Background: an optimization exercise with open tools, aiming at small area, a short achievable clock period and few clock cycles. Do not read the settings as production practice.
In this exercise RTL edits were held to simulation tests only and were not proved equivalent to the original.
Some runs may be left out. An edit can pass the tests and still lose a function that they never use.

**Run 1: placed cells, one colour a class**

Fill, decap, tap and diode cells in grey.
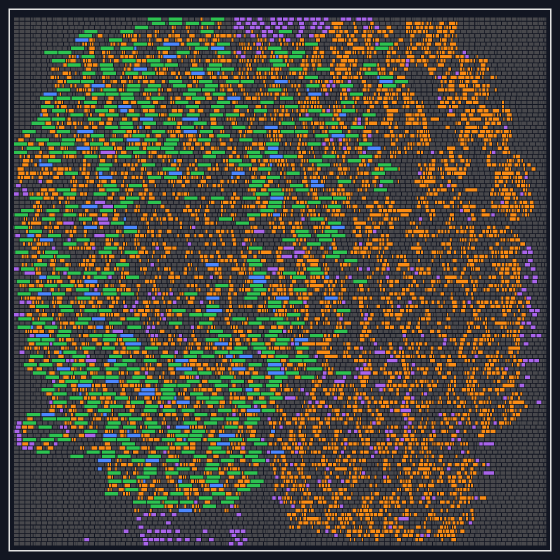
**Run 1: port wiring**

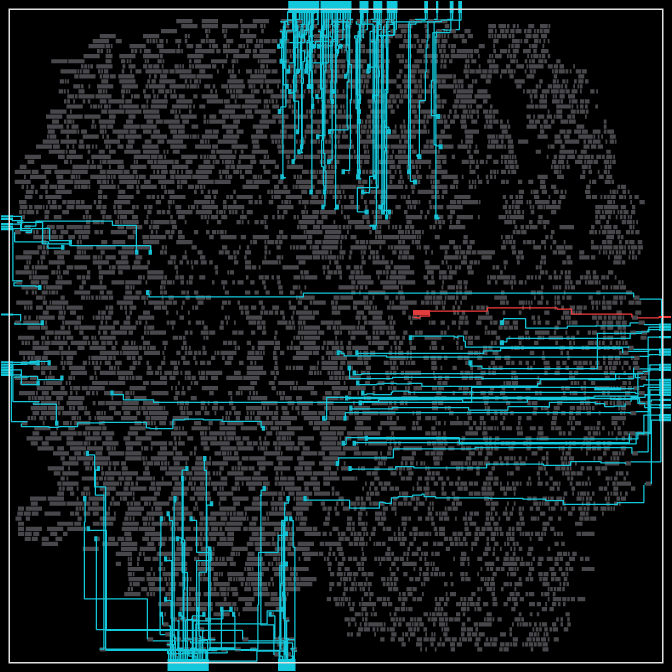
**Run 1: gate families picked out**

Scale bar: 100 µm.
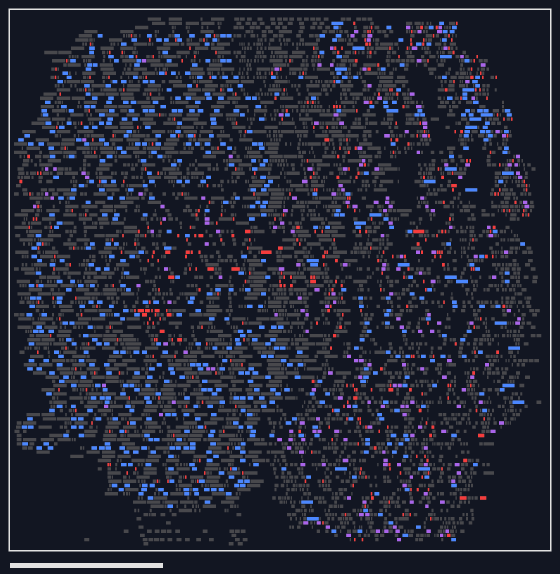
## design/flow/constraint.sdc

```tcl
create_clock -name core_clock -period 7.0 [get_ports {clk}]
set_input_delay 1.4000 -clock core_clock [delete_from_list [all_inputs] [get_ports {clk}]]
set_output_delay 1.4000 -clock core_clock [all_outputs]
set_load 0.01 [all_outputs]
```

## design/flow/design.v

```verilog
module S_BOX1 (
    input [5:0] in_6,
    output reg [3:0] out_4
);
    wire [3:0] x = in_6[4:1];   
    wire [1:0] y = {in_6[5], in_6[0]}; 
    always @(*) begin
        case (y)
            2'b00: begin  
                case (x)
                    4'b0000: out_4 = 4'd14;  
                    4'b0001: out_4 = 4'd4;   
                    4'b0010: out_4 = 4'd13;  
                    4'b0011: out_4 = 4'd1;   
                    4'b0100: out_4 = 4'd2;   
                    4'b0101: out_4 = 4'd15;  
                    4'b0110: out_4 = 4'd11;  
                    4'b0111: out_4 = 4'd8;   
                    4'b1000: out_4 = 4'd3;   
                    4'b1001: out_4 = 4'd10;  
                    4'b1010: out_4 = 4'd6;   
                    4'b1011: out_4 = 4'd12;  
                    4'b1100: out_4 = 4'd5;   
                    4'b1101: out_4 = 4'd9;   
                    4'b1110: out_4 = 4'd0;   
                    4'b1111: out_4 = 4'd7;   
                endcase
            end
            2'b01: begin  
                case (x)
                    4'b0000: out_4 = 4'd0;   
                    4'b0001: out_4 = 4'd15;  
                    4'b0010: out_4 = 4'd7;   
                    4'b0011: out_4 = 4'd4;   
                    4'b0100: out_4 = 4'd14;  
                    4'b0101: out_4 = 4'd2;   
                    4'b0110: out_4 = 4'd13;  
                    4'b0111: out_4 = 4'd1;   
                    4'b1000: out_4 = 4'd10;  
                    4'b1001: out_4 = 4'd6;   
                    4'b1010: out_4 = 4'd12;  
                    4'b1011: out_4 = 4'd11;  
                    4'b1100: out_4 = 4'd9;   
                    4'b1101: out_4 = 4'd5;   
                    4'b1110: out_4 = 4'd3;   
                    4'b1111: out_4 = 4'd8;   
                endcase
            end
            2'b10: begin  
                case (x)
                    4'b0000: out_4 = 4'd4;   
                    4'b0001: out_4 = 4'd1;   
                    4'b0010: out_4 = 4'd14;  
                    4'b0011: out_4 = 4'd8;   
                    4'b0100: out_4 = 4'd13;  
                    4'b0101: out_4 = 4'd6;   
                    4'b0110: out_4 = 4'd2;   
                    4'b0111: out_4 = 4'd11;  
                    4'b1000: out_4 = 4'd15;  
                    4'b1001: out_4 = 4'd12;  
                    4'b1010: out_4 = 4'd9;   
                    4'b1011: out_4 = 4'd7;   
                    4'b1100: out_4 = 4'd3;   
                    4'b1101: out_4 = 4'd10;  
                    4'b1110: out_4 = 4'd5;   
                    4'b1111: out_4 = 4'd0;   
                endcase
            end
            2'b11: begin  
                case (x)
                    4'b0000: out_4 = 4'd15;  
                    4'b0001: out_4 = 4'd12;  
                    4'b0010: out_4 = 4'd8;   
                    4'b0011: out_4 = 4'd2;   
                    4'b0100: out_4 = 4'd4;   
                    4'b0101: out_4 = 4'd9;   
                    4'b0110: out_4 = 4'd1;   
                    4'b0111: out_4 = 4'd7;   
                    4'b1000: out_4 = 4'd5;   
                    4'b1001: out_4 = 4'd11;  
                    4'b1010: out_4 = 4'd3;   
                    4'b1011: out_4 = 4'd14;  
                    4'b1100: out_4 = 4'd10;  
                    4'b1101: out_4 = 4'd0;   
                    4'b1110: out_4 = 4'd6;   
                    4'b1111: out_4 = 4'd13;  
                endcase
            end
        endcase
    end
endmodule
module S_BOX2 (
    input [5:0] in_6,
    output reg [3:0] out_4
);
    wire [3:0] x = in_6[4:1];      
    wire [1:0] y = {in_6[5], in_6[0]};
    always @(*) begin
        case (y)
            2'b00: begin  
                case (x)
                    4'b0000: out_4 = 4'd15;  
                    4'b0001: out_4 = 4'd1;   
                    4'b0010: out_4 = 4'd8;   
                    4'b0011: out_4 = 4'd14;  
                    4'b0100: out_4 = 4'd6;   
                    4'b0101: out_4 = 4'd11;  
                    4'b0110: out_4 = 4'd3;   
                    4'b0111: out_4 = 4'd4;   
                    4'b1000: out_4 = 4'd9;   
                    4'b1001: out_4 = 4'd7;   
                    4'b1010: out_4 = 4'd2;   
                    4'b1011: out_4 = 4'd13;  
                    4'b1100: out_4 = 4'd12;  
                    4'b1101: out_4 = 4'd0;   
                    4'b1110: out_4 = 4'd5;   
                    4'b1111: out_4 = 4'd10;  
                endcase
            end
            2'b01: begin  
                case (x)
                    4'b0000: out_4 = 4'd3;   
                    4'b0001: out_4 = 4'd13;  
                    4'b0010: out_4 = 4'd4;   
                    4'b0011: out_4 = 4'd7;   
                    4'b0100: out_4 = 4'd15;  
                    4'b0101: out_4 = 4'd2;   
                    4'b0110: out_4 = 4'd8;   
                    4'b0111: out_4 = 4'd14;  
                    4'b1000: out_4 = 4'd12;  
                    4'b1001: out_4 = 4'd0;   
                    4'b1010: out_4 = 4'd1;   
                    4'b1011: out_4 = 4'd10;  
                    4'b1100: out_4 = 4'd6;   
                    4'b1101: out_4 = 4'd9;   
                    4'b1110: out_4 = 4'd11;  
                    4'b1111: out_4 = 4'd5;   
                endcase
            end
            2'b10: begin  
                case (x)
                    4'b0000: out_4 = 4'd0;   
                    4'b0001: out_4 = 4'd14;  
                    4'b0010: out_4 = 4'd7;   
                    4'b0011: out_4 = 4'd11;  
                    4'b0100: out_4 = 4'd10;  
                    4'b0101: out_4 = 4'd4;   
                    4'b0110: out_4 = 4'd13;  
                    4'b0111: out_4 = 4'd1;   
                    4'b1000: out_4 = 4'd5;   
                    4'b1001: out_4 = 4'd8;   
                    4'b1010: out_4 = 4'd12;  
                    4'b1011: out_4 = 4'd6;   
                    4'b1100: out_4 = 4'd9;   
                    4'b1101: out_4 = 4'd3;   
                    4'b1110: out_4 = 4'd2;   
                    4'b1111: out_4 = 4'd15;  
                endcase
            end
            2'b11: begin  
                case (x)
                    4'b0000: out_4 = 4'd13;  
                    4'b0001: out_4 = 4'd8;   
                    4'b0010: out_4 = 4'd10;  
                    4'b0011: out_4 = 4'd1;   
                    4'b0100: out_4 = 4'd3;   
                    4'b0101: out_4 = 4'd15;  
                    4'b0110: out_4 = 4'd4;   
                    4'b0111: out_4 = 4'd2;   
                    4'b1000: out_4 = 4'd11;  
                    4'b1001: out_4 = 4'd6;   
                    4'b1010: out_4 = 4'd7;   
                    4'b1011: out_4 = 4'd12;  
                    4'b1100: out_4 = 4'd0;   
                    4'b1101: out_4 = 4'd5;   
                    4'b1110: out_4 = 4'd14;  
                    4'b1111: out_4 = 4'd9;   
                endcase
            end
        endcase
    end
endmodule
module S_BOX3 (
    input [5:0] in_6,    
    output reg [3:0] out_4   
);
    wire [3:0] x = in_6[4:1];   
    wire [1:0] y = {in_6[5], in_6[0]};  
    always @(*) begin
        case (y)   
            2'b00: begin  
                case (x)   
                    4'b0000: out_4 = 4'd10;  
                    4'b0001: out_4 = 4'd0;   
                    4'b0010: out_4 = 4'd9;   
                    4'b0011: out_4 = 4'd14;  
                    4'b0100: out_4 = 4'd6;   
                    4'b0101: out_4 = 4'd3;   
                    4'b0110: out_4 = 4'd15;  
                    4'b0111: out_4 = 4'd5;   
                    4'b1000: out_4 = 4'd1;   
                    4'b1001: out_4 = 4'd13;  
                    4'b1010: out_4 = 4'd12;  
                    4'b1011: out_4 = 4'd7;   
                    4'b1100: out_4 = 4'd11;  
                    4'b1101: out_4 = 4'd4;   
                    4'b1110: out_4 = 4'd2;   
                    4'b1111: out_4 = 4'd8;   
                endcase
            end
            2'b01: begin  
                case (x)
                    4'b0000: out_4 = 4'd13;  
                    4'b0001: out_4 = 4'd7;   
                    4'b0010: out_4 = 4'd0;   
                    4'b0011: out_4 = 4'd9;   
                    4'b0100: out_4 = 4'd3;   
                    4'b0101: out_4 = 4'd4;   
                    4'b0110: out_4 = 4'd6;   
                    4'b0111: out_4 = 4'd10;  
                    4'b1000: out_4 = 4'd2;   
                    4'b1001: out_4 = 4'd8;   
                    4'b1010: out_4 = 4'd5;   
                    4'b1011: out_4 = 4'd14;  
                    4'b1100: out_4 = 4'd12;  
                    4'b1101: out_4 = 4'd11;  
                    4'b1110: out_4 = 4'd15;  
                    4'b1111: out_4 = 4'd1;   
                endcase
            end
            2'b10: begin  
                case (x)
                    4'b0000: out_4 = 4'd13;  
                    4'b0001: out_4 = 4'd6;   
                    4'b0010: out_4 = 4'd4;   
                    4'b0011: out_4 = 4'd9;   
                    4'b0100: out_4 = 4'd8;   
                    4'b0101: out_4 = 4'd15;  
                    4'b0110: out_4 = 4'd3;   
                    4'b0111: out_4 = 4'd0;   
                    4'b1000: out_4 = 4'd11;  
                    4'b1001: out_4 = 4'd1;   
                    4'b1010: out_4 = 4'd2;   
                    4'b1011: out_4 = 4'd12;  
                    4'b1100: out_4 = 4'd5;   
                    4'b1101: out_4 = 4'd10;  
                    4'b1110: out_4 = 4'd14;  
                    4'b1111: out_4 = 4'd7;   
                endcase
            end
            2'b11: begin  
                case (x)
                    4'b0000: out_4 = 4'd1;   
                    4'b0001: out_4 = 4'd10;  
                    4'b0010: out_4 = 4'd13;  
                    4'b0011: out_4 = 4'd0;   
                    4'b0100: out_4 = 4'd6;   
                    4'b0101: out_4 = 4'd9;   
                    4'b0110: out_4 = 4'd8;   
                    4'b0111: out_4 = 4'd7;   
                    4'b1000: out_4 = 4'd4;   
                    4'b1001: out_4 = 4'd15;  
                    4'b1010: out_4 = 4'd14;  
                    4'b1011: out_4 = 4'd3;   
                    4'b1100: out_4 = 4'd11;  
                    4'b1101: out_4 = 4'd5;   
                    4'b1110: out_4 = 4'd2;   
                    4'b1111: out_4 = 4'd12;  
                endcase
            end
        endcase
    end
endmodule
module S_BOX4 (
    input [5:0] in_6,    
    output reg [3:0] out_4   
);
    wire [3:0] x = in_6[4:1]; 
    wire [1:0] y = {in_6[5], in_6[0]}; 
    always @(*) begin
        case (y)   
            2'b00: begin  
                case (x)   
                    4'b0000: out_4 = 4'd7;  
                    4'b0001: out_4 = 4'd13; 
                    4'b0010: out_4 = 4'd14;
                    4'b0011: out_4 = 4'd3;  
                    4'b0100: out_4 = 4'd0; 
                    4'b0101: out_4 = 4'd6; 
                    4'b0110: out_4 = 4'd9; 
                    4'b0111: out_4 = 4'd10; 
                    4'b1000: out_4 = 4'd1; 
                    4'b1001: out_4 = 4'd2;  
                    4'b1010: out_4 = 4'd8; 
                    4'b1011: out_4 = 4'd5;  
                    4'b1100: out_4 = 4'd11; 
                    4'b1101: out_4 = 4'd12;
                    4'b1110: out_4 = 4'd4;  
                    4'b1111: out_4 = 4'd15; 
                endcase
            end
            2'b01: begin  
                case (x)
                    4'b0000: out_4 = 4'd13;
                    4'b0001: out_4 = 4'd8;
                    4'b0010: out_4 = 4'd11;
                    4'b0011: out_4 = 4'd5;
                    4'b0100: out_4 = 4'd6;
                    4'b0101: out_4 = 4'd15;
                    4'b0110: out_4 = 4'd0;
                    4'b0111: out_4 = 4'd3;
                    4'b1000: out_4 = 4'd4;
                    4'b1001: out_4 = 4'd7;
                    4'b1010: out_4 = 4'd2;
                    4'b1011: out_4 = 4'd12;
                    4'b1100: out_4 = 4'd1;
                    4'b1101: out_4 = 4'd10;
                    4'b1110: out_4 = 4'd14;
                    4'b1111: out_4 = 4'd9;
                endcase
            end
            2'b10: begin  
                case (x)
                    4'b0000: out_4 = 4'd10;
                    4'b0001: out_4 = 4'd6;
                    4'b0010: out_4 = 4'd9;
                    4'b0011: out_4 = 4'd0;
                    4'b0100: out_4 = 4'd12;
                    4'b0101: out_4 = 4'd11;
                    4'b0110: out_4 = 4'd7;
                    4'b0111: out_4 = 4'd13;
                    4'b1000: out_4 = 4'd15;
                    4'b1001: out_4 = 4'd1;
                    4'b1010: out_4 = 4'd3;
                    4'b1011: out_4 = 4'd14;
                    4'b1100: out_4 = 4'd5;
                    4'b1101: out_4 = 4'd2;
                    4'b1110: out_4 = 4'd8;
                    4'b1111: out_4 = 4'd4;
                endcase
            end
            2'b11: begin  
                case (x)
                    4'b0000: out_4 = 4'd3;
                    4'b0001: out_4 = 4'd15;
                    4'b0010: out_4 = 4'd0;
                    4'b0011: out_4 = 4'd6;
                    4'b0100: out_4 = 4'd10;
                    4'b0101: out_4 = 4'd1;
                    4'b0110: out_4 = 4'd13;
                    4'b0111: out_4 = 4'd8;
                    4'b1000: out_4 = 4'd9;
                    4'b1001: out_4 = 4'd4;
                    4'b1010: out_4 = 4'd5;
                    4'b1011: out_4 = 4'd11;
                    4'b1100: out_4 = 4'd12;
                    4'b1101: out_4 = 4'd7;
                    4'b1110: out_4 = 4'd2;
                    4'b1111: out_4 = 4'd14;
                endcase
            end
        endcase
    end
endmodule
module S_BOX5 (
    input [5:0] in_6,    
    output reg [3:0] out_4   
);
    wire [3:0] x = in_6[4:1]; 
    wire [1:0] y = {in_6[5], in_6[0]}; 
    always @(*) begin
        case (y)   
            2'b00: begin  
                case (x)   
                    4'b0000: out_4 = 4'd2;    
                    4'b0001: out_4 = 4'd12;   
                    4'b0010: out_4 = 4'd4;    
                    4'b0011: out_4 = 4'd1;    
                    4'b0100: out_4 = 4'd7;    
                    4'b0101: out_4 = 4'd10;   
                    4'b0110: out_4 = 4'd11;   
                    4'b0111: out_4 = 4'd6;    
                    4'b1000: out_4 = 4'd8;    
                    4'b1001: out_4 = 4'd5;    
                    4'b1010: out_4 = 4'd3;    
                    4'b1011: out_4 = 4'd15;   
                    4'b1100: out_4 = 4'd13;   
                    4'b1101: out_4 = 4'd0;    
                    4'b1110: out_4 = 4'd14;   
                    4'b1111: out_4 = 4'd9;    
                endcase
            end
            2'b01: begin  
                case (x)
                    4'b0000: out_4 = 4'd14;
                    4'b0001: out_4 = 4'd11;
                    4'b0010: out_4 = 4'd2;
                    4'b0011: out_4 = 4'd12;
                    4'b0100: out_4 = 4'd4;
                    4'b0101: out_4 = 4'd7;
                    4'b0110: out_4 = 4'd13;
                    4'b0111: out_4 = 4'd1;
                    4'b1000: out_4 = 4'd5;
                    4'b1001: out_4 = 4'd0;
                    4'b1010: out_4 = 4'd15;
                    4'b1011: out_4 = 4'd10;
                    4'b1100: out_4 = 4'd3;
                    4'b1101: out_4 = 4'd9;
                    4'b1110: out_4 = 4'd8;
                    4'b1111: out_4 = 4'd6;
                endcase
            end
            2'b10: begin  
                case (x)
                    4'b0000: out_4 = 4'd4;
                    4'b0001: out_4 = 4'd2;
                    4'b0010: out_4 = 4'd1;
                    4'b0011: out_4 = 4'd11;
                    4'b0100: out_4 = 4'd10;
                    4'b0101: out_4 = 4'd13;
                    4'b0110: out_4 = 4'd7;
                    4'b0111: out_4 = 4'd8;
                    4'b1000: out_4 = 4'd15;
                    4'b1001: out_4 = 4'd9;
                    4'b1010: out_4 = 4'd12;
                    4'b1011: out_4 = 4'd5;
                    4'b1100: out_4 = 4'd6;
                    4'b1101: out_4 = 4'd3;
                    4'b1110: out_4 = 4'd0;
                    4'b1111: out_4 = 4'd14;
                endcase
            end
            2'b11: begin  
                case (x)
                    4'b0000: out_4 = 4'd11;
                    4'b0001: out_4 = 4'd8;
                    4'b0010: out_4 = 4'd12;
                    4'b0011: out_4 = 4'd7;
                    4'b0100: out_4 = 4'd1;
                    4'b0101: out_4 = 4'd14;
                    4'b0110: out_4 = 4'd2;
                    4'b0111: out_4 = 4'd13;
                    4'b1000: out_4 = 4'd6;
                    4'b1001: out_4 = 4'd15;
                    4'b1010: out_4 = 4'd0;
                    4'b1011: out_4 = 4'd9;
                    4'b1100: out_4 = 4'd10;
                    4'b1101: out_4 = 4'd4;
                    4'b1110: out_4 = 4'd5;
                    4'b1111: out_4 = 4'd3;
                endcase
            end
        endcase
    end
endmodule
module S_BOX6 (
    input [5:0] in_6,    
    output reg [3:0] out_4   
);
    wire [3:0] x = in_6[4:1]; 
    wire [1:0] y = {in_6[5], in_6[0]}; 
    always @(*) begin
        case (y)   
            2'b00: begin  
                case (x)   
                    4'b0000: out_4 = 4'd12;   
                    4'b0001: out_4 = 4'd1;    
                    4'b0010: out_4 = 4'd10;   
                    4'b0011: out_4 = 4'd15;   
                    4'b0100: out_4 = 4'd9;    
                    4'b0101: out_4 = 4'd2;    
                    4'b0110: out_4 = 4'd6;    
                    4'b0111: out_4 = 4'd8;    
                    4'b1000: out_4 = 4'd0;    
                    4'b1001: out_4 = 4'd13;   
                    4'b1010: out_4 = 4'd3;    
                    4'b1011: out_4 = 4'd4;    
                    4'b1100: out_4 = 4'd14;   
                    4'b1101: out_4 = 4'd7;    
                    4'b1110: out_4 = 4'd5;    
                    4'b1111: out_4 = 4'd11;   
                endcase
            end
            2'b01: begin  
                case (x)
                    4'b0000: out_4 = 4'd10;
                    4'b0001: out_4 = 4'd15;
                    4'b0010: out_4 = 4'd4;
                    4'b0011: out_4 = 4'd2;
                    4'b0100: out_4 = 4'd7;
                    4'b0101: out_4 = 4'd12;
                    4'b0110: out_4 = 4'd9;
                    4'b0111: out_4 = 4'd5;
                    4'b1000: out_4 = 4'd6;
                    4'b1001: out_4 = 4'd1;
                    4'b1010: out_4 = 4'd13;
                    4'b1011: out_4 = 4'd14;
                    4'b1100: out_4 = 4'd0;
                    4'b1101: out_4 = 4'd11;
                    4'b1110: out_4 = 4'd3;
                    4'b1111: out_4 = 4'd8;
                endcase
            end
            2'b10: begin  
                case (x)
                    4'b0000: out_4 = 4'd9;
                    4'b0001: out_4 = 4'd14;
                    4'b0010: out_4 = 4'd15;
                    4'b0011: out_4 = 4'd5;
                    4'b0100: out_4 = 4'd2;
                    4'b0101: out_4 = 4'd8;
                    4'b0110: out_4 = 4'd12;
                    4'b0111: out_4 = 4'd3;
                    4'b1000: out_4 = 4'd7;
                    4'b1001: out_4 = 4'd0;
                    4'b1010: out_4 = 4'd4;
                    4'b1011: out_4 = 4'd10;
                    4'b1100: out_4 = 4'd1;
                    4'b1101: out_4 = 4'd13;
                    4'b1110: out_4 = 4'd11;
                    4'b1111: out_4 = 4'd6;
                endcase
            end
            2'b11: begin  
                case (x)
                    4'b0000: out_4 = 4'd4;
                    4'b0001: out_4 = 4'd3;
                    4'b0010: out_4 = 4'd2;
                    4'b0011: out_4 = 4'd12;
                    4'b0100: out_4 = 4'd9;
                    4'b0101: out_4 = 4'd5;
                    4'b0110: out_4 = 4'd15;
                    4'b0111: out_4 = 4'd10;
                    4'b1000: out_4 = 4'd11;
                    4'b1001: out_4 = 4'd14;
                    4'b1010: out_4 = 4'd1;
                    4'b1011: out_4 = 4'd7;
                    4'b1100: out_4 = 4'd6;
                    4'b1101: out_4 = 4'd0;
                    4'b1110: out_4 = 4'd8;
                    4'b1111: out_4 = 4'd13;
                endcase
            end
        endcase
    end
endmodule
module S_BOX7 (
    input [5:0] in_6,    
    output reg [3:0] out_4   
);
    wire [3:0] x = in_6[4:1]; 
    wire [1:0] y = {in_6[5], in_6[0]}; 
    always @(*) begin
        case (y)   
            2'b00: begin  
                case (x)   
                    4'b0000: out_4 = 4'd4;    
                    4'b0001: out_4 = 4'd11;   
                    4'b0010: out_4 = 4'd2;    
                    4'b0011: out_4 = 4'd14;   
                    4'b0100: out_4 = 4'd15;   
                    4'b0101: out_4 = 4'd0;    
                    4'b0110: out_4 = 4'd8;    
                    4'b0111: out_4 = 4'd13;   
                    4'b1000: out_4 = 4'd3;    
                    4'b1001: out_4 = 4'd12;   
                    4'b1010: out_4 = 4'd9;    
                    4'b1011: out_4 = 4'd7;    
                    4'b1100: out_4 = 4'd5;    
                    4'b1101: out_4 = 4'd10;   
                    4'b1110: out_4 = 4'd6;    
                    4'b1111: out_4 = 4'd1;    
                endcase
            end
            2'b01: begin  
                case (x)
                    4'b0000: out_4 = 4'd13;
                    4'b0001: out_4 = 4'd0;
                    4'b0010: out_4 = 4'd11;
                    4'b0011: out_4 = 4'd7;
                    4'b0100: out_4 = 4'd4;
                    4'b0101: out_4 = 4'd9;
                    4'b0110: out_4 = 4'd1;
                    4'b0111: out_4 = 4'd10;
                    4'b1000: out_4 = 4'd14;
                    4'b1001: out_4 = 4'd3;
                    4'b1010: out_4 = 4'd5;
                    4'b1011: out_4 = 4'd12;
                    4'b1100: out_4 = 4'd2;
                    4'b1101: out_4 = 4'd15;
                    4'b1110: out_4 = 4'd8;
                    4'b1111: out_4 = 4'd6;
                endcase
            end
            2'b10: begin  
                case (x)
                    4'b0000: out_4 = 4'd1;
                    4'b0001: out_4 = 4'd4;
                    4'b0010: out_4 = 4'd11;
                    4'b0011: out_4 = 4'd13;
                    4'b0100: out_4 = 4'd12;
                    4'b0101: out_4 = 4'd3;
                    4'b0110: out_4 = 4'd7;
                    4'b0111: out_4 = 4'd14;
                    4'b1000: out_4 = 4'd10;
                    4'b1001: out_4 = 4'd15;
                    4'b1010: out_4 = 4'd6;
                    4'b1011: out_4 = 4'd8;
                    4'b1100: out_4 = 4'd0;
                    4'b1101: out_4 = 4'd5;
                    4'b1110: out_4 = 4'd9;
                    4'b1111: out_4 = 4'd2;
                endcase
            end
            2'b11: begin  
                case (x)
                    4'b0000: out_4 = 4'd6;
                    4'b0001: out_4 = 4'd11;
                    4'b0010: out_4 = 4'd13;
                    4'b0011: out_4 = 4'd8;
                    4'b0100: out_4 = 4'd1;
                    4'b0101: out_4 = 4'd4;
                    4'b0110: out_4 = 4'd10;
                    4'b0111: out_4 = 4'd7;
                    4'b1000: out_4 = 4'd9;
                    4'b1001: out_4 = 4'd5;
                    4'b1010: out_4 = 4'd0;
                    4'b1011: out_4 = 4'd15;
                    4'b1100: out_4 = 4'd14;
                    4'b1101: out_4 = 4'd2;
                    4'b1110: out_4 = 4'd3;
                    4'b1111: out_4 = 4'd12;
                endcase
            end
        endcase
    end
endmodule
module S_BOX8 (
    input [5:0] in_6,    
    output reg [3:0] out_4   
);
    wire [3:0] x = in_6[4:1]; 
    wire [1:0] y = {in_6[5], in_6[0]}; 
    always @(*) begin
        case (y)   
            2'b00: begin  
                case (x)   
                    4'b0000: out_4 = 4'd13;   
                    4'b0001: out_4 = 4'd2;    
                    4'b0010: out_4 = 4'd8;    
                    4'b0011: out_4 = 4'd4;    
                    4'b0100: out_4 = 4'd6;    
                    4'b0101: out_4 = 4'd15;   
                    4'b0110: out_4 = 4'd11;   
                    4'b0111: out_4 = 4'd1;    
                    4'b1000: out_4 = 4'd10;   
                    4'b1001: out_4 = 4'd9;    
                    4'b1010: out_4 = 4'd3;    
                    4'b1011: out_4 = 4'd14;   
                    4'b1100: out_4 = 4'd5;    
                    4'b1101: out_4 = 4'd0;    
                    4'b1110: out_4 = 4'd12;   
                    4'b1111: out_4 = 4'd7;    
                endcase
            end
            2'b01: begin  
                case (x)
                    4'b0000: out_4 = 4'd1;
                    4'b0001: out_4 = 4'd15;
                    4'b0010: out_4 = 4'd13;
                    4'b0011: out_4 = 4'd8;
                    4'b0100: out_4 = 4'd10;
                    4'b0101: out_4 = 4'd3;
                    4'b0110: out_4 = 4'd7;
                    4'b0111: out_4 = 4'd4;
                    4'b1000: out_4 = 4'd12;
                    4'b1001: out_4 = 4'd5;
                    4'b1010: out_4 = 4'd6;
                    4'b1011: out_4 = 4'd11;
                    4'b1100: out_4 = 4'd0;
                    4'b1101: out_4 = 4'd14;
                    4'b1110: out_4 = 4'd9;
                    4'b1111: out_4 = 4'd2;
                endcase
            end
            2'b10: begin  
                case (x)
                    4'b0000: out_4 = 4'd7;
                    4'b0001: out_4 = 4'd11;
                    4'b0010: out_4 = 4'd4;
                    4'b0011: out_4 = 4'd1;
                    4'b0100: out_4 = 4'd9;
                    4'b0101: out_4 = 4'd12;
                    4'b0110: out_4 = 4'd14;
                    4'b0111: out_4 = 4'd2;
                    4'b1000: out_4 = 4'd0;
                    4'b1001: out_4 = 4'd6;
                    4'b1010: out_4 = 4'd10;
                    4'b1011: out_4 = 4'd13;
                    4'b1100: out_4 = 4'd15;
                    4'b1101: out_4 = 4'd3;
                    4'b1110: out_4 = 4'd5;
                    4'b1111: out_4 = 4'd8;
                endcase
            end
            2'b11: begin  
                case (x)
                    4'b0000: out_4 = 4'd2;
                    4'b0001: out_4 = 4'd1;
                    4'b0010: out_4 = 4'd14;
                    4'b0011: out_4 = 4'd7;
                    4'b0100: out_4 = 4'd4;
                    4'b0101: out_4 = 4'd10;
                    4'b0110: out_4 = 4'd8;
                    4'b0111: out_4 = 4'd13;
                    4'b1000: out_4 = 4'd15;
                    4'b1001: out_4 = 4'd12;
                    4'b1010: out_4 = 4'd9;
                    4'b1011: out_4 = 4'd0;
                    4'b1100: out_4 = 4'd3;
                    4'b1101: out_4 = 4'd5;
                    4'b1110: out_4 = 4'd6;
                    4'b1111: out_4 = 4'd11;
                endcase
            end
        endcase
    end
endmodule
module F (
    input [31:0] R,
    input [47:0] K,
    output reg[31:0] F_out
);
reg [47:0] R_48, R_48_xor;
reg [3:0] S_result [1:8];
S_BOX1 s1 (
    .in_6(R_48_xor[47:42]),
    .out_4(S_result[1])
);
S_BOX2 s2 (
    .in_6(R_48_xor[41:36]),
    .out_4(S_result[2])
);
S_BOX3 s3 (
    .in_6(R_48_xor[35:30]),
    .out_4(S_result[3])
);
S_BOX4 s4 (
    .in_6(R_48_xor[29:24]),
    .out_4(S_result[4])
);
S_BOX5 s5 (
    .in_6(R_48_xor[23:18]),
    .out_4(S_result[5])
);
S_BOX6 s6 (
    .in_6(R_48_xor[17:12]),
    .out_4(S_result[6])
);
S_BOX7 s7 (
    .in_6(R_48_xor[11:6]),
    .out_4(S_result[7])
);
S_BOX8 s8 (
    .in_6(R_48_xor[5:0]),
    .out_4(S_result[8])
);
always @(*) begin
    R_48 = expansion(R);
    R_48_xor = R_48 ^ K;
    F_out = P({S_result[1], S_result[2], S_result[3], S_result[4], S_result[5], S_result[6], S_result[7], S_result[8]});
end
function [31:0] P;
    input [31:0] in_32; 
    begin
        P[31] = in_32[16];
        P[30] = in_32[25];
        P[29] = in_32[12];
        P[28] = in_32[11];
        P[27] = in_32[3];
        P[26] = in_32[20];
        P[25] = in_32[4];
        P[24] = in_32[15];
        P[23] = in_32[31];
        P[22] = in_32[17];
        P[21] = in_32[9];
        P[20] = in_32[6];
        P[19] = in_32[27];
        P[18] = in_32[14];
        P[17] = in_32[1];
        P[16] = in_32[22];
        P[15] = in_32[30];
        P[14] = in_32[24];
        P[13] = in_32[8];
        P[12] = in_32[18];
        P[11] = in_32[0];
        P[10] = in_32[5];
        P[9]  = in_32[29];
        P[8]  = in_32[23];  
        P[7]  = in_32[13];
        P[6]  = in_32[19];
        P[5]  = in_32[2];
        P[4]  = in_32[26];
        P[3]  = in_32[10];
        P[2]  = in_32[21];
        P[1]  = in_32[28];
        P[0]  = in_32[7];
    end
endfunction
function [47:0] expansion;
    input [31:0] in_32; 
    begin
        expansion[47] = in_32[0];
        expansion[46] = in_32[31];
        expansion[45] = in_32[30];
        expansion[44] = in_32[29];
        expansion[43] = in_32[28];
        expansion[42] = in_32[27];
        expansion[41] = in_32[28];
        expansion[40] = in_32[27]; 
        expansion[39] = in_32[26];
        expansion[38] = in_32[25];
        expansion[37] = in_32[24];
        expansion[36] = in_32[23];
        expansion[35] = in_32[24];
        expansion[34] = in_32[23];
        expansion[33] = in_32[22];
        expansion[32] = in_32[21];
        expansion[31] = in_32[20];
        expansion[30] = in_32[19];
        expansion[29] = in_32[20];
        expansion[28] = in_32[19];
        expansion[27] = in_32[18];
        expansion[26] = in_32[17];
        expansion[25] = in_32[16];
        expansion[24] = in_32[15];
        expansion[23] = in_32[16];
        expansion[22] = in_32[15];
        expansion[21] = in_32[14];
        expansion[20] = in_32[13];
        expansion[19] = in_32[12];
        expansion[18] = in_32[11];
        expansion[17] = in_32[12];
        expansion[16] = in_32[11];
        expansion[15] = in_32[10];
        expansion[14] = in_32[9];
        expansion[13] = in_32[8];
        expansion[12] = in_32[7];
        expansion[11] = in_32[8];
        expansion[10] = in_32[7];
        expansion[9]  = in_32[6];
        expansion[8]  = in_32[5];
        expansion[7]  = in_32[4];
        expansion[6]  = in_32[3];
        expansion[5]  = in_32[4];
        expansion[4]  = in_32[3];
        expansion[3]  = in_32[2];
        expansion[2]  = in_32[1];
        expansion[1]  = in_32[0];
        expansion[0]  = in_32[31];
    end
endfunction
endmodule
module KEY (
    input [63:0] main_key,
    output reg [47:0] K1,
    output reg [47:0] K2,
    output reg [47:0] K3,
    output reg [47:0] K4,
    output reg [47:0] K5,
    output reg [47:0] K6,
    output reg [47:0] K7,
    output reg [47:0] K8,
    output reg [47:0] K9,
    output reg [47:0] K10,
    output reg [47:0] K11,
    output reg [47:0] K12,
    output reg [47:0] K13,
    output reg [47:0] K14,
    output reg [47:0] K15,
    output reg [47:0] K16
);
reg [55:0] cipher_key;
always @(*) begin
    cipher_key = PC1(main_key);
    K1 = PC2({cipher_key[54:28], cipher_key[55], cipher_key[26:0], cipher_key[27]});
    K2 = PC2({cipher_key[53:28], cipher_key[55:54], cipher_key[25:0], cipher_key[27:26]});
    K3 = PC2({cipher_key[51:28], cipher_key[55:52], cipher_key[23:0], cipher_key[27:24]});
    K4 = PC2({cipher_key[49:28], cipher_key[55:50], cipher_key[21:0], cipher_key[27:22]});
    K5 = PC2({cipher_key[47:28], cipher_key[55:48], cipher_key[19:0], cipher_key[27:20]});
    K6 = PC2({cipher_key[45:28], cipher_key[55:46], cipher_key[17:0], cipher_key[27:18]});
    K7 = PC2({cipher_key[43:28], cipher_key[55:44], cipher_key[15:0], cipher_key[27:16]});
    K8 = PC2({cipher_key[41:28], cipher_key[55:42], cipher_key[13:0], cipher_key[27:14]});
    K9 = PC2({cipher_key[40:28], cipher_key[55:41], cipher_key[12:0], cipher_key[27:13]});
    K10 = PC2({cipher_key[38:28], cipher_key[55:39], cipher_key[10:0], cipher_key[27:11]});
    K11 = PC2({cipher_key[36:28], cipher_key[55:37], cipher_key[8:0], cipher_key[27:9]});
    K12 = PC2({cipher_key[34:28], cipher_key[55:35], cipher_key[6:0], cipher_key[27:7]});
    K13 = PC2({cipher_key[32:28], cipher_key[55:33], cipher_key[4:0], cipher_key[27:5]});
    K14 = PC2({cipher_key[30:28], cipher_key[55:31], cipher_key[2:0], cipher_key[27:3]});
    K15 = PC2({cipher_key[28], cipher_key[55:29], cipher_key[0], cipher_key[27:1]});
    K16 = PC2(cipher_key);
end
function [55:0] PC1; 
    input [63:0] in_64;
    begin
        PC1[55] = in_64[7];
        PC1[54] = in_64[15];
        PC1[53] = in_64[23];
        PC1[52] = in_64[31];
        PC1[51] = in_64[39];
        PC1[50] = in_64[47];
        PC1[49] = in_64[55];
        PC1[48] = in_64[63];
        PC1[47] = in_64[6];
        PC1[46] = in_64[14];
        PC1[45] = in_64[22];
        PC1[44] = in_64[30];
        PC1[43] = in_64[38];
        PC1[42] = in_64[46];
        PC1[41] = in_64[54];
        PC1[40] = in_64[62];
        PC1[39] = in_64[5];
        PC1[38] = in_64[13];
        PC1[37] = in_64[21];
        PC1[36] = in_64[29];
        PC1[35] = in_64[37];
        PC1[34] = in_64[45];
        PC1[33] = in_64[53];
        PC1[32] = in_64[61];
        PC1[31] = in_64[4];
        PC1[30] = in_64[12];
        PC1[29] = in_64[20];
        PC1[28] = in_64[28];
        PC1[27] = in_64[1];
        PC1[26] = in_64[9];
        PC1[25] = in_64[17];
        PC1[24] = in_64[25];
        PC1[23] = in_64[33];
        PC1[22] = in_64[41];
        PC1[21] = in_64[49];
        PC1[20] = in_64[57];
        PC1[19] = in_64[2];
        PC1[18] = in_64[10];
        PC1[17] = in_64[18];
        PC1[16] = in_64[26];
        PC1[15] = in_64[34];
        PC1[14] = in_64[42];
        PC1[13] = in_64[50];
        PC1[12] = in_64[58];
        PC1[11] = in_64[3];
        PC1[10] = in_64[11];
        PC1[9]  = in_64[19];
        PC1[8]  = in_64[27];
        PC1[7]  = in_64[35];
        PC1[6]  = in_64[43];
        PC1[5]  = in_64[51];
        PC1[4]  = in_64[59];
        PC1[3]  = in_64[36];
        PC1[2]  = in_64[44];
        PC1[1]  = in_64[52];
        PC1[0]  = in_64[60];
    end
endfunction
function [47:0] PC2;
    input [55:0] in_56;
    begin
        PC2[47] = in_56[42];   
        PC2[46] = in_56[39];   
        PC2[45] = in_56[45];   
        PC2[44] = in_56[32];   
        PC2[43] = in_56[55];   
        PC2[42] = in_56[51];   
        PC2[41] = in_56[53];   
        PC2[40] = in_56[28];   
        PC2[39] = in_56[41];   
        PC2[38] = in_56[50];   
        PC2[37] = in_56[35];   
        PC2[36] = in_56[46];   
        PC2[35] = in_56[33];   
        PC2[34] = in_56[37];   
        PC2[33] = in_56[44];   
        PC2[32] = in_56[52];   
        PC2[31] = in_56[30];   
        PC2[30] = in_56[48];   
        PC2[29] = in_56[40];   
        PC2[28] = in_56[49];   
        PC2[27] = in_56[29];   
        PC2[26] = in_56[36];   
        PC2[25] = in_56[43];   
        PC2[24] = in_56[54];   
        PC2[23] = in_56[15];   
        PC2[22] = in_56[4];    
        PC2[21] = in_56[25];   
        PC2[20] = in_56[19];   
        PC2[19] = in_56[9];    
        PC2[18] = in_56[1];    
        PC2[17] = in_56[26];   
        PC2[16] = in_56[16];   
        PC2[15] = in_56[5];    
        PC2[14] = in_56[11];   
        PC2[13] = in_56[23];   
        PC2[12] = in_56[8];    
        PC2[11] = in_56[12];   
        PC2[10] = in_56[7];    
        PC2[9]  = in_56[17];   
        PC2[8]  = in_56[0];    
        PC2[7]  = in_56[22];   
        PC2[6]  = in_56[3];    
        PC2[5]  = in_56[10];   
        PC2[4]  = in_56[14];   
        PC2[3]  = in_56[6];    
        PC2[2]  = in_56[20];   
        PC2[1]  = in_56[27];   
        PC2[0]  = in_56[24];   
    end
endfunction
endmodule
`timescale 1ns/10ps
module IOTDF( clk, rst, in_en, iot_in, fn_sel, busy, valid, iot_out);
input          clk;
input          rst;
input          in_en;
input  [7:0]   iot_in;
input  [2:0]   fn_sel;
output         busy;
output         valid;
output [127:0] iot_out;
integer i, j;
localparam ENCRYPT = 3'b001;
localparam DECRYPT = 3'b010;
localparam CRC = 3'b011;
localparam TOP2MAX = 3'b100;
localparam LAST2MIN = 3'b101;
localparam BIGGER = 2'd0;
localparam EQUAL = 2'd1;
localparam SMALLER = 2'd2;
reg [7:0] iot_data_r [0:15];
reg [7:0] iot_in_buff;
reg in_en_buff;
reg [2:0]  fn_sel_reg;
reg busy_buff;
reg valid_buff;
reg [63:0] main_key_r;
reg [31:0] R_r, L_r;
reg [5:0] counter;
reg [2:0] crc_r;
reg  iot_dir_r;
reg first_round;
reg start;
reg [7:0] iot_compareA [0:15];
reg [7:0] iot_compareB [0:15];
reg [7:0] counter_compare;
reg [3:0] compare_addr_rd;
reg [3:0] counter_addr_rd;
reg [3:0] counter_addr_wr;
reg data_wen;
reg first_en_r;
reg output_ing, output_end;
reg [1:0] D_A_r;
reg [1:0] D_B_r;
reg en12, en123, en3, en45;
reg n_counter16;
reg [7:0] iot_data_r12, iot_data_r3, iot_data_r45;
reg busy_n;
reg valid_n;
wire [7:0] iot_data_msb = iot_data_r[counter_addr_wr];
reg [5:0] counter_n;
reg [63:0] plaintext_init;
reg [63:0] main_key_pre;
reg [47:0] K1, K2, K3, K4, K5, K6, K7, K8, K9, K10, K11, K12, K13, K14, K15, K16;
reg [47:0] K1_pre, K16_pre;
reg [31:0] R1, L1;
reg [31:0] R_into_F;
reg [31:0] R_n, L_n;
reg [31:0] R_F;
reg [47:0] K_using;
reg [127:0] iot_out_w;
reg [55:0] cipher_key_0;
reg [2:0] crc_n;
reg [7:0] compare1_n, compare2_n;
reg [1:0] D_A;
reg [1:0] D_B;
reg change1, change2, nochange;
wire gclk_10, gclk_123, gclk_3, gclk_45;
wire [127:0] iotA_bus;
wire [127:0] iotB_bus;
assign iotA_bus = {iot_compareA[15], iot_compareA[14], iot_compareA[13], iot_compareA[12],
                   iot_compareA[11], iot_compareA[10], iot_compareA[9],  iot_compareA[8],
                   iot_compareA[7],  iot_compareA[6],  iot_compareA[5],  iot_compareA[4],
                   iot_compareA[3],  iot_compareA[2],  iot_compareA[1],  iot_compareA[0]};
assign iotB_bus = {iot_compareB[15], iot_compareB[14], iot_compareB[13], iot_compareB[12],
                   iot_compareB[11], iot_compareB[10], iot_compareB[9],  iot_compareB[8],
                   iot_compareB[7],  iot_compareB[6],  iot_compareB[5],  iot_compareB[4],
                   iot_compareB[3],  iot_compareB[2],  iot_compareB[1],  iot_compareB[0]};
assign iot_out = iot_out_w;
F f0 (
    .R(R_r),
    .K(K_using),
    .F_out(R_F)
);
KEY u_key (
    .main_key(main_key_r),
    .K1(K1),
    .K2(K2),
    .K3(K3),
    .K4(K4),
    .K5(K5),
    .K6(K6),
    .K7(K7),
    .K8(K8),
    .K9(K9),
    .K10(K10),
    .K11(K11),
    .K12(K12),
    .K13(K13),
    .K14(K14),
    .K15(K15),
    .K16(K16)
);
wire [63:0] plaintext = {
    iot_data_r[7],
    iot_data_r[6],
    iot_data_r[5],
    iot_data_r[4],
    iot_data_r[3],
    iot_data_r[2],
    iot_data_r[1],
    iot_data_r[0]
};
wire [63:0] main_key = {
    iot_data_r[15],
    iot_data_r[14],
    iot_data_r[13],
    iot_data_r[12],
    iot_data_r[11],
    iot_data_r[10],
    iot_data_r[9],
    iot_data_r[8]
};
assign busy = busy_buff;
assign valid = valid_buff;
always @(posedge clk or posedge rst) begin
    if (rst) begin
        iot_in_buff <= 8'd0;
        in_en_buff <= 1'b0;
        fn_sel_reg <= 3'b0;
        busy_buff <= 1'b1;
        valid_buff <= 1'b0;
    end
    else begin
        if (in_en)
            iot_in_buff <= iot_in;
        in_en_buff <= in_en;
        fn_sel_reg <= fn_sel;
        busy_buff <= busy_n;
        valid_buff <= valid_n;
    end
end
assign gclk_10 = clk & en12;
assign gclk_123 = clk & en123;
assign gclk_3 = clk & en3;
assign gclk_45 = clk & en45;
always @(posedge clk or posedge rst) begin
    if (rst) begin
        en12 <= 1'b1;
        en123 <= 1'b1;
        en3 <= 1'b1;
        en45 <= 1'b1;
    end
    else begin
        en12 <= (fn_sel==ENCRYPT || fn_sel==DECRYPT);
        en123 <= (fn_sel==ENCRYPT || fn_sel==DECRYPT || fn_sel==CRC);
        en3 <= (fn_sel==CRC);
        en45 <= (fn_sel_reg==TOP2MAX || fn_sel==LAST2MIN);
    end
end
always @(posedge clk or posedge rst) begin
    if (rst) begin
        counter <= 'd0;
        iot_dir_r <= 1'b0;
    end
    else if (en123) begin
        counter <= counter_n;
        iot_dir_r <= (!n_counter16) ? ~iot_dir_r : iot_dir_r; 
    end
end
always @(posedge clk or posedge rst) begin
    if (rst) begin
        main_key_r <= 56'd0;
        R_r <= 32'd0;
        L_r <= 32'd0;
    end
    else if (en12) begin
        main_key_r <= (counter=='d16 || counter=='d33) ? main_key : main_key_r;    
        R_r <= R_n;
        L_r <= L_n;
    end
end
always @(posedge clk or posedge rst) begin
    if (rst) begin
        crc_r <= 'd0;
        first_round<=1'b1;
        start <= 1'b0;
        n_counter16 <= 1'b1;
    end
    else begin
        crc_r <= crc_n;
        first_round <= (counter=='d16) ? 1'b0 : first_round;
        start <= (in_en) ? 1'b1 : start;
        n_counter16 <= ((counter=='d15) && (fn_sel_reg==CRC)) ? 1'b0 : 1'b1;
    end
end
always @(posedge clk or posedge rst) begin
    if (rst) begin
        for (i=0; i<16; i=i+1 ) begin
            iot_data_r[i] <= 8'd0;
        end
    end
    else if (n_counter16)begin
        iot_data_r[counter_addr_wr] <= iot_in_buff;
    end
end
always @(*) begin
    case (fn_sel_reg)
        ENCRYPT, DECRYPT : counter_addr_wr = (counter[5:0] > 6'd16) ? counter[3:0]-3'd1 : counter[3:0];
        CRC : counter_addr_wr = (!iot_dir_r) ? counter[3:0] : 4'd15-counter[3:0];
        TOP2MAX, LAST2MIN : counter_addr_wr = counter_compare[3:0];
        default : counter_addr_wr = 4'd0;
    endcase
end
always @(posedge clk or posedge rst) begin
    if (rst) begin
        iot_data_r45 <= 8'd0;
    end
    else if (en45) begin
        iot_data_r45 <= iot_in_buff;
    end
end
always @(*) begin
    case (fn_sel_reg)
        ENCRYPT, DECRYPT: begin
            busy_n = (counter[5:0] == 'd13 || counter=='d30);
            valid_n = (counter == 'd32) ? 1'b1 : 1'b0;
            iot_out_w = {main_key_r, {final_permutation({L_r, R_r})}};
        end
        CRC : begin
            busy_n = (counter == 'd13) ? 1'b1 : 1'b0;     
            valid_n = (counter == 'd15 && !first_round) ? 1'b1 : 1'b0;
            iot_out_w = {125'b0, crc_r};
        end
        TOP2MAX, LAST2MIN : begin
            busy_n = (counter_compare==8'd125 || counter_compare==8'd126 || counter_compare==8'd127) ?1'b1 : 1'b0;
            valid_n = (counter_compare==8'd128 || counter_compare==8'd130) ? ~valid_buff : valid_buff;
            iot_out_w = (counter_compare==8'd130) ? iotB_bus : iotA_bus;
        end
        default : begin
            busy_n = 1'b1;
            valid_n = 1'b0;
            iot_out_w = 128'd0;
        end
    endcase
end
always @(*) begin
    plaintext_init = initial_permutation(plaintext);
    if (counter == 'd16 || counter == 'd33)     
        R_n = plaintext_init[31:0];   
    else if (counter[3:0] == 'd0)
        R_n = R_r;
    else
        R_n = R_F ^ L_r; 
    if (counter == 'd16 || counter == 'd33)     
        L_n = plaintext_init[63:32];
    else if (counter[3:0] == 'd0)
        L_n = R_F ^ L_r;
    else
        L_n = R_r;
    if (fn_sel_reg == ENCRYPT) begin     
        case (counter[3:0])
            4'd1: K_using = K1;
            4'd2: K_using = K2;
            4'd3: K_using = K3;
            4'd4: K_using = K4;
            4'd5: K_using = K5;
            4'd6: K_using = K6;
            4'd7: K_using = K7;
            4'd8: K_using = K8;
            4'd9: K_using = K9;
            4'd10: K_using = K10;
            4'd11: K_using = K11;
            4'd12: K_using = K12;
            4'd13: K_using = K13;
            4'd14: K_using = K14;
            4'd15: K_using = K15;
            4'd0: K_using = K16;
        endcase
    end
    else begin                           
        case (counter[3:0])
            4'd1: K_using = K16;
            4'd2: K_using = K15;
            4'd3: K_using = K14;
            4'd4: K_using = K13;
            4'd5: K_using = K12;
            4'd6: K_using = K11;
            4'd7: K_using = K10;
            4'd8: K_using = K9;
            4'd9: K_using = K8;
            4'd10: K_using = K7;
            4'd11: K_using = K6;
            4'd12: K_using = K5;
            4'd13: K_using = K4;
            4'd14: K_using = K3;
            4'd15: K_using = K2;
            4'd0: K_using = K1;
        endcase
    end
end
always @(*) begin
    counter_n = 'd0;
    case (fn_sel_reg)
        ENCRYPT, DECRYPT : begin
            if (counter == 'd33) 
                counter_n = 'd17;
            else if (start) 
                counter_n = counter + 'd1; 
        end
        CRC : begin
            if (counter == 'd16) 
                counter_n = 'd0;
            else if (start)
                counter_n = counter + 'd1; 
        end
    endcase
end
always @(*) begin
    if (counter=='d16) begin
        crc_n = 3'd0;
    end
    else if (counter == 'd15) begin
        crc_n[2] = crc_r[1] ^ crc_r[0] ^ iot_data_msb[6] ^ iot_data_msb[5] ^ iot_data_msb[3] ^ iot_data_msb[2] ^ iot_data_msb[0];
        crc_n[1] = crc_r[2] ^ crc_r[1] ^ iot_data_msb[7] ^ iot_data_msb[6] ^ iot_data_msb[4] ^ iot_data_msb[3] ^ iot_data_msb[1] ^ iot_data_msb[0];
        crc_n[0] = 1'b0;
    end
    else begin 
        crc_n[2] = crc_r[1] ^ crc_r[0] ^ iot_data_msb[6] ^ iot_data_msb[5] ^ iot_data_msb[3] ^ iot_data_msb[2];     
        crc_n[1] = crc_r[2] ^ crc_r[1] ^ iot_data_msb[7] ^ iot_data_msb[6] ^ iot_data_msb[4] ^ iot_data_msb[3] ^ iot_data_msb[1];
        crc_n[0] = iot_data_msb[0];
    end
end
always @(posedge clk or posedge rst) begin
    if (rst) begin
        for (i=0; i<16; i=i+1) begin
            iot_compareA[i] <= 8'd0;
            iot_compareB[i] <= 8'd0;
        end
    end
    else if (en45) begin
        if(output_ing) begin
            for (i=0; i<16; i=i+1) begin
                iot_compareA[i] <= iot_compareA[i];
                iot_compareB[i] <= iot_compareB[i];
            end
        end
        if (counter_compare==8'd0)begin
            for (i=0; i<16; i=i+1) begin
                iot_compareA[i] <= (fn_sel_reg==TOP2MAX) ? 8'd0 : 8'hff;
                iot_compareB[i] <= (fn_sel_reg==TOP2MAX) ? 8'd0 : 8'hff;
            end
        end
        else if (counter_compare[3:0]==4'd0) begin
            if (nochange) begin
                for (i=0; i<16; i=i+1) begin
                    iot_compareA[i] <= iot_compareA[i];             
                    iot_compareB[i] <= iot_compareB[i];     
                end    
            end
            else if (change2) begin
                for (i=0; i<16; i=i+1) begin
                    iot_compareA[i] <= iot_data_r[i];                
                    iot_compareB[i] <= iot_compareA[i];                
                end
            end
            else begin
                for (i=0; i<16; i=i+1) begin
                    iot_compareA[i] <= iot_compareA[i];                
                    iot_compareB[i] <= iot_data_r[i];                
                end
            end
        end
    end
end
always @(posedge clk or posedge rst) begin
    if (rst) begin
        D_A_r <= BIGGER;
        D_B_r <= BIGGER;
    end
    else begin
        if (D_A==BIGGER || (D_A==EQUAL&&D_A_r==BIGGER))
            D_A_r <= BIGGER;
        else if (D_A==EQUAL && D_A_r==EQUAL) 
            D_A_r <= EQUAL;
        else
            D_A_r <= SMALLER;
        if (D_B==BIGGER || (D_B==EQUAL&&D_B_r==BIGGER))
            D_B_r <= BIGGER;
        else if (D_B==EQUAL && D_B_r==EQUAL) 
            D_B_r <= EQUAL;
        else
            D_B_r <= SMALLER;
    end
end
always @(posedge clk or posedge rst) begin
    if (rst) begin
        counter_compare <= 8'd0;
        first_en_r <= 1'b0;
        output_ing <= 1'd0;
        output_end <= 1'd0;
        compare_addr_rd <= 4'd0;
    end
    else if (en45) begin
        first_en_r <= (in_en) ? in_en : first_en_r;          
        if (first_en_r)
            counter_compare <= (counter_compare==8'd130) ? 'd0 : counter_compare + 'd1;
        output_ing <= (counter_compare==8'd128) ? 1'b1 : 1'b0;
        output_end <= (counter_compare==8'd129) ? 1'b1 : 1'b0;
        compare_addr_rd <= counter_compare[3:0];
    end
end
always @(*) begin
    D_A = (iot_data_r45>iot_compareA[compare_addr_rd]) ? BIGGER : (iot_data_r45==iot_compareA[compare_addr_rd]) ? EQUAL : SMALLER;
    D_B = (iot_data_r45>iot_compareB[compare_addr_rd]) ? BIGGER : (iot_data_r45==iot_compareB[compare_addr_rd]) ? EQUAL : SMALLER;
    if (fn_sel_reg == TOP2MAX) begin
        change2 = (D_A==BIGGER) || (D_A==EQUAL&&D_A_r==BIGGER);
        nochange = (D_B==SMALLER) || (D_B==EQUAL&&D_B_r==SMALLER);
        change1 = ~(change2 | nochange);
    end
    else begin
        change2 = (D_A==SMALLER) || (D_A==EQUAL&&D_A_r==SMALLER);
        nochange = (D_B==BIGGER) || (D_B==EQUAL&&D_B_r==BIGGER);
        change1 = ~(change2 | nochange);
    end
end
function [63:0] initial_permutation; 
    input [63:0] in_64; 
    begin
        initial_permutation[63] = in_64[6];
        initial_permutation[62] = in_64[14];
        initial_permutation[61] = in_64[22];
        initial_permutation[60] = in_64[30];
        initial_permutation[59] = in_64[38];
        initial_permutation[58] = in_64[46];
        initial_permutation[57] = in_64[54];
        initial_permutation[56] = in_64[62];
        initial_permutation[55] = in_64[4];
        initial_permutation[54] = in_64[12];
        initial_permutation[53] = in_64[20];
        initial_permutation[52] = in_64[28];
        initial_permutation[51] = in_64[36];
        initial_permutation[50] = in_64[44];
        initial_permutation[49] = in_64[52];
        initial_permutation[48] = in_64[60];
        initial_permutation[47] = in_64[2];
        initial_permutation[46] = in_64[10];
        initial_permutation[45] = in_64[18];
        initial_permutation[44] = in_64[26];
        initial_permutation[43] = in_64[34];
        initial_permutation[42] = in_64[42];
        initial_permutation[41] = in_64[50];
        initial_permutation[40] = in_64[58];
        initial_permutation[39] = in_64[0];
        initial_permutation[38] = in_64[8];
        initial_permutation[37] = in_64[16];
        initial_permutation[36] = in_64[24];
        initial_permutation[35] = in_64[32];
        initial_permutation[34] = in_64[40];
        initial_permutation[33] = in_64[48];
        initial_permutation[32] = in_64[56];
        initial_permutation[31] = in_64[7];
        initial_permutation[30] = in_64[15];
        initial_permutation[29] = in_64[23];
        initial_permutation[28] = in_64[31];
        initial_permutation[27] = in_64[39];
        initial_permutation[26] = in_64[47];
        initial_permutation[25] = in_64[55];
        initial_permutation[24] = in_64[63];
        initial_permutation[23] = in_64[5];
        initial_permutation[22] = in_64[13];
        initial_permutation[21] = in_64[21];
        initial_permutation[20] = in_64[29];
        initial_permutation[19] = in_64[37];
        initial_permutation[18] = in_64[45];
        initial_permutation[17] = in_64[53];
        initial_permutation[16] = in_64[61];
        initial_permutation[15] = in_64[3];
        initial_permutation[14] = in_64[11];
        initial_permutation[13] = in_64[19];
        initial_permutation[12] = in_64[27];
        initial_permutation[11] = in_64[35];
        initial_permutation[10] = in_64[43];
        initial_permutation[9]  = in_64[51];
        initial_permutation[8]  = in_64[59];
        initial_permutation[7]  = in_64[1];
        initial_permutation[6]  = in_64[9];
        initial_permutation[5]  = in_64[17];
        initial_permutation[4]  = in_64[25];
        initial_permutation[3]  = in_64[33];
        initial_permutation[2]  = in_64[41];
        initial_permutation[1]  = in_64[49];
        initial_permutation[0]  = in_64[57];
    end
endfunction
function [63:0] final_permutation;
    input [63:0] in_64; 
    begin
        final_permutation[63] = in_64[24];
        final_permutation[62] = in_64[56];
        final_permutation[61] = in_64[16];
        final_permutation[60] = in_64[48];
        final_permutation[59] = in_64[8];
        final_permutation[58] = in_64[40];
        final_permutation[57] = in_64[0];
        final_permutation[56] = in_64[32];
        final_permutation[55] = in_64[25];
        final_permutation[54] = in_64[57];
        final_permutation[53] = in_64[17];
        final_permutation[52] = in_64[49];
        final_permutation[51] = in_64[9];
        final_permutation[50] = in_64[41];
        final_permutation[49] = in_64[1];
        final_permutation[48] = in_64[33];
        final_permutation[47] = in_64[26];
        final_permutation[46] = in_64[58];
        final_permutation[45] = in_64[18];
        final_permutation[44] = in_64[50];
        final_permutation[43] = in_64[10];
        final_permutation[42] = in_64[42];
        final_permutation[41] = in_64[2];
        final_permutation[40] = in_64[34];
        final_permutation[39] = in_64[27];
        final_permutation[38] = in_64[59];
        final_permutation[37] = in_64[19];
        final_permutation[36] = in_64[51];
        final_permutation[35] = in_64[11];
        final_permutation[34] = in_64[43];
        final_permutation[33] = in_64[3];
        final_permutation[32] = in_64[35];
        final_permutation[31] = in_64[28];
        final_permutation[30] = in_64[60];
        final_permutation[29] = in_64[20];
        final_permutation[28] = in_64[52];
        final_permutation[27] = in_64[12];
        final_permutation[26] = in_64[44];
        final_permutation[25] = in_64[4];
        final_permutation[24] = in_64[36];
        final_permutation[23] = in_64[29];
        final_permutation[22] = in_64[61];
        final_permutation[21] = in_64[21];
        final_permutation[20] = in_64[53];
        final_permutation[19] = in_64[13];
        final_permutation[18] = in_64[45];
        final_permutation[17] = in_64[5];
        final_permutation[16] = in_64[37];
        final_permutation[15] = in_64[30];
        final_permutation[14] = in_64[62];
        final_permutation[13] = in_64[22];
        final_permutation[12] = in_64[54];
        final_permutation[11] = in_64[14];
        final_permutation[10] = in_64[46];
        final_permutation[9]  = in_64[6];
        final_permutation[8]  = in_64[38];
        final_permutation[7]  = in_64[31];
        final_permutation[6]  = in_64[63];
        final_permutation[5]  = in_64[23];
        final_permutation[4]  = in_64[55];
        final_permutation[3]  = in_64[15];
        final_permutation[2]  = in_64[47];
        final_permutation[1]  = in_64[7];
        final_permutation[0]  = in_64[39];
    end
endfunction
function [55:0] PC1; 
    input [63:0] in_64;
    begin
        PC1[55] = in_64[7];
        PC1[54] = in_64[15];
        PC1[53] = in_64[23];
        PC1[52] = in_64[31];
        PC1[51] = in_64[39];
        PC1[50] = in_64[47];
        PC1[49] = in_64[55];
        PC1[48] = in_64[63];
        PC1[47] = in_64[6];
        PC1[46] = in_64[14];
        PC1[45] = in_64[22];
        PC1[44] = in_64[30];
        PC1[43] = in_64[38];
        PC1[42] = in_64[46];
        PC1[41] = in_64[54];
        PC1[40] = in_64[62];
        PC1[39] = in_64[5];
        PC1[38] = in_64[13];
        PC1[37] = in_64[21];
        PC1[36] = in_64[29];
        PC1[35] = in_64[37];
        PC1[34] = in_64[45];
        PC1[33] = in_64[53];
        PC1[32] = in_64[61];
        PC1[31] = in_64[4];
        PC1[30] = in_64[12];
        PC1[29] = in_64[20];
        PC1[28] = in_64[28];
        PC1[27] = in_64[1];
        PC1[26] = in_64[9];
        PC1[25] = in_64[17];
        PC1[24] = in_64[25];
        PC1[23] = in_64[33];
        PC1[22] = in_64[41];
        PC1[21] = in_64[49];
        PC1[20] = in_64[57];
        PC1[19] = in_64[2];
        PC1[18] = in_64[10];
        PC1[17] = in_64[18];
        PC1[16] = in_64[26];
        PC1[15] = in_64[34];
        PC1[14] = in_64[42];
        PC1[13] = in_64[50];
        PC1[12] = in_64[58];
        PC1[11] = in_64[3];
        PC1[10] = in_64[11];
        PC1[9]  = in_64[19];
        PC1[8]  = in_64[27];
        PC1[7]  = in_64[35];
        PC1[6]  = in_64[43];
        PC1[5]  = in_64[51];
        PC1[4]  = in_64[59];
        PC1[3]  = in_64[36];
        PC1[2]  = in_64[44];
        PC1[1]  = in_64[52];
        PC1[0]  = in_64[60];
    end
endfunction
function [47:0] PC2;
    input [55:0] in_56;
    begin
        PC2[47] = in_56[42];   
        PC2[46] = in_56[39];   
        PC2[45] = in_56[45];   
        PC2[44] = in_56[32];   
        PC2[43] = in_56[55];   
        PC2[42] = in_56[51];   
        PC2[41] = in_56[53];   
        PC2[40] = in_56[28];   
        PC2[39] = in_56[41];   
        PC2[38] = in_56[50];   
        PC2[37] = in_56[35];   
        PC2[36] = in_56[46];   
        PC2[35] = in_56[33];   
        PC2[34] = in_56[37];   
        PC2[33] = in_56[44];   
        PC2[32] = in_56[52];   
        PC2[31] = in_56[30];   
        PC2[30] = in_56[48];   
        PC2[29] = in_56[40];   
        PC2[28] = in_56[49];   
        PC2[27] = in_56[29];   
        PC2[26] = in_56[36];   
        PC2[25] = in_56[43];   
        PC2[24] = in_56[54];   
        PC2[23] = in_56[15];   
        PC2[22] = in_56[4];    
        PC2[21] = in_56[25];   
        PC2[20] = in_56[19];   
        PC2[19] = in_56[9];    
        PC2[18] = in_56[1];    
        PC2[17] = in_56[26];   
        PC2[16] = in_56[16];   
        PC2[15] = in_56[5];    
        PC2[14] = in_56[11];   
        PC2[13] = in_56[23];   
        PC2[12] = in_56[8];    
        PC2[11] = in_56[12];   
        PC2[10] = in_56[7];    
        PC2[9]  = in_56[17];   
        PC2[8]  = in_56[0];    
        PC2[7]  = in_56[22];   
        PC2[6]  = in_56[3];    
        PC2[5]  = in_56[10];   
        PC2[4]  = in_56[14];   
        PC2[3]  = in_56[6];    
        PC2[2]  = in_56[20];   
        PC2[1]  = in_56[27];   
        PC2[0]  = in_56[24];   
    end
endfunction
endmodule
```

## design/flow/run.sh

```bash
#!/bin/bash
# synth_recipe.tcl (not shown) runs the flow's synth.tcl, then flattens the netlist and writes it again
# the make line also repeats each setting of config.mk as NAME=value (left out here)
make -C /OpenROAD-flow-scripts/flow DESIGN_CONFIG=/design/flow/config.mk WORK_HOME=/design/flow/orfs CLKGATE_MAP_FILE= SYNTH_SCRIPT=/design/flow/synth_recipe.tcl finish
```

## design/flow/config.mk

```make
export PLATFORM = sky130hd
export DESIGN_NAME = IOTDF
export DESIGN_NICKNAME = IOTDF
export VERILOG_FILES = /design/flow/design.v
export SDC_FILE = /design/flow/constraint.sdc
export NUM_CORES = 4
export LEC_CHECK = 0
export CAP_MARGIN = 20
export CORE_MARGIN = 2
export CORE_UTILIZATION = 40
export SETUP_SLACK_MARGIN = 0.3
export SLEW_MARGIN = 20
```

==> metrics.md, run 1 <==
| Metric | Value |
|---|---|
| DRT Pass-1 Iters | `11` |
| # DRC | `0` |
| Clock Skews | `0.0480 ns` |
| Initial antenna violation count | `14` |
| Worst-skew pair later-pin latency | `0.69 ns` |
| CTS Sinks | `566` |
| Clkbuf count | `78` |
| Worst Hold End | `first_en_r$_DFFE_PP0P_` |
| Finish-stage setup viols | `0` |
| Routed Antenna Nets | `0` |
| Worst Setup End Kind | `flop` |
| Slew margin rel. | `0.120` |
| Placed cell count | `7266` |
| Core ar. | `0.120 mm²` |
| Part of the cycle the worst path needs | `0.918` |
| Top cells by area, synth | `dfrtp_1 29%, mux2_2 8.6%, mux2i_1 5.7%` |
| DRT met1 WL | `100 mm` |
| Cell with the largest stage delay on the worst path | `dfrtp_1` |
| Most frequent cells in the layout | `740 x nand2_1, 557 x dfrtp_1, 445 x a21oi_1` |
| CP cell instances | `inv_1 > ha_4 > nor3_2 > nand2_2 > nor2_1 > nor2_1 > a22oi_1 > xnor2_1 > buf_4 > ha_1 > inv_1 > o21ai_0 > o21ai_0 > a2111oi_0 > a2111oi_0 > a31oi_1 > xor2_1 > a221oi_1` |
| Reg2reg setup slack | `0.57 ns` |
| Inverter count | `89` |
| FF-to-FF End | `R_r[24]$_DFFE_PP0P_` |
| Critical Path Start Type | `flop` |
| Buffer share of cell area | `0.0677` |
| Syn Inst Count | `5922` |
| Fill count | `11.9k` |
| Hold-fix buffers, CTS | `0` |
| Post-Synth XOR/XNOR Area | `0.0217` |
| Sequential cells | `566` |
| Die width | `353 µm` |
| Synthesized flop and latch total | `566` |
| Post-DR wirelength/cell | `36.8 µm` |
| Site Rows | `127` |
| Synth Area per Inst | `8.22 µm²` |
| Critical path type | `flop to flop` |
| Status | `finished clean` |
| Sequential cell area | `0.0142 mm²` |
| Post-cts sizing count | `0` |
| Hpwl dp | `191 mm` |
| Worst setup margin | `0.574 ns` |
| Highest Signal Layer | `met5` |
| Worst slack, placed | `0.876 ns` |
| Post-Syn Area | `0.0487 mm²` |
| R2r startpoint | `counter[0]$_DFFE_PP0P_` |
| Die height | `353 µm` |
| Initial core utilization | `0.405` |
| Worst Reg-to-Reg Cells | `18` |
| Biggest Area Class | `multi-input combinational cells` |
| Leading cell type in the layout, fill and taps excluded | `nand2_1` |
| Critical Path Start | `counter[0]$_DFFE_PP0P_` |
| TritonCTS clock tree | `yes` |
| Worst-path fanout max | `60` |
| Gp weighted congestion | `1.10` |
| Area share of fa/ha/maj cells after synthesis | `0.0224` |
| Clk buf depth | `3` |
| Antenna diode instance count | `11` |
| Top-count cell post-synth | `nand2_1` |
| Vias | `53.2k` |
| Overall routing resource usage | `0.419` |
| Vias per cell | `7.20` |
| Share of layout cells above drive strength 1 | `0.151` |
| Mux share of post-synthesis cell area | `0.156` |
| Multi-input combinational area share | `0.584` |
| H-tree depth | `2` |
| Async SR Flop Fraction | `1.00` |
| Syn_nets | `6023` |
| Post-synthesis simple-gate area fraction | `0.153` |
| CP endpoint | `R_r[24]$_DFFE_PP0P_` |
| Met1 usage | `0.531` |
| # Post-CTS Setup Buffers | `0` |
| Syn. warnings | `23` |
| Crit-path max cell delay | `0.59 ns` |
| Met2 WL | `108 mm` |
| Seq area share | `0.263` |
| Initial DRC Count | `10.1k` |
| Worst hold path class | `flop to flop` |
| Vias in the first global route | `48.4k` |
| Hold Path Stages | `1` |
| Crit path time final | `6.43 ns` |
| Most Crowded Layer GR | `met2` |
| Multi-input gate area | `0.0315 mm²` |
| First-pass GRT wire length | `381 mm` |
| Non-clock buffers | `395` |
| Main combinational cell family by area after synthesis | `compound AO/OA/AOI/OAI gates` |
| Synth Area in Compound Gates | `0.288` |
| Final WL | `272 mm` |
| Largest net degree at the start of global routing | `178` |
| Max-cap violation count | `0` |
| Multi-input gate count | `4610` |
| Tapcells | `1612` |
| Post-Layout Cell Count | `7399` |
| M3 GR Usage | `0.159` |
| Post-synth top cells | `743 x nand2_1, 560 x dfrtp_1, 446 x a21oi_1` |
| Hold_sp | `first_en_r$_DFFE_PP0P_` |
| CTS root buffer | `clkbuf_16` |
| TritonCTS buffer count | `61` |
| Met3 routed WL | `38.6 mm` |
| Synth area leader | `dfrtp_1` |
| Yosys cell types | `110` |
| Sequential fraction of the synthesis area | `0.291` |
| Synth top area share | `0.288` |
| Overflow after GRT | `0` |
| Crit path arrival time | `7.00 ns` |
| Final hold viol count | `0` |
Testbench counts for the RTL of run 1, summed over its fixed seeds: cycles 16,648.
About 'placed cells, one colour a class':
colour	class	cells	share of their area
orange	combinational and other logic	4699	61%
green	flops	566	27%
purple	other buffers and delay cells	395	7.0%
blue	clock drivers and dummy loads	116	4.3%

About 'port wiring':
colour	port	bits	direction	edge	end cells	buffers	wire
red	`valid`	1	output	right	1	1	140 µm
cyan	`iot_out`	128	output	59 top, 34 bottom, 23 right, 12 left	128	128	12100 µm
I/O pin count: 144
PortBufs: 143

About 'gate families picked out':
colour	family	cells	most used
purple	AND-OR and OR-AND gates	220	a22o_1
red	NOR gates	477	nor2_1
blue	multiplexers	678	mux2_2

## run 1: stage by stage
stage          TNS [ns]  cell area, µm²  utilization  hold WS (ns)
6_report              0           53900        0.448         0.480
5_1_grt               0           53900        0.448         0.513
3_3_place_gp          0           51600        0.429         0.461
4_1_cts               0           53800        0.447         0.477
2_1_floorplan  -1177.54           48700            -         0.442
3_5_place_dp          0           51600        0.429         0.463
## run 1: cells by family (layout without fill, tap and decap cells)
kind of cell / count (synthesis) / in the layout
DFF: 566 / 566
xor gates and xnor gates: 111 / 111
muxes: 678 / 678
other: 0 / 11
buffers and inverters: 746 / 600
adders and majority gates: 87 / 87
AOI/OAI and AO/OA: 2082 / 2082
and+or+nand+nor: 1652 / 1652
## run 1: critical path, delay by kind of cell (launching register included)
kind,cells,cell delay [ns]
compound gates,7,2.29
simple gates,4,1.47
buf+inv,3,0.69
flops,1,0.59
fa+ha+maj,2,0.86
xor+xnor,2,0.39
**Run 1: clock routing**

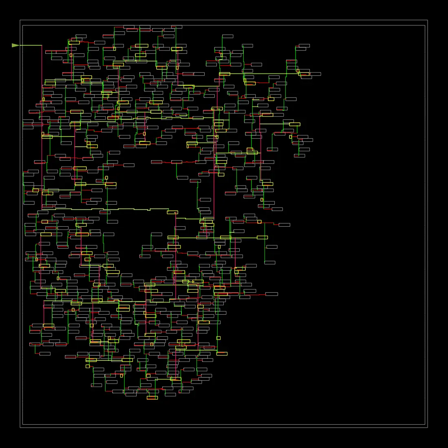

==> run 2: too many edits to list; what changed since run 1 <==
design/flow/design.v: 1695 -> 1506 lines; modules unchanged: 10
  IOTDF: edited, 677 -> 489 lines
--- a/design/flow/config.mk
+++ b/design/flow/config.mk
@@ -9,4 +9,4 @@
 export CORE_MARGIN = 2
 export CORE_UTILIZATION = 40
-export SETUP_SLACK_MARGIN = 0.3
+export SETUP_SLACK_MARGIN = 4.0
 export SLEW_MARGIN = 20
**Run 2: clock routing**

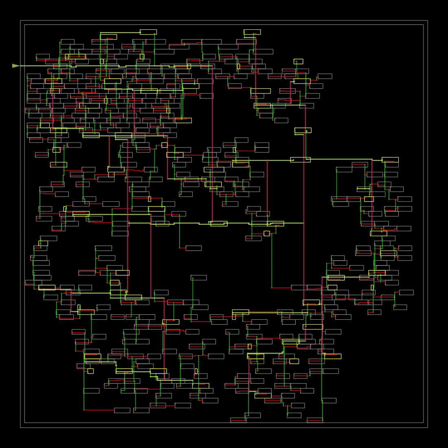
TritonCTS buffer count: 44
Clock Skews: 0.0325 ns
sequential cells: 420
clkbuf count: 59
worst-skew pair later-pin latency: 0.60 ns

**Run 2: placed cells, one colour a class**

Fill, decap, tap and diode cells in grey.
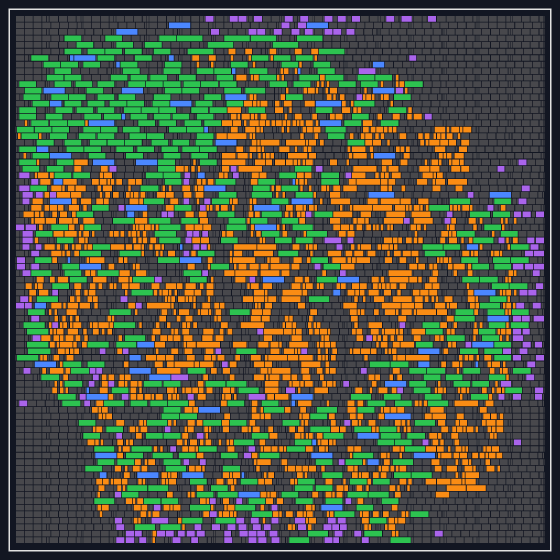
Util after Layout: 0.493
Core ar.: 0.0486 mm²
Non-Filler Cell Area, Final: 0.0240 mm²
Seq area share: 0.372

**Run 2: port wiring**

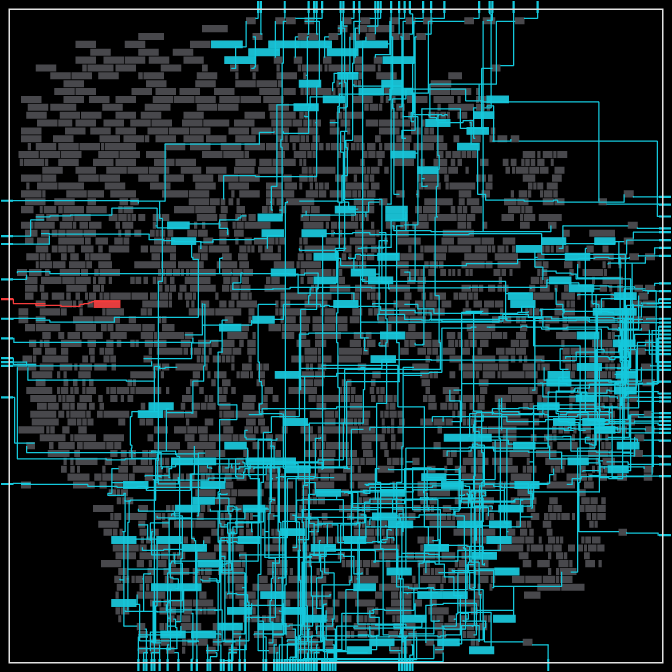

==> run 2 against run 1 <==
Net effect: synthesized area down 60%; clock-buffer cell count down 19; core utilization up 4.4 points; first-iteration DRC count down 81%; die area down 59%; design area down 56%; clock skew down 0.016 ns; register-to-register slack better by 3.4 ns.
==> metrics.md, run 2 <==
| Metric | Value |
|---|---|
| Mux share of post-synthesis cell area | `0.0789 (-0.0772)` |
| Most frequent cells in the layout | `278 x dfxtp_1, 241 x nand2_1, 116 x a22oi_1` |
| Reg2reg setup slack | `3.98 ns (+3.41 ns)` |
| Antenna diode instance count | `0 (-11)` |
| Cell with the largest stage delay on the worst path | `dfxtp_4` |
| Critical Path Start Type | `flop` |
| H-tree depth | `2 (unchanged)` |
| Worst Reg-to-Reg Cells | `9 (-9)` |
| # Post-CTS Setup Buffers | `45 (+45)` |
| Leading cell type in the layout, fill and taps excluded | `dfxtp_1` |
| Sequential fraction of the synthesis area | `0.438 (+0.147)` |
| Synth top area share | `0.400 (+0.112)` |
| Initial core utilization | `0.403 (-0.00145)` |
| Placed cell area | `0.0213 mm² (-59%)` |
| Vias in the first global route | `15.5k (-68%)` |
| Hpwl dp | `43.7 mm (-77%)` |
| Vias per cell | `5.94 (-17%)` |
| Hold Path Stages | `0 (-1)` |
| Fill count | `4493 (-62%)` |
| Status | `finished clean` |
| Top cells by area, synth | `dfxtp_1 40%, ha_1 5.4%, nand2_1 4.6%` |
| Post-cts sizing count | `230 (+230)` |
| Final hold viol count | `0 (unchanged)` |
| Worst Setup End Kind | `flop` |
| Die width | `225 µm (-36%)` |
| Area share of fa/ha/maj cells after synthesis | `0.0548 (+0.0324)` |
| FF-to-FF End | `A[2]$_DFF_P_` |
| Overflow after GRT | `0 (unchanged)` |
| CP cell instances | `xor2_4 > ha_1 > inv_1 > maj3_1 > a221oi_1 > o221ai_1 > xor2_1 > a21oi_1 > a31oi_1` |
| Overall routing resource usage | `0.249 (-0.170)` |
| CP top delay family | `compound AO/OA/AOI/OAI gates` |
| I/O pin count | `144 (unchanged)` |
| Synth Area in Compound Gates | `0.195 (-0.0935)` |
| Worst setup margin | `3.98 ns (+3.41 ns)` |
| Buf/Inv on CP | `1 (-2)` |
| TritonCTS clock tree | `yes` |
| Initial antenna violation count | `2 (-12)` |
| Main combinational cell family by area after synthesis | `compound AO/OA/AOI/OAI gates` |
| Async SR Flop Fraction | `0.0476 (-0.952)` |
| Post-Syn Area | `0.0196 mm² (-60%)` |
| # DRC | `0 (unchanged)` |
| Gp weighted congestion | `0.899 (-19%)` |
| Finish-stage setup viols | `0 (unchanged)` |
| Post-Synth XOR/XNOR Area | `0.0664 (+0.0448)` |
| Crit path time final | `3.02 ns (-3.41 ns)` |
| Placed cell count | `2662 (-63%)` |
| First-pass GRT wire length | `97.3 mm (-74%)` |
| Post-synth top cells | `392 x dfxtp_1, 242 x nand2_1, 116 x a22oi_1` |
| Largest net degree at the start of global routing | `80 (-55%)` |
| Final WL | `64.4 mm (-76%)` |
Testbench counts for the RTL of run 2, summed over its fixed seeds: cycles 16,352.
run 2: worst max path at each step:
stage                     slack, ns  cells after the start            from                to
after global routing           3.90                      9  A[125]$_DFF_P_      A[2]$_DFF_P_
after CTS                      3.90                      1  A[106]$_DFF_P_      iot_out[106]
after global placement         3.33                      9       iot_in[7]  oB_d$_DFFE_PP0P_
after detailed placement       3.25                      9       iot_in[1]  oB_b$_DFFE_PP0P_
final                          3.98                      9  A[125]$_DFF_P_      A[2]$_DFF_P_
after floorplan                4.01                      9       iot_in[7]  oB_d$_DFFE_PP0P_
run 2: area by class of cell:
type / instances / area [µm²] / share of cell area
clock buffers: 59 / 1240 / 0.0516
clock inverters: 19 / 258 / 0.0108
inverters: 69 / 260 / 0.0109
multi-input cells: 1388 / 10500 / 0.436
flip-flops and latches: 420 / 8910 / 0.372
well taps: 622 / 778 / 0.0325
repair buffers: 221 / 2070 / 0.0862
run 2: per-layer routing:
metal / part of all wire / routed length, µm / GRT usage
met1: 0.43 / 27500 / 0.339
met4: 0.031 / 2020 / 0.0850
met2: 0.46 / 29600 / 0.394
met3: 0.082 / 5280 / 0.0501
met5: 0 / 0 / 0
**Run 2: M3 wires**

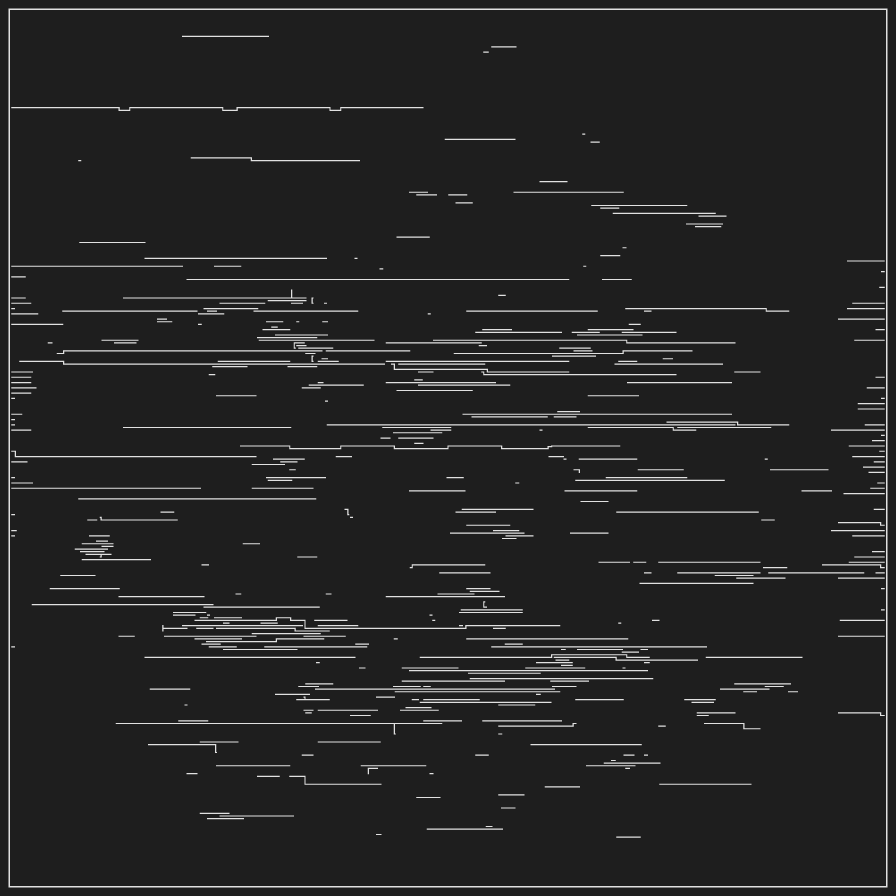

==> run 2 -> run 3 <==
--- a/design/flow/config.mk
+++ b/design/flow/config.mk
@@ -10,3 +10,3 @@
 export CORE_UTILIZATION = 40
-export SETUP_SLACK_MARGIN = 4.0
+export SETUP_SLACK_MARGIN = 4.8
 export SLEW_MARGIN = 20
**Run 3: M3 wires**

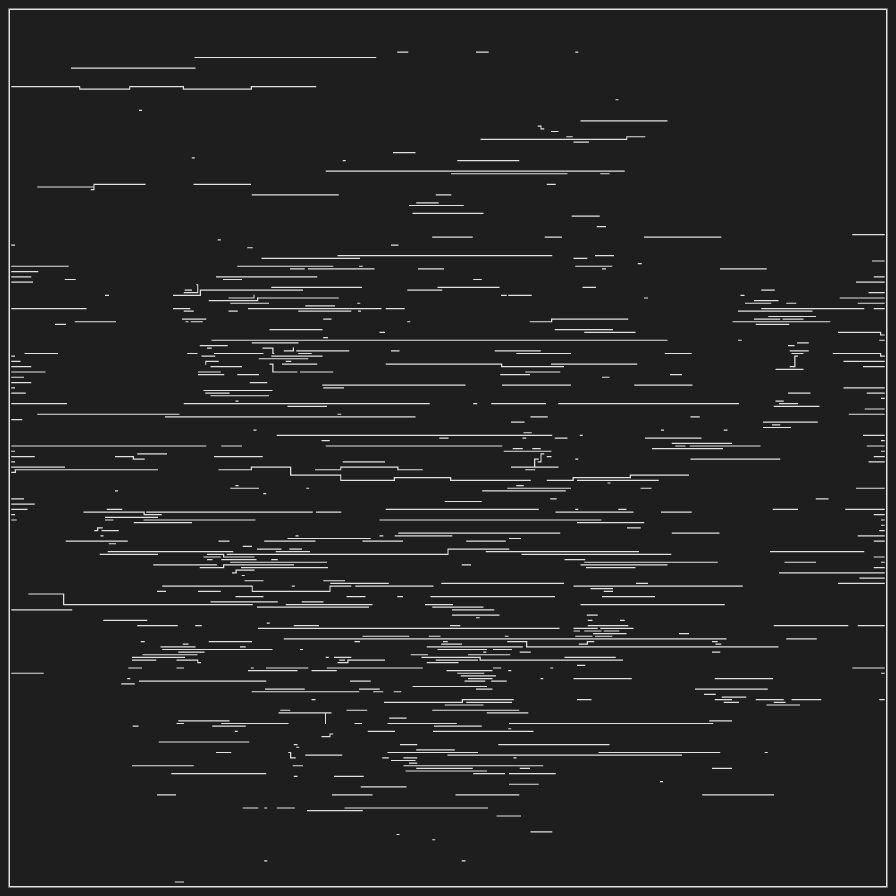
nets with wire on the layer	355
wire length on this layer	6070 µm
main direction	horizontal
M3 GR Usage: 0.0523
final WL: 73.4 mm
Vias: 18.5k

**Run 3: gate families picked out**

Scale bar: 50 µm.
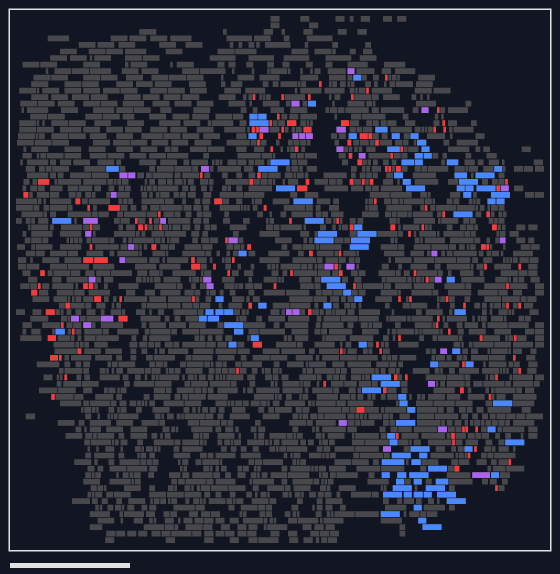
colour	family	cells	most used
blue	multiplexers	108	mux2i_1
red	NOR gates	155	nor2_1
purple	AND-OR and OR-AND gates	40	a211o_1

**Run 3: clock routing**

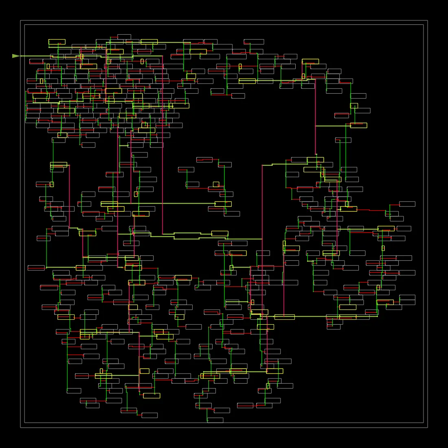
Clock Skews: 0.0419 ns
clkbuf count: 68
CTS Sinks: 420
worst-skew pair later-pin latency: 0.61 ns

==> run 3 against run 2 <==
Net effect: still clean on timing, DRC and antenna; non-clock buffer count increased by 331; final cell count increased by 12%; register-to-register slack improved by 0.33 ns; critical path depth increased by 1.
==> metrics.md, run 3 <==
| Metric | Value |
|---|---|
| Status | `finished clean` |
| Post-synth top cells | `392 x dfxtp_1, 242 x nand2_1, 116 x a22oi_1` |
| Sequential cells | `420 (unchanged)` |
| Gp weighted congestion | `0.886 (-1.4%)` |
| Initial core utilization | `0.403 (unchanged)` |
| Post-Syn Area | `0.0196 mm² (unchanged)` |
| CP endpoint | `oB_b$_DFFE_PP0P_` |
| I/O pin count | `144 (unchanged)` |
| Non-Filler Cell Area, Final | `0.0291 mm² (+21%)` |
| Async SR Flop Fraction | `0.0476 (unchanged)` |
| Met2 Usage GRT | `0.444 (+0.0496)` |
| Worst setup margin | `4.31 ns (+0.330 ns)` |
| Area share of fa/ha/maj cells after synthesis | `0.0548 (unchanged)` |
| Slew margin rel. | `0.135` |
| Top cells by area, synth | `dfxtp_1 40%, ha_1 5.4%, nand2_1 4.6%` |
| Layout clock area frac | `0.0509 (-0.0115)` |
| Critical Path Start | `oB_a$_DFFE_PP0P_` |
| Multi-input gate area | `0.0122 mm² (+17%)` |
| Biggest Area Class | `multi-input combinational cells` |
| FF-to-FF End | `oB_b$_DFFE_PP0P_` |
| Worst Setup End Kind | `flop` |
| Mux share of post-synthesis cell area | `0.0789 (unchanged)` |
| Overflow after GRT | `0 (unchanged)` |
| Hpwl dp | `44.6 mm (+2.0%)` |
| Synth top area share | `0.400 (unchanged)` |
| Largest net degree at the start of global routing | `82 (+2.5%)` |
| Most Crowded Layer GR | `met2` |
| Reg2reg setup slack | `4.31 ns (+0.33 ns)` |
| Placed cell count | `2658 (-0.15%)` |
| TritonCTS buffer count | `44 (unchanged)` |
| Met1 usage | `0.367 (+0.0280)` |
| Clk buf depth | `3` |
| H-tree depth | `2 (unchanged)` |
| Post-DR wirelength/cell | `23.4 µm` |
| Multi-input gate count | `1390 (+0.14%)` |
| Vias per cell | `5.90 (-0.78%)` |
| Synthesized flop and latch total | `420` |
| Finish-stage setup viols | `0 (unchanged)` |
| Non-clock buffers | `552 (+150%)` |
| Fin. max-slew vios | `0` |
| Hold Path Stages | `0 (unchanged)` |
| Final TNS setup | `0 ns` |
| Critical Path Start Type | `flop` |
| Syn_nets | `2138` |
| First-pass GRT wire length | `109 mm (+12%)` |
| DRT Pass-1 Iters | `7` |
| Crit path time final | `2.69 ns (-0.330 ns)` |
| Core ar. | `0.0486 mm² (unchanged)` |
| Tapcells | `622 (unchanged)` |
| Placed cell area | `0.0220 mm² (+3.2%)` |
| TritonCTS clock tree | `yes` |
| Main combinational cell family by area after synthesis | `compound AO/OA/AOI/OAI gates` |
| Vias in the first global route | `17.6k (+14%)` |
| Util after Layout | `0.599 (+0.106)` |
| Sequential cell area | `0.00904 mm² (+1.5%)` |
| Fill count | `3912 (-13%)` |
| Worst slack, placed | `3.22 ns` |
| Worst Reg-to-Reg Cells | `10 (+1)` |
| Leading cell type in the layout, fill and taps excluded | `buf_4` |
| Multi-input combinational area share | `0.419 (-0.0173)` |
| Post-synthesis simple-gate area fraction | `0.119` |
| Seq area share | `0.310 (-0.0613)` |
| Post-Synth XOR/XNOR Area | `0.0664 (unchanged)` |
| Antenna diode instance count | `1 (+1)` |
| Synth Area in Compound Gates | `0.195 (unchanged)` |
| Share of layout cells above drive strength 1 | `0.421` |
| Routed Antenna Nets | `0` |
| Yosys cell types | `80` |
| Initial antenna violation count | `3 (+1)` |
| Inverter count | `69 (unchanged)` |
| Overall routing resource usage | `0.280 (+0.0309)` |
| # DRC | `0 (unchanged)` |
| Final hold viol count | `0 (unchanged)` |
| Sequential fraction of the synthesis area | `0.438 (unchanged)` |
| Die width | `225 µm (unchanged)` |
| Most frequent cells in the layout | `322 x buf_4, 265 x dfxtp_1, 234 x nand2_1` |
| Buffer share of cell area | `0.181 (+0.0947)` |
==> run 3: layer usage <==
metal	vias to the layer above	wire length (µm)
met5	-	29
met4	2	4260
met3	218	6070
met2	902	33300
met1	9041	29700
li1	8324	-
==> run 3: worst max-delay path: stages (launching register included) <==
cell      delay (ns)
dfrtp_2         0.46
buf_4           0.16
a222oi_1        0.33
buf_4           0.22
ha_4            0.22
a21oi_1         0.24
a21oi_2         0.11
o21ai_2         0.22
mux2i_4         0.13
or3b_4          0.39
a31oi_1         0.13
==> run 3: timing repair <==
action / 4_1_cts / 5_1_grt
buffers inserted: 315 / 78
endpoints found under the setup margin: 280 / 215
pin swaps: 118 / 94
resized for setup: 1148 / 112
gates cloned: 0 / 2
==> run 3: logic make-up after synthesis <==
group,count (synthesis)
AO/OA/AOI/OAI,541
AND/OR/NAND/NOR,524
flip-flops,420
buffers and inverters,231
XOR/XNOR,129
multiplexers,108
adder cells (fa/ha/maj),86
**Run 3: port wiring**

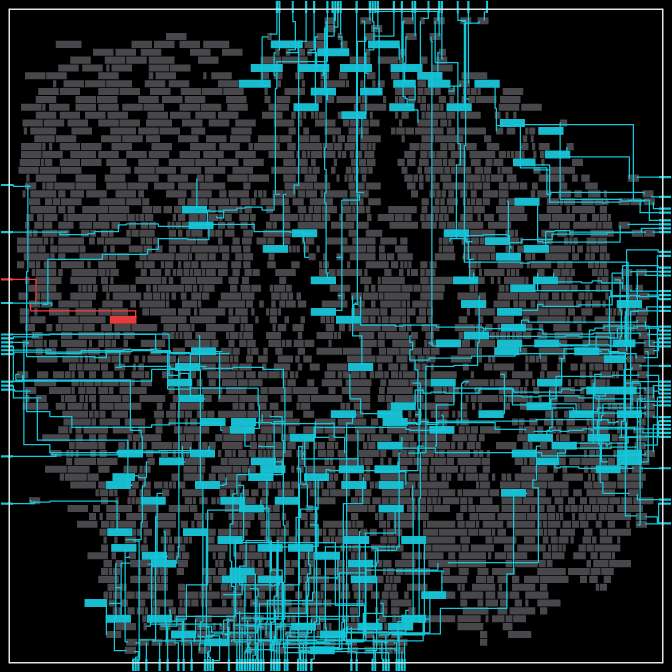

==> run 3 -> run 4 <==
--- a/design/flow/config.mk
+++ b/design/flow/config.mk
@@ -10,3 +10,3 @@
 export CORE_UTILIZATION = 40
-export SETUP_SLACK_MARGIN = 4.8
+export SETUP_SLACK_MARGIN = 0.3
 export SLEW_MARGIN = 20
**Run 4: port wiring**

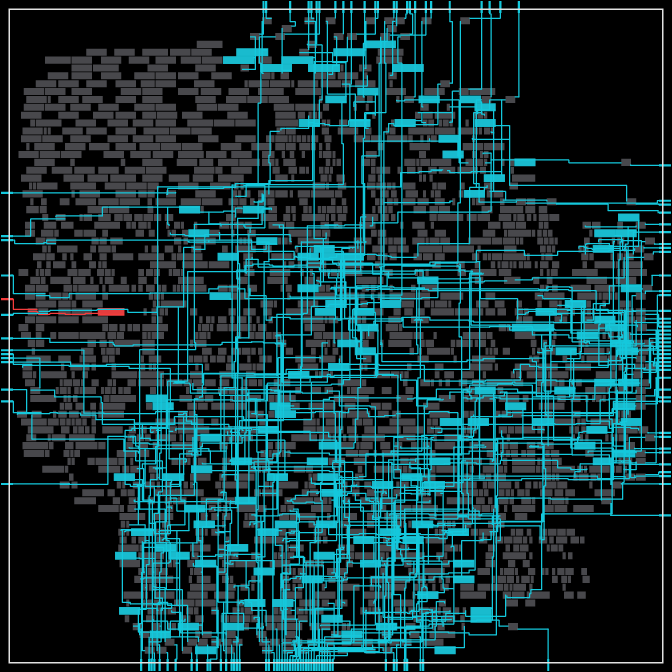
colour	port	bits	direction	edge	end cells	buffers	wire
red	`valid`	1	output	left	1	1	48.0 µm
cyan	`iot_out`	128	output	50 bottom, 40 right, 25 top, 13 left	128	130	18800 µm

**Run 4: M3 wires**

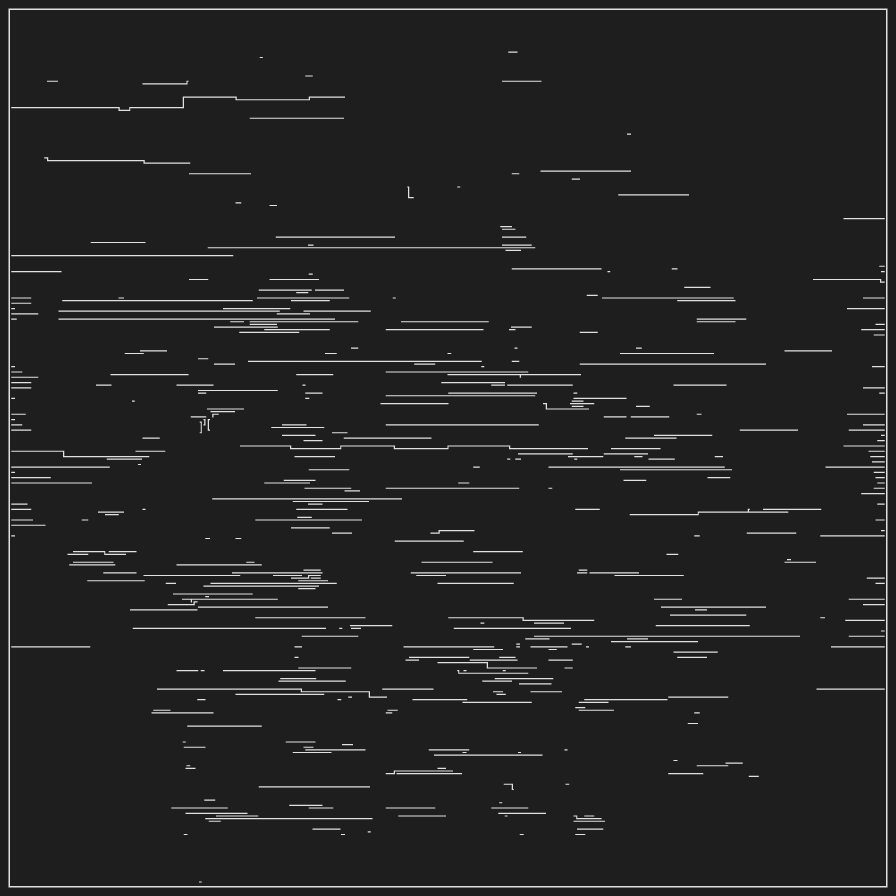
share of all routed wire	7.0%
main direction	horizontal
nets with wire on the layer	265
wire length on this layer	4390 µm
longest straight run	84.0 µm

**Run 4: clock routing**

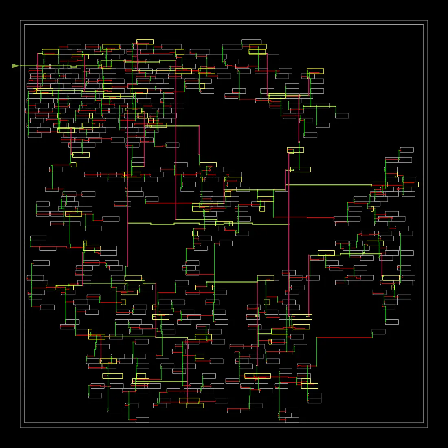
worst-skew pair later-pin latency: 0.60 ns
Clock Skews: 0.0275 ns

==> run 4 against run 3 <==
Net effect: synthesized cell count is the same; first-iteration DRC count shrank 15%; die area is the same; clock skew shrank 0.014 ns; synthesized area is the same; critical path depth shrank 1; clock-buffer cell count shrank 6; routed wire length shrank 14%; setup slack lost 1.0 ns; fmax shrank 27%; critical path type unchanged; largest cell class unchanged.
==> metrics.md, run 4 <==
| Metric | Value |
|---|---|
| Status | `finished clean` |
| Post-DR wirelength/cell | `22.9 µm (-2.2%)` |
| Worst slack, placed | `3.08 ns (-0.136 ns)` |
| Yosys cell types | `80 (unchanged)` |
| Final TNS setup | `0 ns (unchanged)` |
| Post-synth top cells | `392 x dfxtp_1, 242 x nand2_1, 116 x a22oi_1` |
| Non-Filler Cell Area, Final | `0.0229 mm² (-21%)` |
| Hold Path Stages | `0 (unchanged)` |
| Worst Reg-to-Reg Cells | `9 (-1)` |
| Sequential fraction of the synthesis area | `0.438 (unchanged)` |
| Cell with the largest stage delay on the worst path | `xnor2_1` |
| First-pass GRT wire length | `94.9 mm (-13%)` |
| Hpwl dp | `43.6 mm (-2.2%)` |
| Area share of fa/ha/maj cells after synthesis | `0.0548 (unchanged)` |
| Die height | `225 µm` |
| Worst Setup End Kind | `flop` |
| Util after Layout | `0.471 (-0.127)` |
| TritonCTS clock tree | `yes` |
| Synth top area share | `0.400 (unchanged)` |
| Synthesized flop and latch total | `420 (unchanged)` |
| Overflow after GRT | `0 (unchanged)` |
| Gp weighted congestion | `0.890 (+0.47%)` |
| Post-Synth XOR/XNOR Area | `0.0664 (unchanged)` |
| Sequential cell area | `0.00860 mm² (-4.8%)` |
| Most frequent cells in the layout | `385 x dfxtp_1, 242 x nand2_1, 143 x clkdlybuf4s50_1` |
| Async SR Flop Fraction | `0.0476 (unchanged)` |
| Vias per cell | `5.96 (+1.1%)` |
| Post-cts sizing count | `0 (-100%)` |
| Critical Path Start Type | `flop` |
| Initial antenna violation count | `0 (-3)` |
| Crit path time final | `3.71 ns (+1.02 ns)` |
| Fill count | `4558 (+17%)` |
| Antenna diode instance count | `0 (-1)` |
| Routed Antenna Nets | `0 (unchanged)` |
| Overall routing resource usage | `0.242 (-0.0375)` |
| Final hold viol count | `0 (unchanged)` |
| Placed cell count | `2661 (+0.11%)` |
| Final WL | `62.9 mm (-14%)` |
| Finish-stage setup viols | `0 (unchanged)` |
| Least-Margin Pin Slew | `1.17 ns` |
| Top cells by area, synth | `dfxtp_1 40%, ha_1 5.4%, nand2_1 4.6%` |
| Synth Area in Compound Gates | `0.195 (unchanged)` |
| # Post-CTS Setup Buffers | `0 (-100%)` |
| Post-synthesis simple-gate area fraction | `0.119 (unchanged)` |
| Mux share of post-synthesis cell area | `0.0789 (unchanged)` |
| H-tree depth | `2 (unchanged)` |
| Initial core utilization | `0.403 (unchanged)` |
| CP cell instances | `xnor2_1 > inv_1 > ha_1 > inv_1 > mux4_2 > mux4_2 > xnor2_1 > a21oi_1 > a21o_1` |
| Post-Syn Area | `0.0196 mm² (unchanged)` |
| TritonCTS buffer count | `46 (+4.5%)` |
| I/O pin count | `144 (unchanged)` |
| CP top delay family | `XOR/XNOR gates` |
| Leading cell type in the layout, fill and taps excluded | `dfxtp_1` |
| FF-to-FF End | `A[14]$_DFF_P_` |
| Reg2reg setup slack | `3.29 ns (-1.02 ns)` |
| Placed cell area | `0.0213 mm² (-3.2%)` |
| Crit-path max cell delay | `0.88 ns (+0.42 ns)` |
| Clk buf depth | `3 (unchanged)` |
| Main combinational cell family by area after synthesis | `compound AO/OA/AOI/OAI gates` |
| Largest net degree at the start of global routing | `72 (-12%)` |
| CTS Sinks | `420 (unchanged)` |
| Share of layout cells above drive strength 1 | `0.0943 (-0.327)` |
| Vias in the first global route | `15.3k (-13%)` |
| Core ar. | `0.0486 mm² (unchanged)` |
| Worst setup margin | `3.29 ns (-1.02 ns)` |
| Syn_nets | `2138 (unchanged)` |
| Buf/Inv on CP | `2 (unchanged)` |
| Vias | `16.4k (-12%)` |
| Multi-input gate area | `0.0101 mm² (-17%)` |
| Syn Inst Count | `2039` |
| Fin. max-slew vios | `0 (unchanged)` |
[run 4: cell counts after synthesis]
Identical to the previous run, type by type.
[run 4: cell type report]
type / count / share of cell area
well taps: 622 / 0.0339
flip-flops and latches: 420 / 0.375
inverters: 69 / 0.0114
repair buffers: 162 / 0.0687
clock inverters: 21 / 0.0110
clock buffers: 62 / 0.0577
multi-input cells: 1388 / 0.442
[run 4: routing by layer]
layer | vias up | wire [µm] | track usage
met5 | - | 0 | 0
met4 | 0 | 2150 | 0.0923
met3 | 122 | 4390 | 0.0349
met2 | 701 | 28600 | 0.382
met1 | 8005 | 27700 | 0.336
li1 | 7529 | - | -
[run 4: worst max path at each step]
stage | start | slack (ns) | cells after the start | end
2_1_floorplan | in_en | 3.88 | 8 | k_r2$_DFF_P_
3_3_place_gp | iot_in[1] | 3.28 | 9 | oB_b$_DFFE_PP0P_
3_5_place_dp | in_en | 3.08 | 9 | k_r2$_DFF_P_
4_1_cts | A[101]$_DFF_P_ | 3.32 | 9 | A[14]$_DFF_P_
5_1_grt | A[101]$_DFF_P_ | 3.08 | 9 | A[14]$_DFF_P_
6_report | A[101]$_DFF_P_ | 3.29 | 9 | A[14]$_DFF_P_
**Run 4: placed cells, one colour a class**

Fill, decap, tap and diode cells in grey.
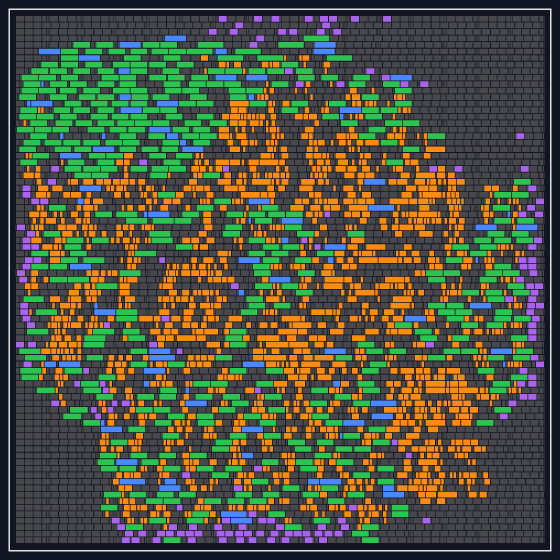

==> run 4 -> run 5 <==
--- a/design/flow/design.v
+++ b/design/flow/design.v
@@ -1026,3 +1026,4 @@
 output [127:0] iot_out;
-reg [127:0] A, B, D;
+reg [127:0] A, B;
+reg [135:0] D;    
 reg m_des, m_dec, m_crc, m_mm, m_min;
@@ -1060,3 +1061,3 @@
 always @(posedge clk)
-    D <= {iot_in, D[127:8]};
+    D <= {iot_in, D[135:8]};
 wire [7:0] at = ({8{oA_a}} & A[7:0]) | ({8{oA_b}} & B[7:0]) | ({8{oA_d}} & D[7:0]);
@@ -1064,13 +1065,20 @@
 wire first = (cnt[3:0] == 4'd0);
-wire gtA = iot_in > at;
-wire ltA = iot_in < at;
-wire gtB = iot_in > bt;
-wire ltB = iot_in < bt;
-wire fgA = gtA | (~ltA & ~first & gA);
-wire flA = ltA | (~gtA & ~first & lA);
-wire fgB = gtB | (~ltB & ~first & gB);
-wire flB = ltB | (~gtB & ~first & lB);
+wire cfirst = (cnt[3:0] == 4'd1);
+reg gta, lta, gtb, ltb, gtd, ltd;
+always @(posedge clk) begin
+    {gta, lta} <= cmp8(iot_in, A[15:8]);
+    {gtb, ltb} <= cmp8(iot_in, B[15:8]);
+    {gtd, ltd} <= cmp8(iot_in, D[15:8]);
+end
+wire gtA = (oA_a & gta) | (oA_b & gtb) | (oA_d & gtd);
+wire ltA = (oA_a & lta) | (oA_b & ltb) | (oA_d & ltd);
+wire gtB = (oB_a & gta) | (oB_b & gtb) | (oB_d & gtd);
+wire ltB = (oB_a & lta) | (oB_b & ltb) | (oB_d & ltd);
+wire fgA = gtA | (~ltA & ~cfirst & gA);
+wire flA = ltA | (~gtA & ~cfirst & lA);
+wire fgB = gtB | (~ltB & ~cfirst & gB);
+wire flB = ltB | (~gtB & ~cfirst & lB);
 wire betA = m_min ? flA : fgA;
 wire betB = m_min ? flB : fgB;
-wire dec_t = m_mm & adv & (cnt[3:0] == 4'd15);
+wire dec_t = m_mm & run & first;
 always @(posedge clk) begin
@@ -1112,5 +1120,6 @@
 F f0 (.R(Rr), .K(K), .F_out(fo));
-wire [63:0] ipt = IPf(D[63:0]);
-wire [63:0] lr_next = k_ldd | k_lde ? FPf({ipt[31:0], ipt[63:32]}) : FPf({Lr ^ fo, Rr});
-wire [55:0] ckD = PC1f(D[127:64]);
+wire [63:0] ipt = IPf(D[71:8]);
+wire [63:0] lr_round = FPf({Lr ^ fo, Rr});
+wire [63:0] lr_load = FPf({ipt[31:0], ipt[63:32]});
+wire [55:0] ckD = PC1f(D[135:72]);
 wire [55:0] ck_next =
@@ -1124,3 +1133,4 @@
 wire [63:0] par_mask = 64'h0101010101010101;
-wire [63:0] key_next = invPC1(ck_next) | (par_mask & ((k_ldd | k_lde) ? D[127:64] : A[127:64]));
+wire [63:0] par_rot = {A[64], 7'd0, A[120:72]};
+wire [63:0] key_next = invPC1(ck_next) | (par_mask & ((k_ldd | k_lde) ? D[135:72] : par_rot));
 wire [3:0] c4 = cnt_n[3:0];
@@ -1152,10 +1162,37 @@
 wire [1:0] crc_next = (first ? 2'b00 : A[2:1]) ^ crcf(cnt[3:0], iot_in);
+reg sel_rnd, sel_ld;
+always @(posedge clk) begin
+    sel_rnd <= m_des & ~cnt_n[4];
+    sel_ld <= m_des & cnt_n[4];
+end
+wire [127:0] A_ring = m_crc ? {8'd0, A[127:11], crc_next, A[8]} : {at, A[127:8]};
+wire [63:0] lr_other = sel_ld ? lr_load : A_ring[63:0];
 always @(posedge clk) begin
-    if (m_des)
-        A <= {key_next, lr_next};
-    else if (m_crc)
-        A <= {8'd0, A[127:11], crc_next, A[8]};
-    else
-        A <= {at, A[127:8]};
+    A[63:0] <= sel_rnd ? lr_round : lr_other;
+    A[127:64] <= m_des ? key_next : A_ring[127:64];
 end
+function [1:0] cmp8;
+    input [7:0] a;
+    input [7:0] b;
+    reg [7:0] g1, l1;
+    reg [3:0] g2, l2;
+    reg [1:0] g3, l3;
+    integer i;
+    begin
+        for (i = 0; i < 8; i = i + 1) begin
+            g1[i] = a[i] & ~b[i];
+            l1[i] = ~a[i] & b[i];
+        end
+        for (i = 0; i < 4; i = i + 1) begin
+            g2[i] = g1[2*i+1] | (~l1[2*i+1] & g1[2*i]);
+            l2[i] = l1[2*i+1] | (~g1[2*i+1] & l1[2*i]);
+        end
+        for (i = 0; i < 2; i = i + 1) begin
+            g3[i] = g2[2*i+1] | (~l2[2*i+1] & g2[2*i]);
+            l3[i] = l2[2*i+1] | (~g2[2*i+1] & l2[2*i]);
+        end
+        cmp8[1] = g3[1] | (~l3[1] & g3[0]);
+        cmp8[0] = l3[1] | (~g3[1] & l3[0]);
+    end
+endfunction
 function [63:0] IPf;
--- a/design/flow/config.mk
+++ b/design/flow/config.mk
@@ -10,3 +10,3 @@
 export CORE_UTILIZATION = 40
-export SETUP_SLACK_MARGIN = 0.3
+export SETUP_SLACK_MARGIN = 4.1
 export SLEW_MARGIN = 20
**Run 5: placed cells, one colour a class**

Fill, decap, tap and diode cells in grey.
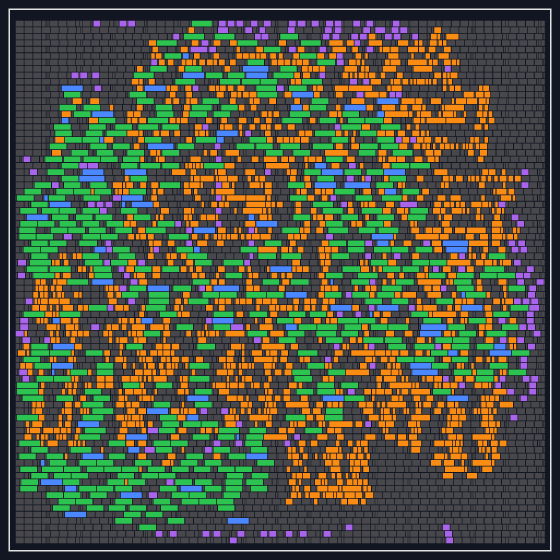
colour	class	cells	share of their area
blue	clock drivers and dummy loads	84	7.2%
purple	other buffers and delay cells	213	7.8%
green	flops	436	39%
orange	combinational and other logic	1436	46%
Site Rows: 81
Seq area share: 0.375
Util after Layout: 0.496
Core ar.: 0.0492 mm²
Non-Filler Cell Area, Final: 0.0244 mm²

**Run 5: port wiring**

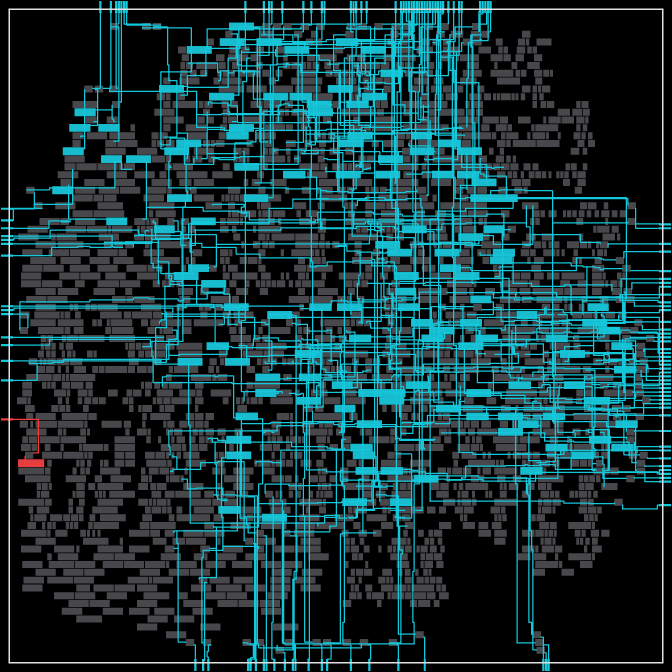

**Run 5: M3 wires**

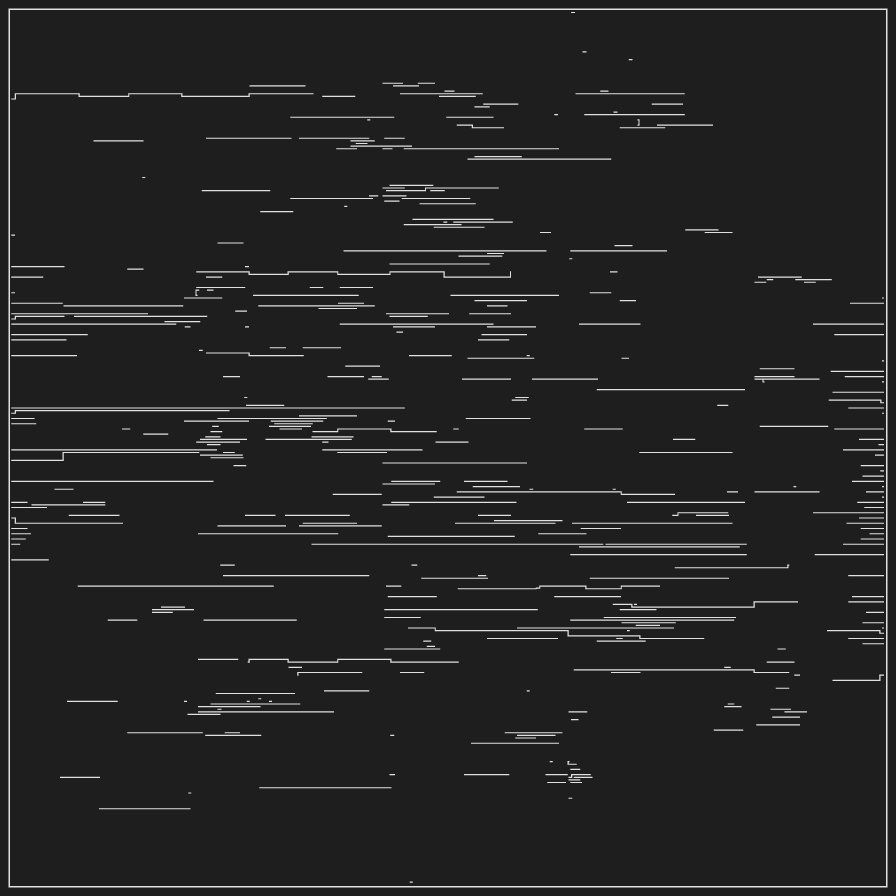
longest straight run	102 µm
share of all routed wire	7.5%
nets with wire on the layer	247
main direction	horizontal
wire length on this layer	4850 µm

==> run 5 against run 4 <==
Net effect: still clean on timing, DRC and antenna; register-to-register slack better by 0.95 ns; non-clock buffer count grew 51; sequential share of layout area is essentially flat; clock-buffer cell count grew 1; global-route usage is 0.41 points higher; critical path depth shrank 8; fmax up 28%; critical path type is now flop to output pin; largest cell class unchanged.
==> metrics.md, run 5 <==
| Metric | Value |
|---|---|
| Post-Syn Area | `0.0200 mm² (+1.8%)` |
| Leading cell type in the layout, fill and taps excluded | `dfxtp_1` |
| Crit path time final | `2.89 ns (-0.819 ns)` |
| Buf/Inv on CP | `1 (-1)` |
| Overall routing resource usage | `0.247 (+0.00408)` |
| Placed cell area | `0.0218 mm² (+2.2%)` |
| Clk buf depth | `3 (unchanged)` |
| Highest Signal Layer | `met4` |
| Worst Setup End Kind | `output pin` |
| Post-Synth XOR/XNOR Area | `0.0699 (+0.00350)` |
| First-pass GRT wire length | `97.7 mm (+2.9%)` |
| Sequential fraction of the synthesis area | `0.442 (+0.00410)` |
| H-tree depth | `2 (unchanged)` |
| Layout clock area frac | `0.0698 (+0.00110)` |
| Inverter count | `73 (+5.8%)` |
| Worst setup margin | `4.11 ns (+0.819 ns)` |
| Antenna diode instance count | `2 (+2)` |
| Top cells by area, synth | `dfxtp_1 42%, a22oi_1 6.2%, ha_1 4.4%` |
| Fill count | `4542 (-0.35%)` |
| Routed Antenna Nets | `0 (unchanged)` |
| Synth Area in Compound Gates | `0.211 (+0.0159)` |
| Met2 WL | `29.3 mm (+2.4%)` |
| DRT met1 WL | `28.3 mm (+2.1%)` |
| Vias per cell | `5.84 (-2.1%)` |
| Overflow after GRT | `0 (unchanged)` |
| Multi-input gate count | `1363 (-1.8%)` |
| Critical Path Start Type | `flop` |
| Initial core utilization | `0.406 (+0.00320)` |
| TritonCTS clock tree | `yes` |
| Status | `finished clean` |
| Gp weighted congestion | `0.931 (+4.6%)` |
| Most frequent cells in the layout | `302 x dfxtp_1, 164 x a22oi_1, 124 x dlygate4sd2_1` |
| Synthesized flop and latch total | `436 (+3.8%)` |
| Worst-skew pair later-pin latency | `0.60 ns (about the same)` |
| Post-Layout Cell Count | `2835` |
| Initial antenna violation count | `5 (+5)` |
| Multi-input gate area | `0.0106 mm² (+4.3%)` |
| Worst slack, placed | `3.38 ns (+0.298 ns)` |
| CP cell instances | `dlygate4sd2_1` |
| Least-Margin Pin Slew | `1.09 ns (-0.0822 ns)` |
| Synth top area share | `0.417 (+0.0168)` |
| Main combinational cell family by area after synthesis | `compound AO/OA/AOI/OAI gates` |
| Post-synthesis simple-gate area fraction | `0.0996 (-0.0196)` |
| Final hold viol count | `0 (unchanged)` |
| Sequential cells | `436 (+3.8%)` |
| Cell with the largest stage delay on the worst path | `dfxtp_1` |
| Hpwl dp | `44.1 mm (+1.2%)` |
| CTS Sinks | `436 (+3.8%)` |
| Async SR Flop Fraction | `0.0459 (-0.00175)` |
| Multi-input combinational area share | `0.434 (-0.00829)` |
| Post-synth top cells | `416 x dfxtp_1, 164 x a22oi_1, 122 x nand2_1` |
| Most Crowded Layer GR | `met2` |
| Finish-stage setup viols | `0 (unchanged)` |
| Met1 usage | `0.344 (+0.00776)` |
| Met3 routed WL | `4.85 mm (+10%)` |
| Area share of fa/ha/maj cells after synthesis | `0.0550 (+0.000262)` |
| Die height | `227 µm (+0.90%)` |
| Yosys cell types | `79 (-1.3%)` |
| Clkbuf count | `63 (+1.6%)` |
| Sequential cell area | `0.00914 mm² (+6.3%)` |
| TritonCTS buffer count | `46 (unchanged)` |
| Syn Inst Count | `2030 (-0.44%)` |
| Syn_nets | `2115 (-1.1%)` |
| Share of layout cells above drive strength 1 | `0.167 (+0.0726)` |
| Non-clock buffers | `213 (+31%)` |
| Final TNS setup | `0 ns (unchanged)` |
| CP top delay family | `flip-flops` |
| Clock Skews | `0.0227 ns (-0.00484 ns)` |
| Met2 Usage GRT | `0.385 (+0.00242)` |
| Crit-path max cell delay | `0.49 ns (-0.39 ns)` |
| Biggest Area Class | `multi-input combinational cells` |
| I/O pin count | `144 (unchanged)` |
| Final WL | `64.5 mm (+2.6%)` |
| Buffer share of cell area | `0.0757 (+0.00700)` |
| Vias in the first global route | `15.5k (+1.8%)` |
| Post-DR wirelength/cell | `22.7 µm (-0.69%)` |
| Fin. max-slew vios | `0 (unchanged)` |
| Placed cell count | `2704 (+1.6%)` |
| Vias | `16.5k (+1.2%)` |
Testbench counts for the RTL of run 5, summed over its fixed seeds: cycles 16,368.
-- run 5: cell count changes after synthesis, moves of 24 or more --
| cell | before | now |
|---|---|---|
| nand2_1 | 242 | 122 |
| a221oi_1 | 55 | 4 |
| a22oi_1 | 116 | 164 |
| a22o_1 | 0 | 47 |
| nand3_1 | 48 | 93 |
| nor2_1 | 104 | 66 |
| a211oi_1 | 16 | 48 |
| nor2b_1 | 8 | 34 |
| dfxtp_1 | 392 | 416 |
| mux2i_1 | 59 | 83 |
-- run 5: final timing paths --
path,startpoint,slack (ns),endpoint,depth (start not counted)
min reg2reg,B[60]$_DFF_P_,0.32,B[52]$_DFF_P_,0
max in group asynchronous,rst,5.25,blk[2]$_DFFE_PP0P_,2
min,B[60]$_DFF_P_,0.32,B[52]$_DFF_P_,0
max,A[26]$_DFF_P_,4.11,iot_out[26],1
max reg2reg,A[115]$_DFF_P_,4.24,A[30]$_DFF_P_,8
min in group asynchronous,rst,1.25,cnt[0]$_DFF_PP0_,2
-- run 5: timing repair --
item,in CTS,in global routing
gates resized for setup,314,42
pin swaps,0,3
setup endpoints to repair,161,31
setup buffers,31,14
**Run 5: gate families picked out**

Scale bar: 50 µm.
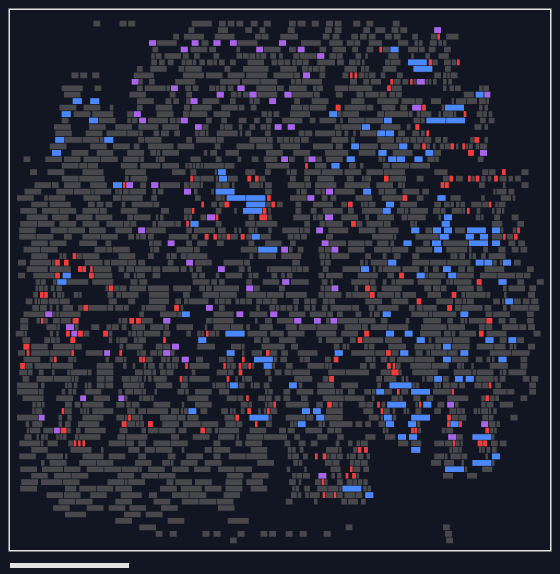

==> run 5 -> run 6 <==
--- a/design/flow/config.mk
+++ b/design/flow/config.mk
@@ -7,6 +7,9 @@
 export LEC_CHECK = 0
+export ABC_AREA = 1
 export CAP_MARGIN = 20
 export CORE_MARGIN = 2
-export CORE_UTILIZATION = 40
-export SETUP_SLACK_MARGIN = 4.1
+export CORE_UTILIZATION = 60
+export CTS_CLUSTER_DIAMETER = 100
+export CTS_CLUSTER_SIZE = 25
+export SETUP_SLACK_MARGIN = 4.4
 export SLEW_MARGIN = 20
**Run 6: gate families picked out**

Scale bar: 50 µm.
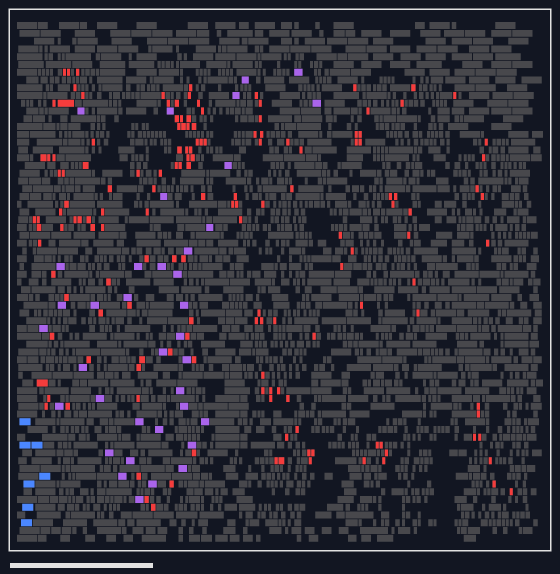
colour	family	cells	most used
blue	multiplexers	7	mux2_2
red	NOR gates	153	nor2_1
purple	AND-OR and OR-AND gates	37	a22o_1

**Run 6: placed cells, one colour a class**

Fill, decap, tap and diode cells in grey.
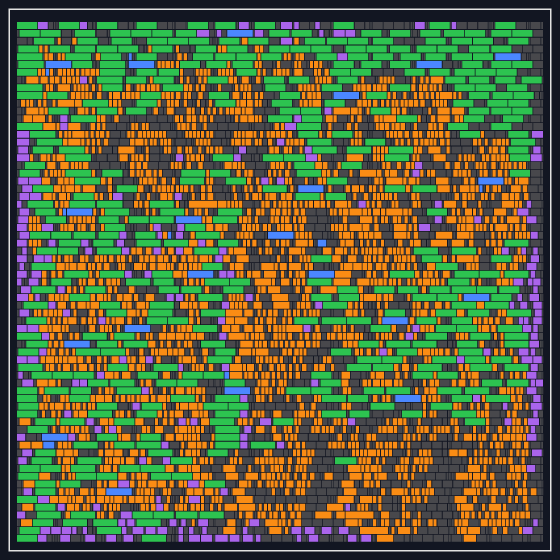
colour	class	cells	share of their area
orange	combinational and other logic	2216	49%
green	flops	436	40%
blue	clock drivers and dummy loads	29	2.5%
purple	other buffers and delay cells	247	8.8%
Seq area share: 0.391
Non-Filler Cell Area, Final: 0.0237 mm²

**Run 6: clock routing**

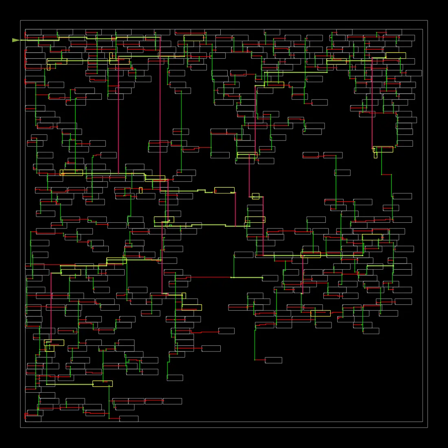
sequential cells: 436
Clock Skews: 0.0294 ns

==> run 6 against run 5 <==
Net effect: clock skew up 0.0068 ns; first-iteration DRC count up 59%; clock-buffer cell count down 37; core utilization up 21 points; sequential share of layout area up 1.6 points; die area down 31%.
==> metrics.md, run 6 <==
| Metric | Value |
|---|---|
| Worst-skew pair later-pin latency | `0.56 ns (-0.04 ns)` |
| Met2 WL | `29.0 mm (-0.97%)` |
| Worst Hold End | `B[91]$_DFF_P_` |
| Overflow after GRT | `0 (unchanged)` |
| Final WL | `67.9 mm (+5.2%)` |
| Die height | `189 µm (-17%)` |
| Main combinational cell family by area after synthesis | `simple AND/OR/NAND/NOR gates` |
| Post-Syn Area | `0.0205 mm² (+2.9%)` |
| Hpwl dp | `47.9 mm (+8.4%)` |
| I/O pin count | `144 (unchanged)` |
| Met1 usage | `0.514 (+0.170)` |
| Post-synth top cells | `848 x nand2_1, 416 x dfxtp_1, 257 x nand3_1` |
| Overall routing resource usage | `0.369 (+0.123)` |
| Share of layout cells above drive strength 1 | `0.133 (-0.0340)` |
| Yosys cell types | `49 (-38%)` |
| Leading cell type in the layout, fill and taps excluded | `nand2_1` |
| Util after Layout | `0.705 (+0.209)` |
| Synth Area in Compound Gates | `0.150 (-0.0606)` |
| TritonCTS buffer count | `21 (-54%)` |
| Met3 routed WL | `8.49 mm (+75%)` |
| Final TNS setup | `0 ns (unchanged)` |
| Most Crowded Layer GR | `met2` |
| Worst Setup End Kind | `output pin` |
| Buf/Inv on CP | `1 (unchanged)` |
| TritonCTS clock tree | `yes` |
| FF-to-FF End | `A[81]$_DFF_P_` |
| Top cells by area, synth | `dfxtp_1 41%, nand2_1 15%, nand3_1 6.3%` |
| Status | `finished clean` |
| Crit-path max cell delay | `0.37 ns (-0.12 ns)` |
| Synthesized flop and latch total | `436 (unchanged)` |
| Fill count | `2735 (-40%)` |
| Vias per cell | `5.99 (+2.6%)` |
| Placed cell count | `3253 (+20%)` |
| Async SR Flop Fraction | `0.0459 (unchanged)` |
| Reg2reg setup slack | `4.45 ns (+0.21 ns)` |
| Critical Path Start Type | `flop` |
| Crit path time final | `2.59 ns (-0.300 ns)` |
| Gp weighted congestion | `0.986 (+5.8%)` |
| Area share of fa/ha/maj cells after synthesis | `0.0432 (-0.0118)` |
| Routed Antenna Nets | `0 (unchanged)` |
| Met2 Usage GRT | `0.558 (+0.173)` |
| Fin. max-slew vios | `0 (unchanged)` |
| CTS Sinks | `436 (unchanged)` |
| Final hold viol count | `0 (unchanged)` |
| Initial core utilization | `0.611 (+0.205)` |
| Finish-stage setup viols | `0 (unchanged)` |
| Post-synthesis simple-gate area fraction | `0.260 (+0.161)` |
| Most frequent cells in the layout | `846 x nand2_1, 292 x dfxtp_1, 257 x nand3_1` |
| CP top delay family | `flip-flops` |
| Highest Signal Layer | `met5` |
| Sequential fraction of the synthesis area | `0.430 (-0.0125)` |
| Vias in the first global route | `18.2k (+17%)` |
## run 6: worst max path at each step
stage / start / to / depth (start not counted)
after global placement: iot_in[7] / A[2]$_DFF_P_ / 14
after detailed placement: iot_in[7] / A[2]$_DFF_P_ / 14
after global routing: in_en / k_r2$_DFF_P_ / 10
after CTS: A[65]$_DFF_P_ / iot_out[65] / 1
after floorplan: in_en / k_r1$_DFF_P_ / 10
final: A[28]$_DFF_P_ / iot_out[28] / 1
## run 6: area by class of cell
cell class                 instances  area [µm²]  share of cell area
clock inverter                     3        25.0             0.00106
sequential                       436        9260               0.391
antenna                            2        5.00            0.000211
timing repair buffer             247        2030              0.0858
multi-input combinational       1952       10300               0.434
inverter                         264         991              0.0418
clock buffer                      26         544              0.0230
tap                              448         561              0.0237
## run 6: what timing repair did
item | in CTS | in global routing
resized for setup | 487 | 101
setup endpoints to repair | 140 | 111
setup buffers | 66 | 27
cloned | 0 | 1
pin swaps | 0 | 2

==> static timing again, ports no longer ideal <==
The results above use ideal ports. As a check the final layouts listed here were re-extracted and re-timed, cells and wires unchanged. Step 1 assumes that a clkbuf_16 drives the clock port and a buf_2 every other input. Step 2 adds t to the input delays and takes it off the output delays; t is the mean of the earliest and latest rising clock arrival at the registers after step 1. Input paths then give back, and output paths get back, about the clock's delay inside the block. Slacks: ideal ports / drivers / drivers and shift; pairs: ideal ports / drivers.
run | t (ns) | setup slack, ns | pins driven straight from the clock port
run 1 | 0.739 | 0.574 / 0.574 / 0.574 | 1
run 2 | 0.639 | 3.982 / 3.939 / 3.497 | 1
run 3 | 0.643 | 4.312 / 4.312 / 3.768 | 1
run 4 | 0.643 | 3.293 / 3.293 / 3.026 | 1
run 5 | 0.646 | 4.112 / 4.055 / 3.549 | 1
run 6 | 0.598 | 4.412 / 4.360 / 3.936 | 1
After both steps setup and hold are still met in every run listed. For run 5, which loses most, drivers alone change the setup slack by -0.057 ns; drivers and shift together by -0.563 ns.
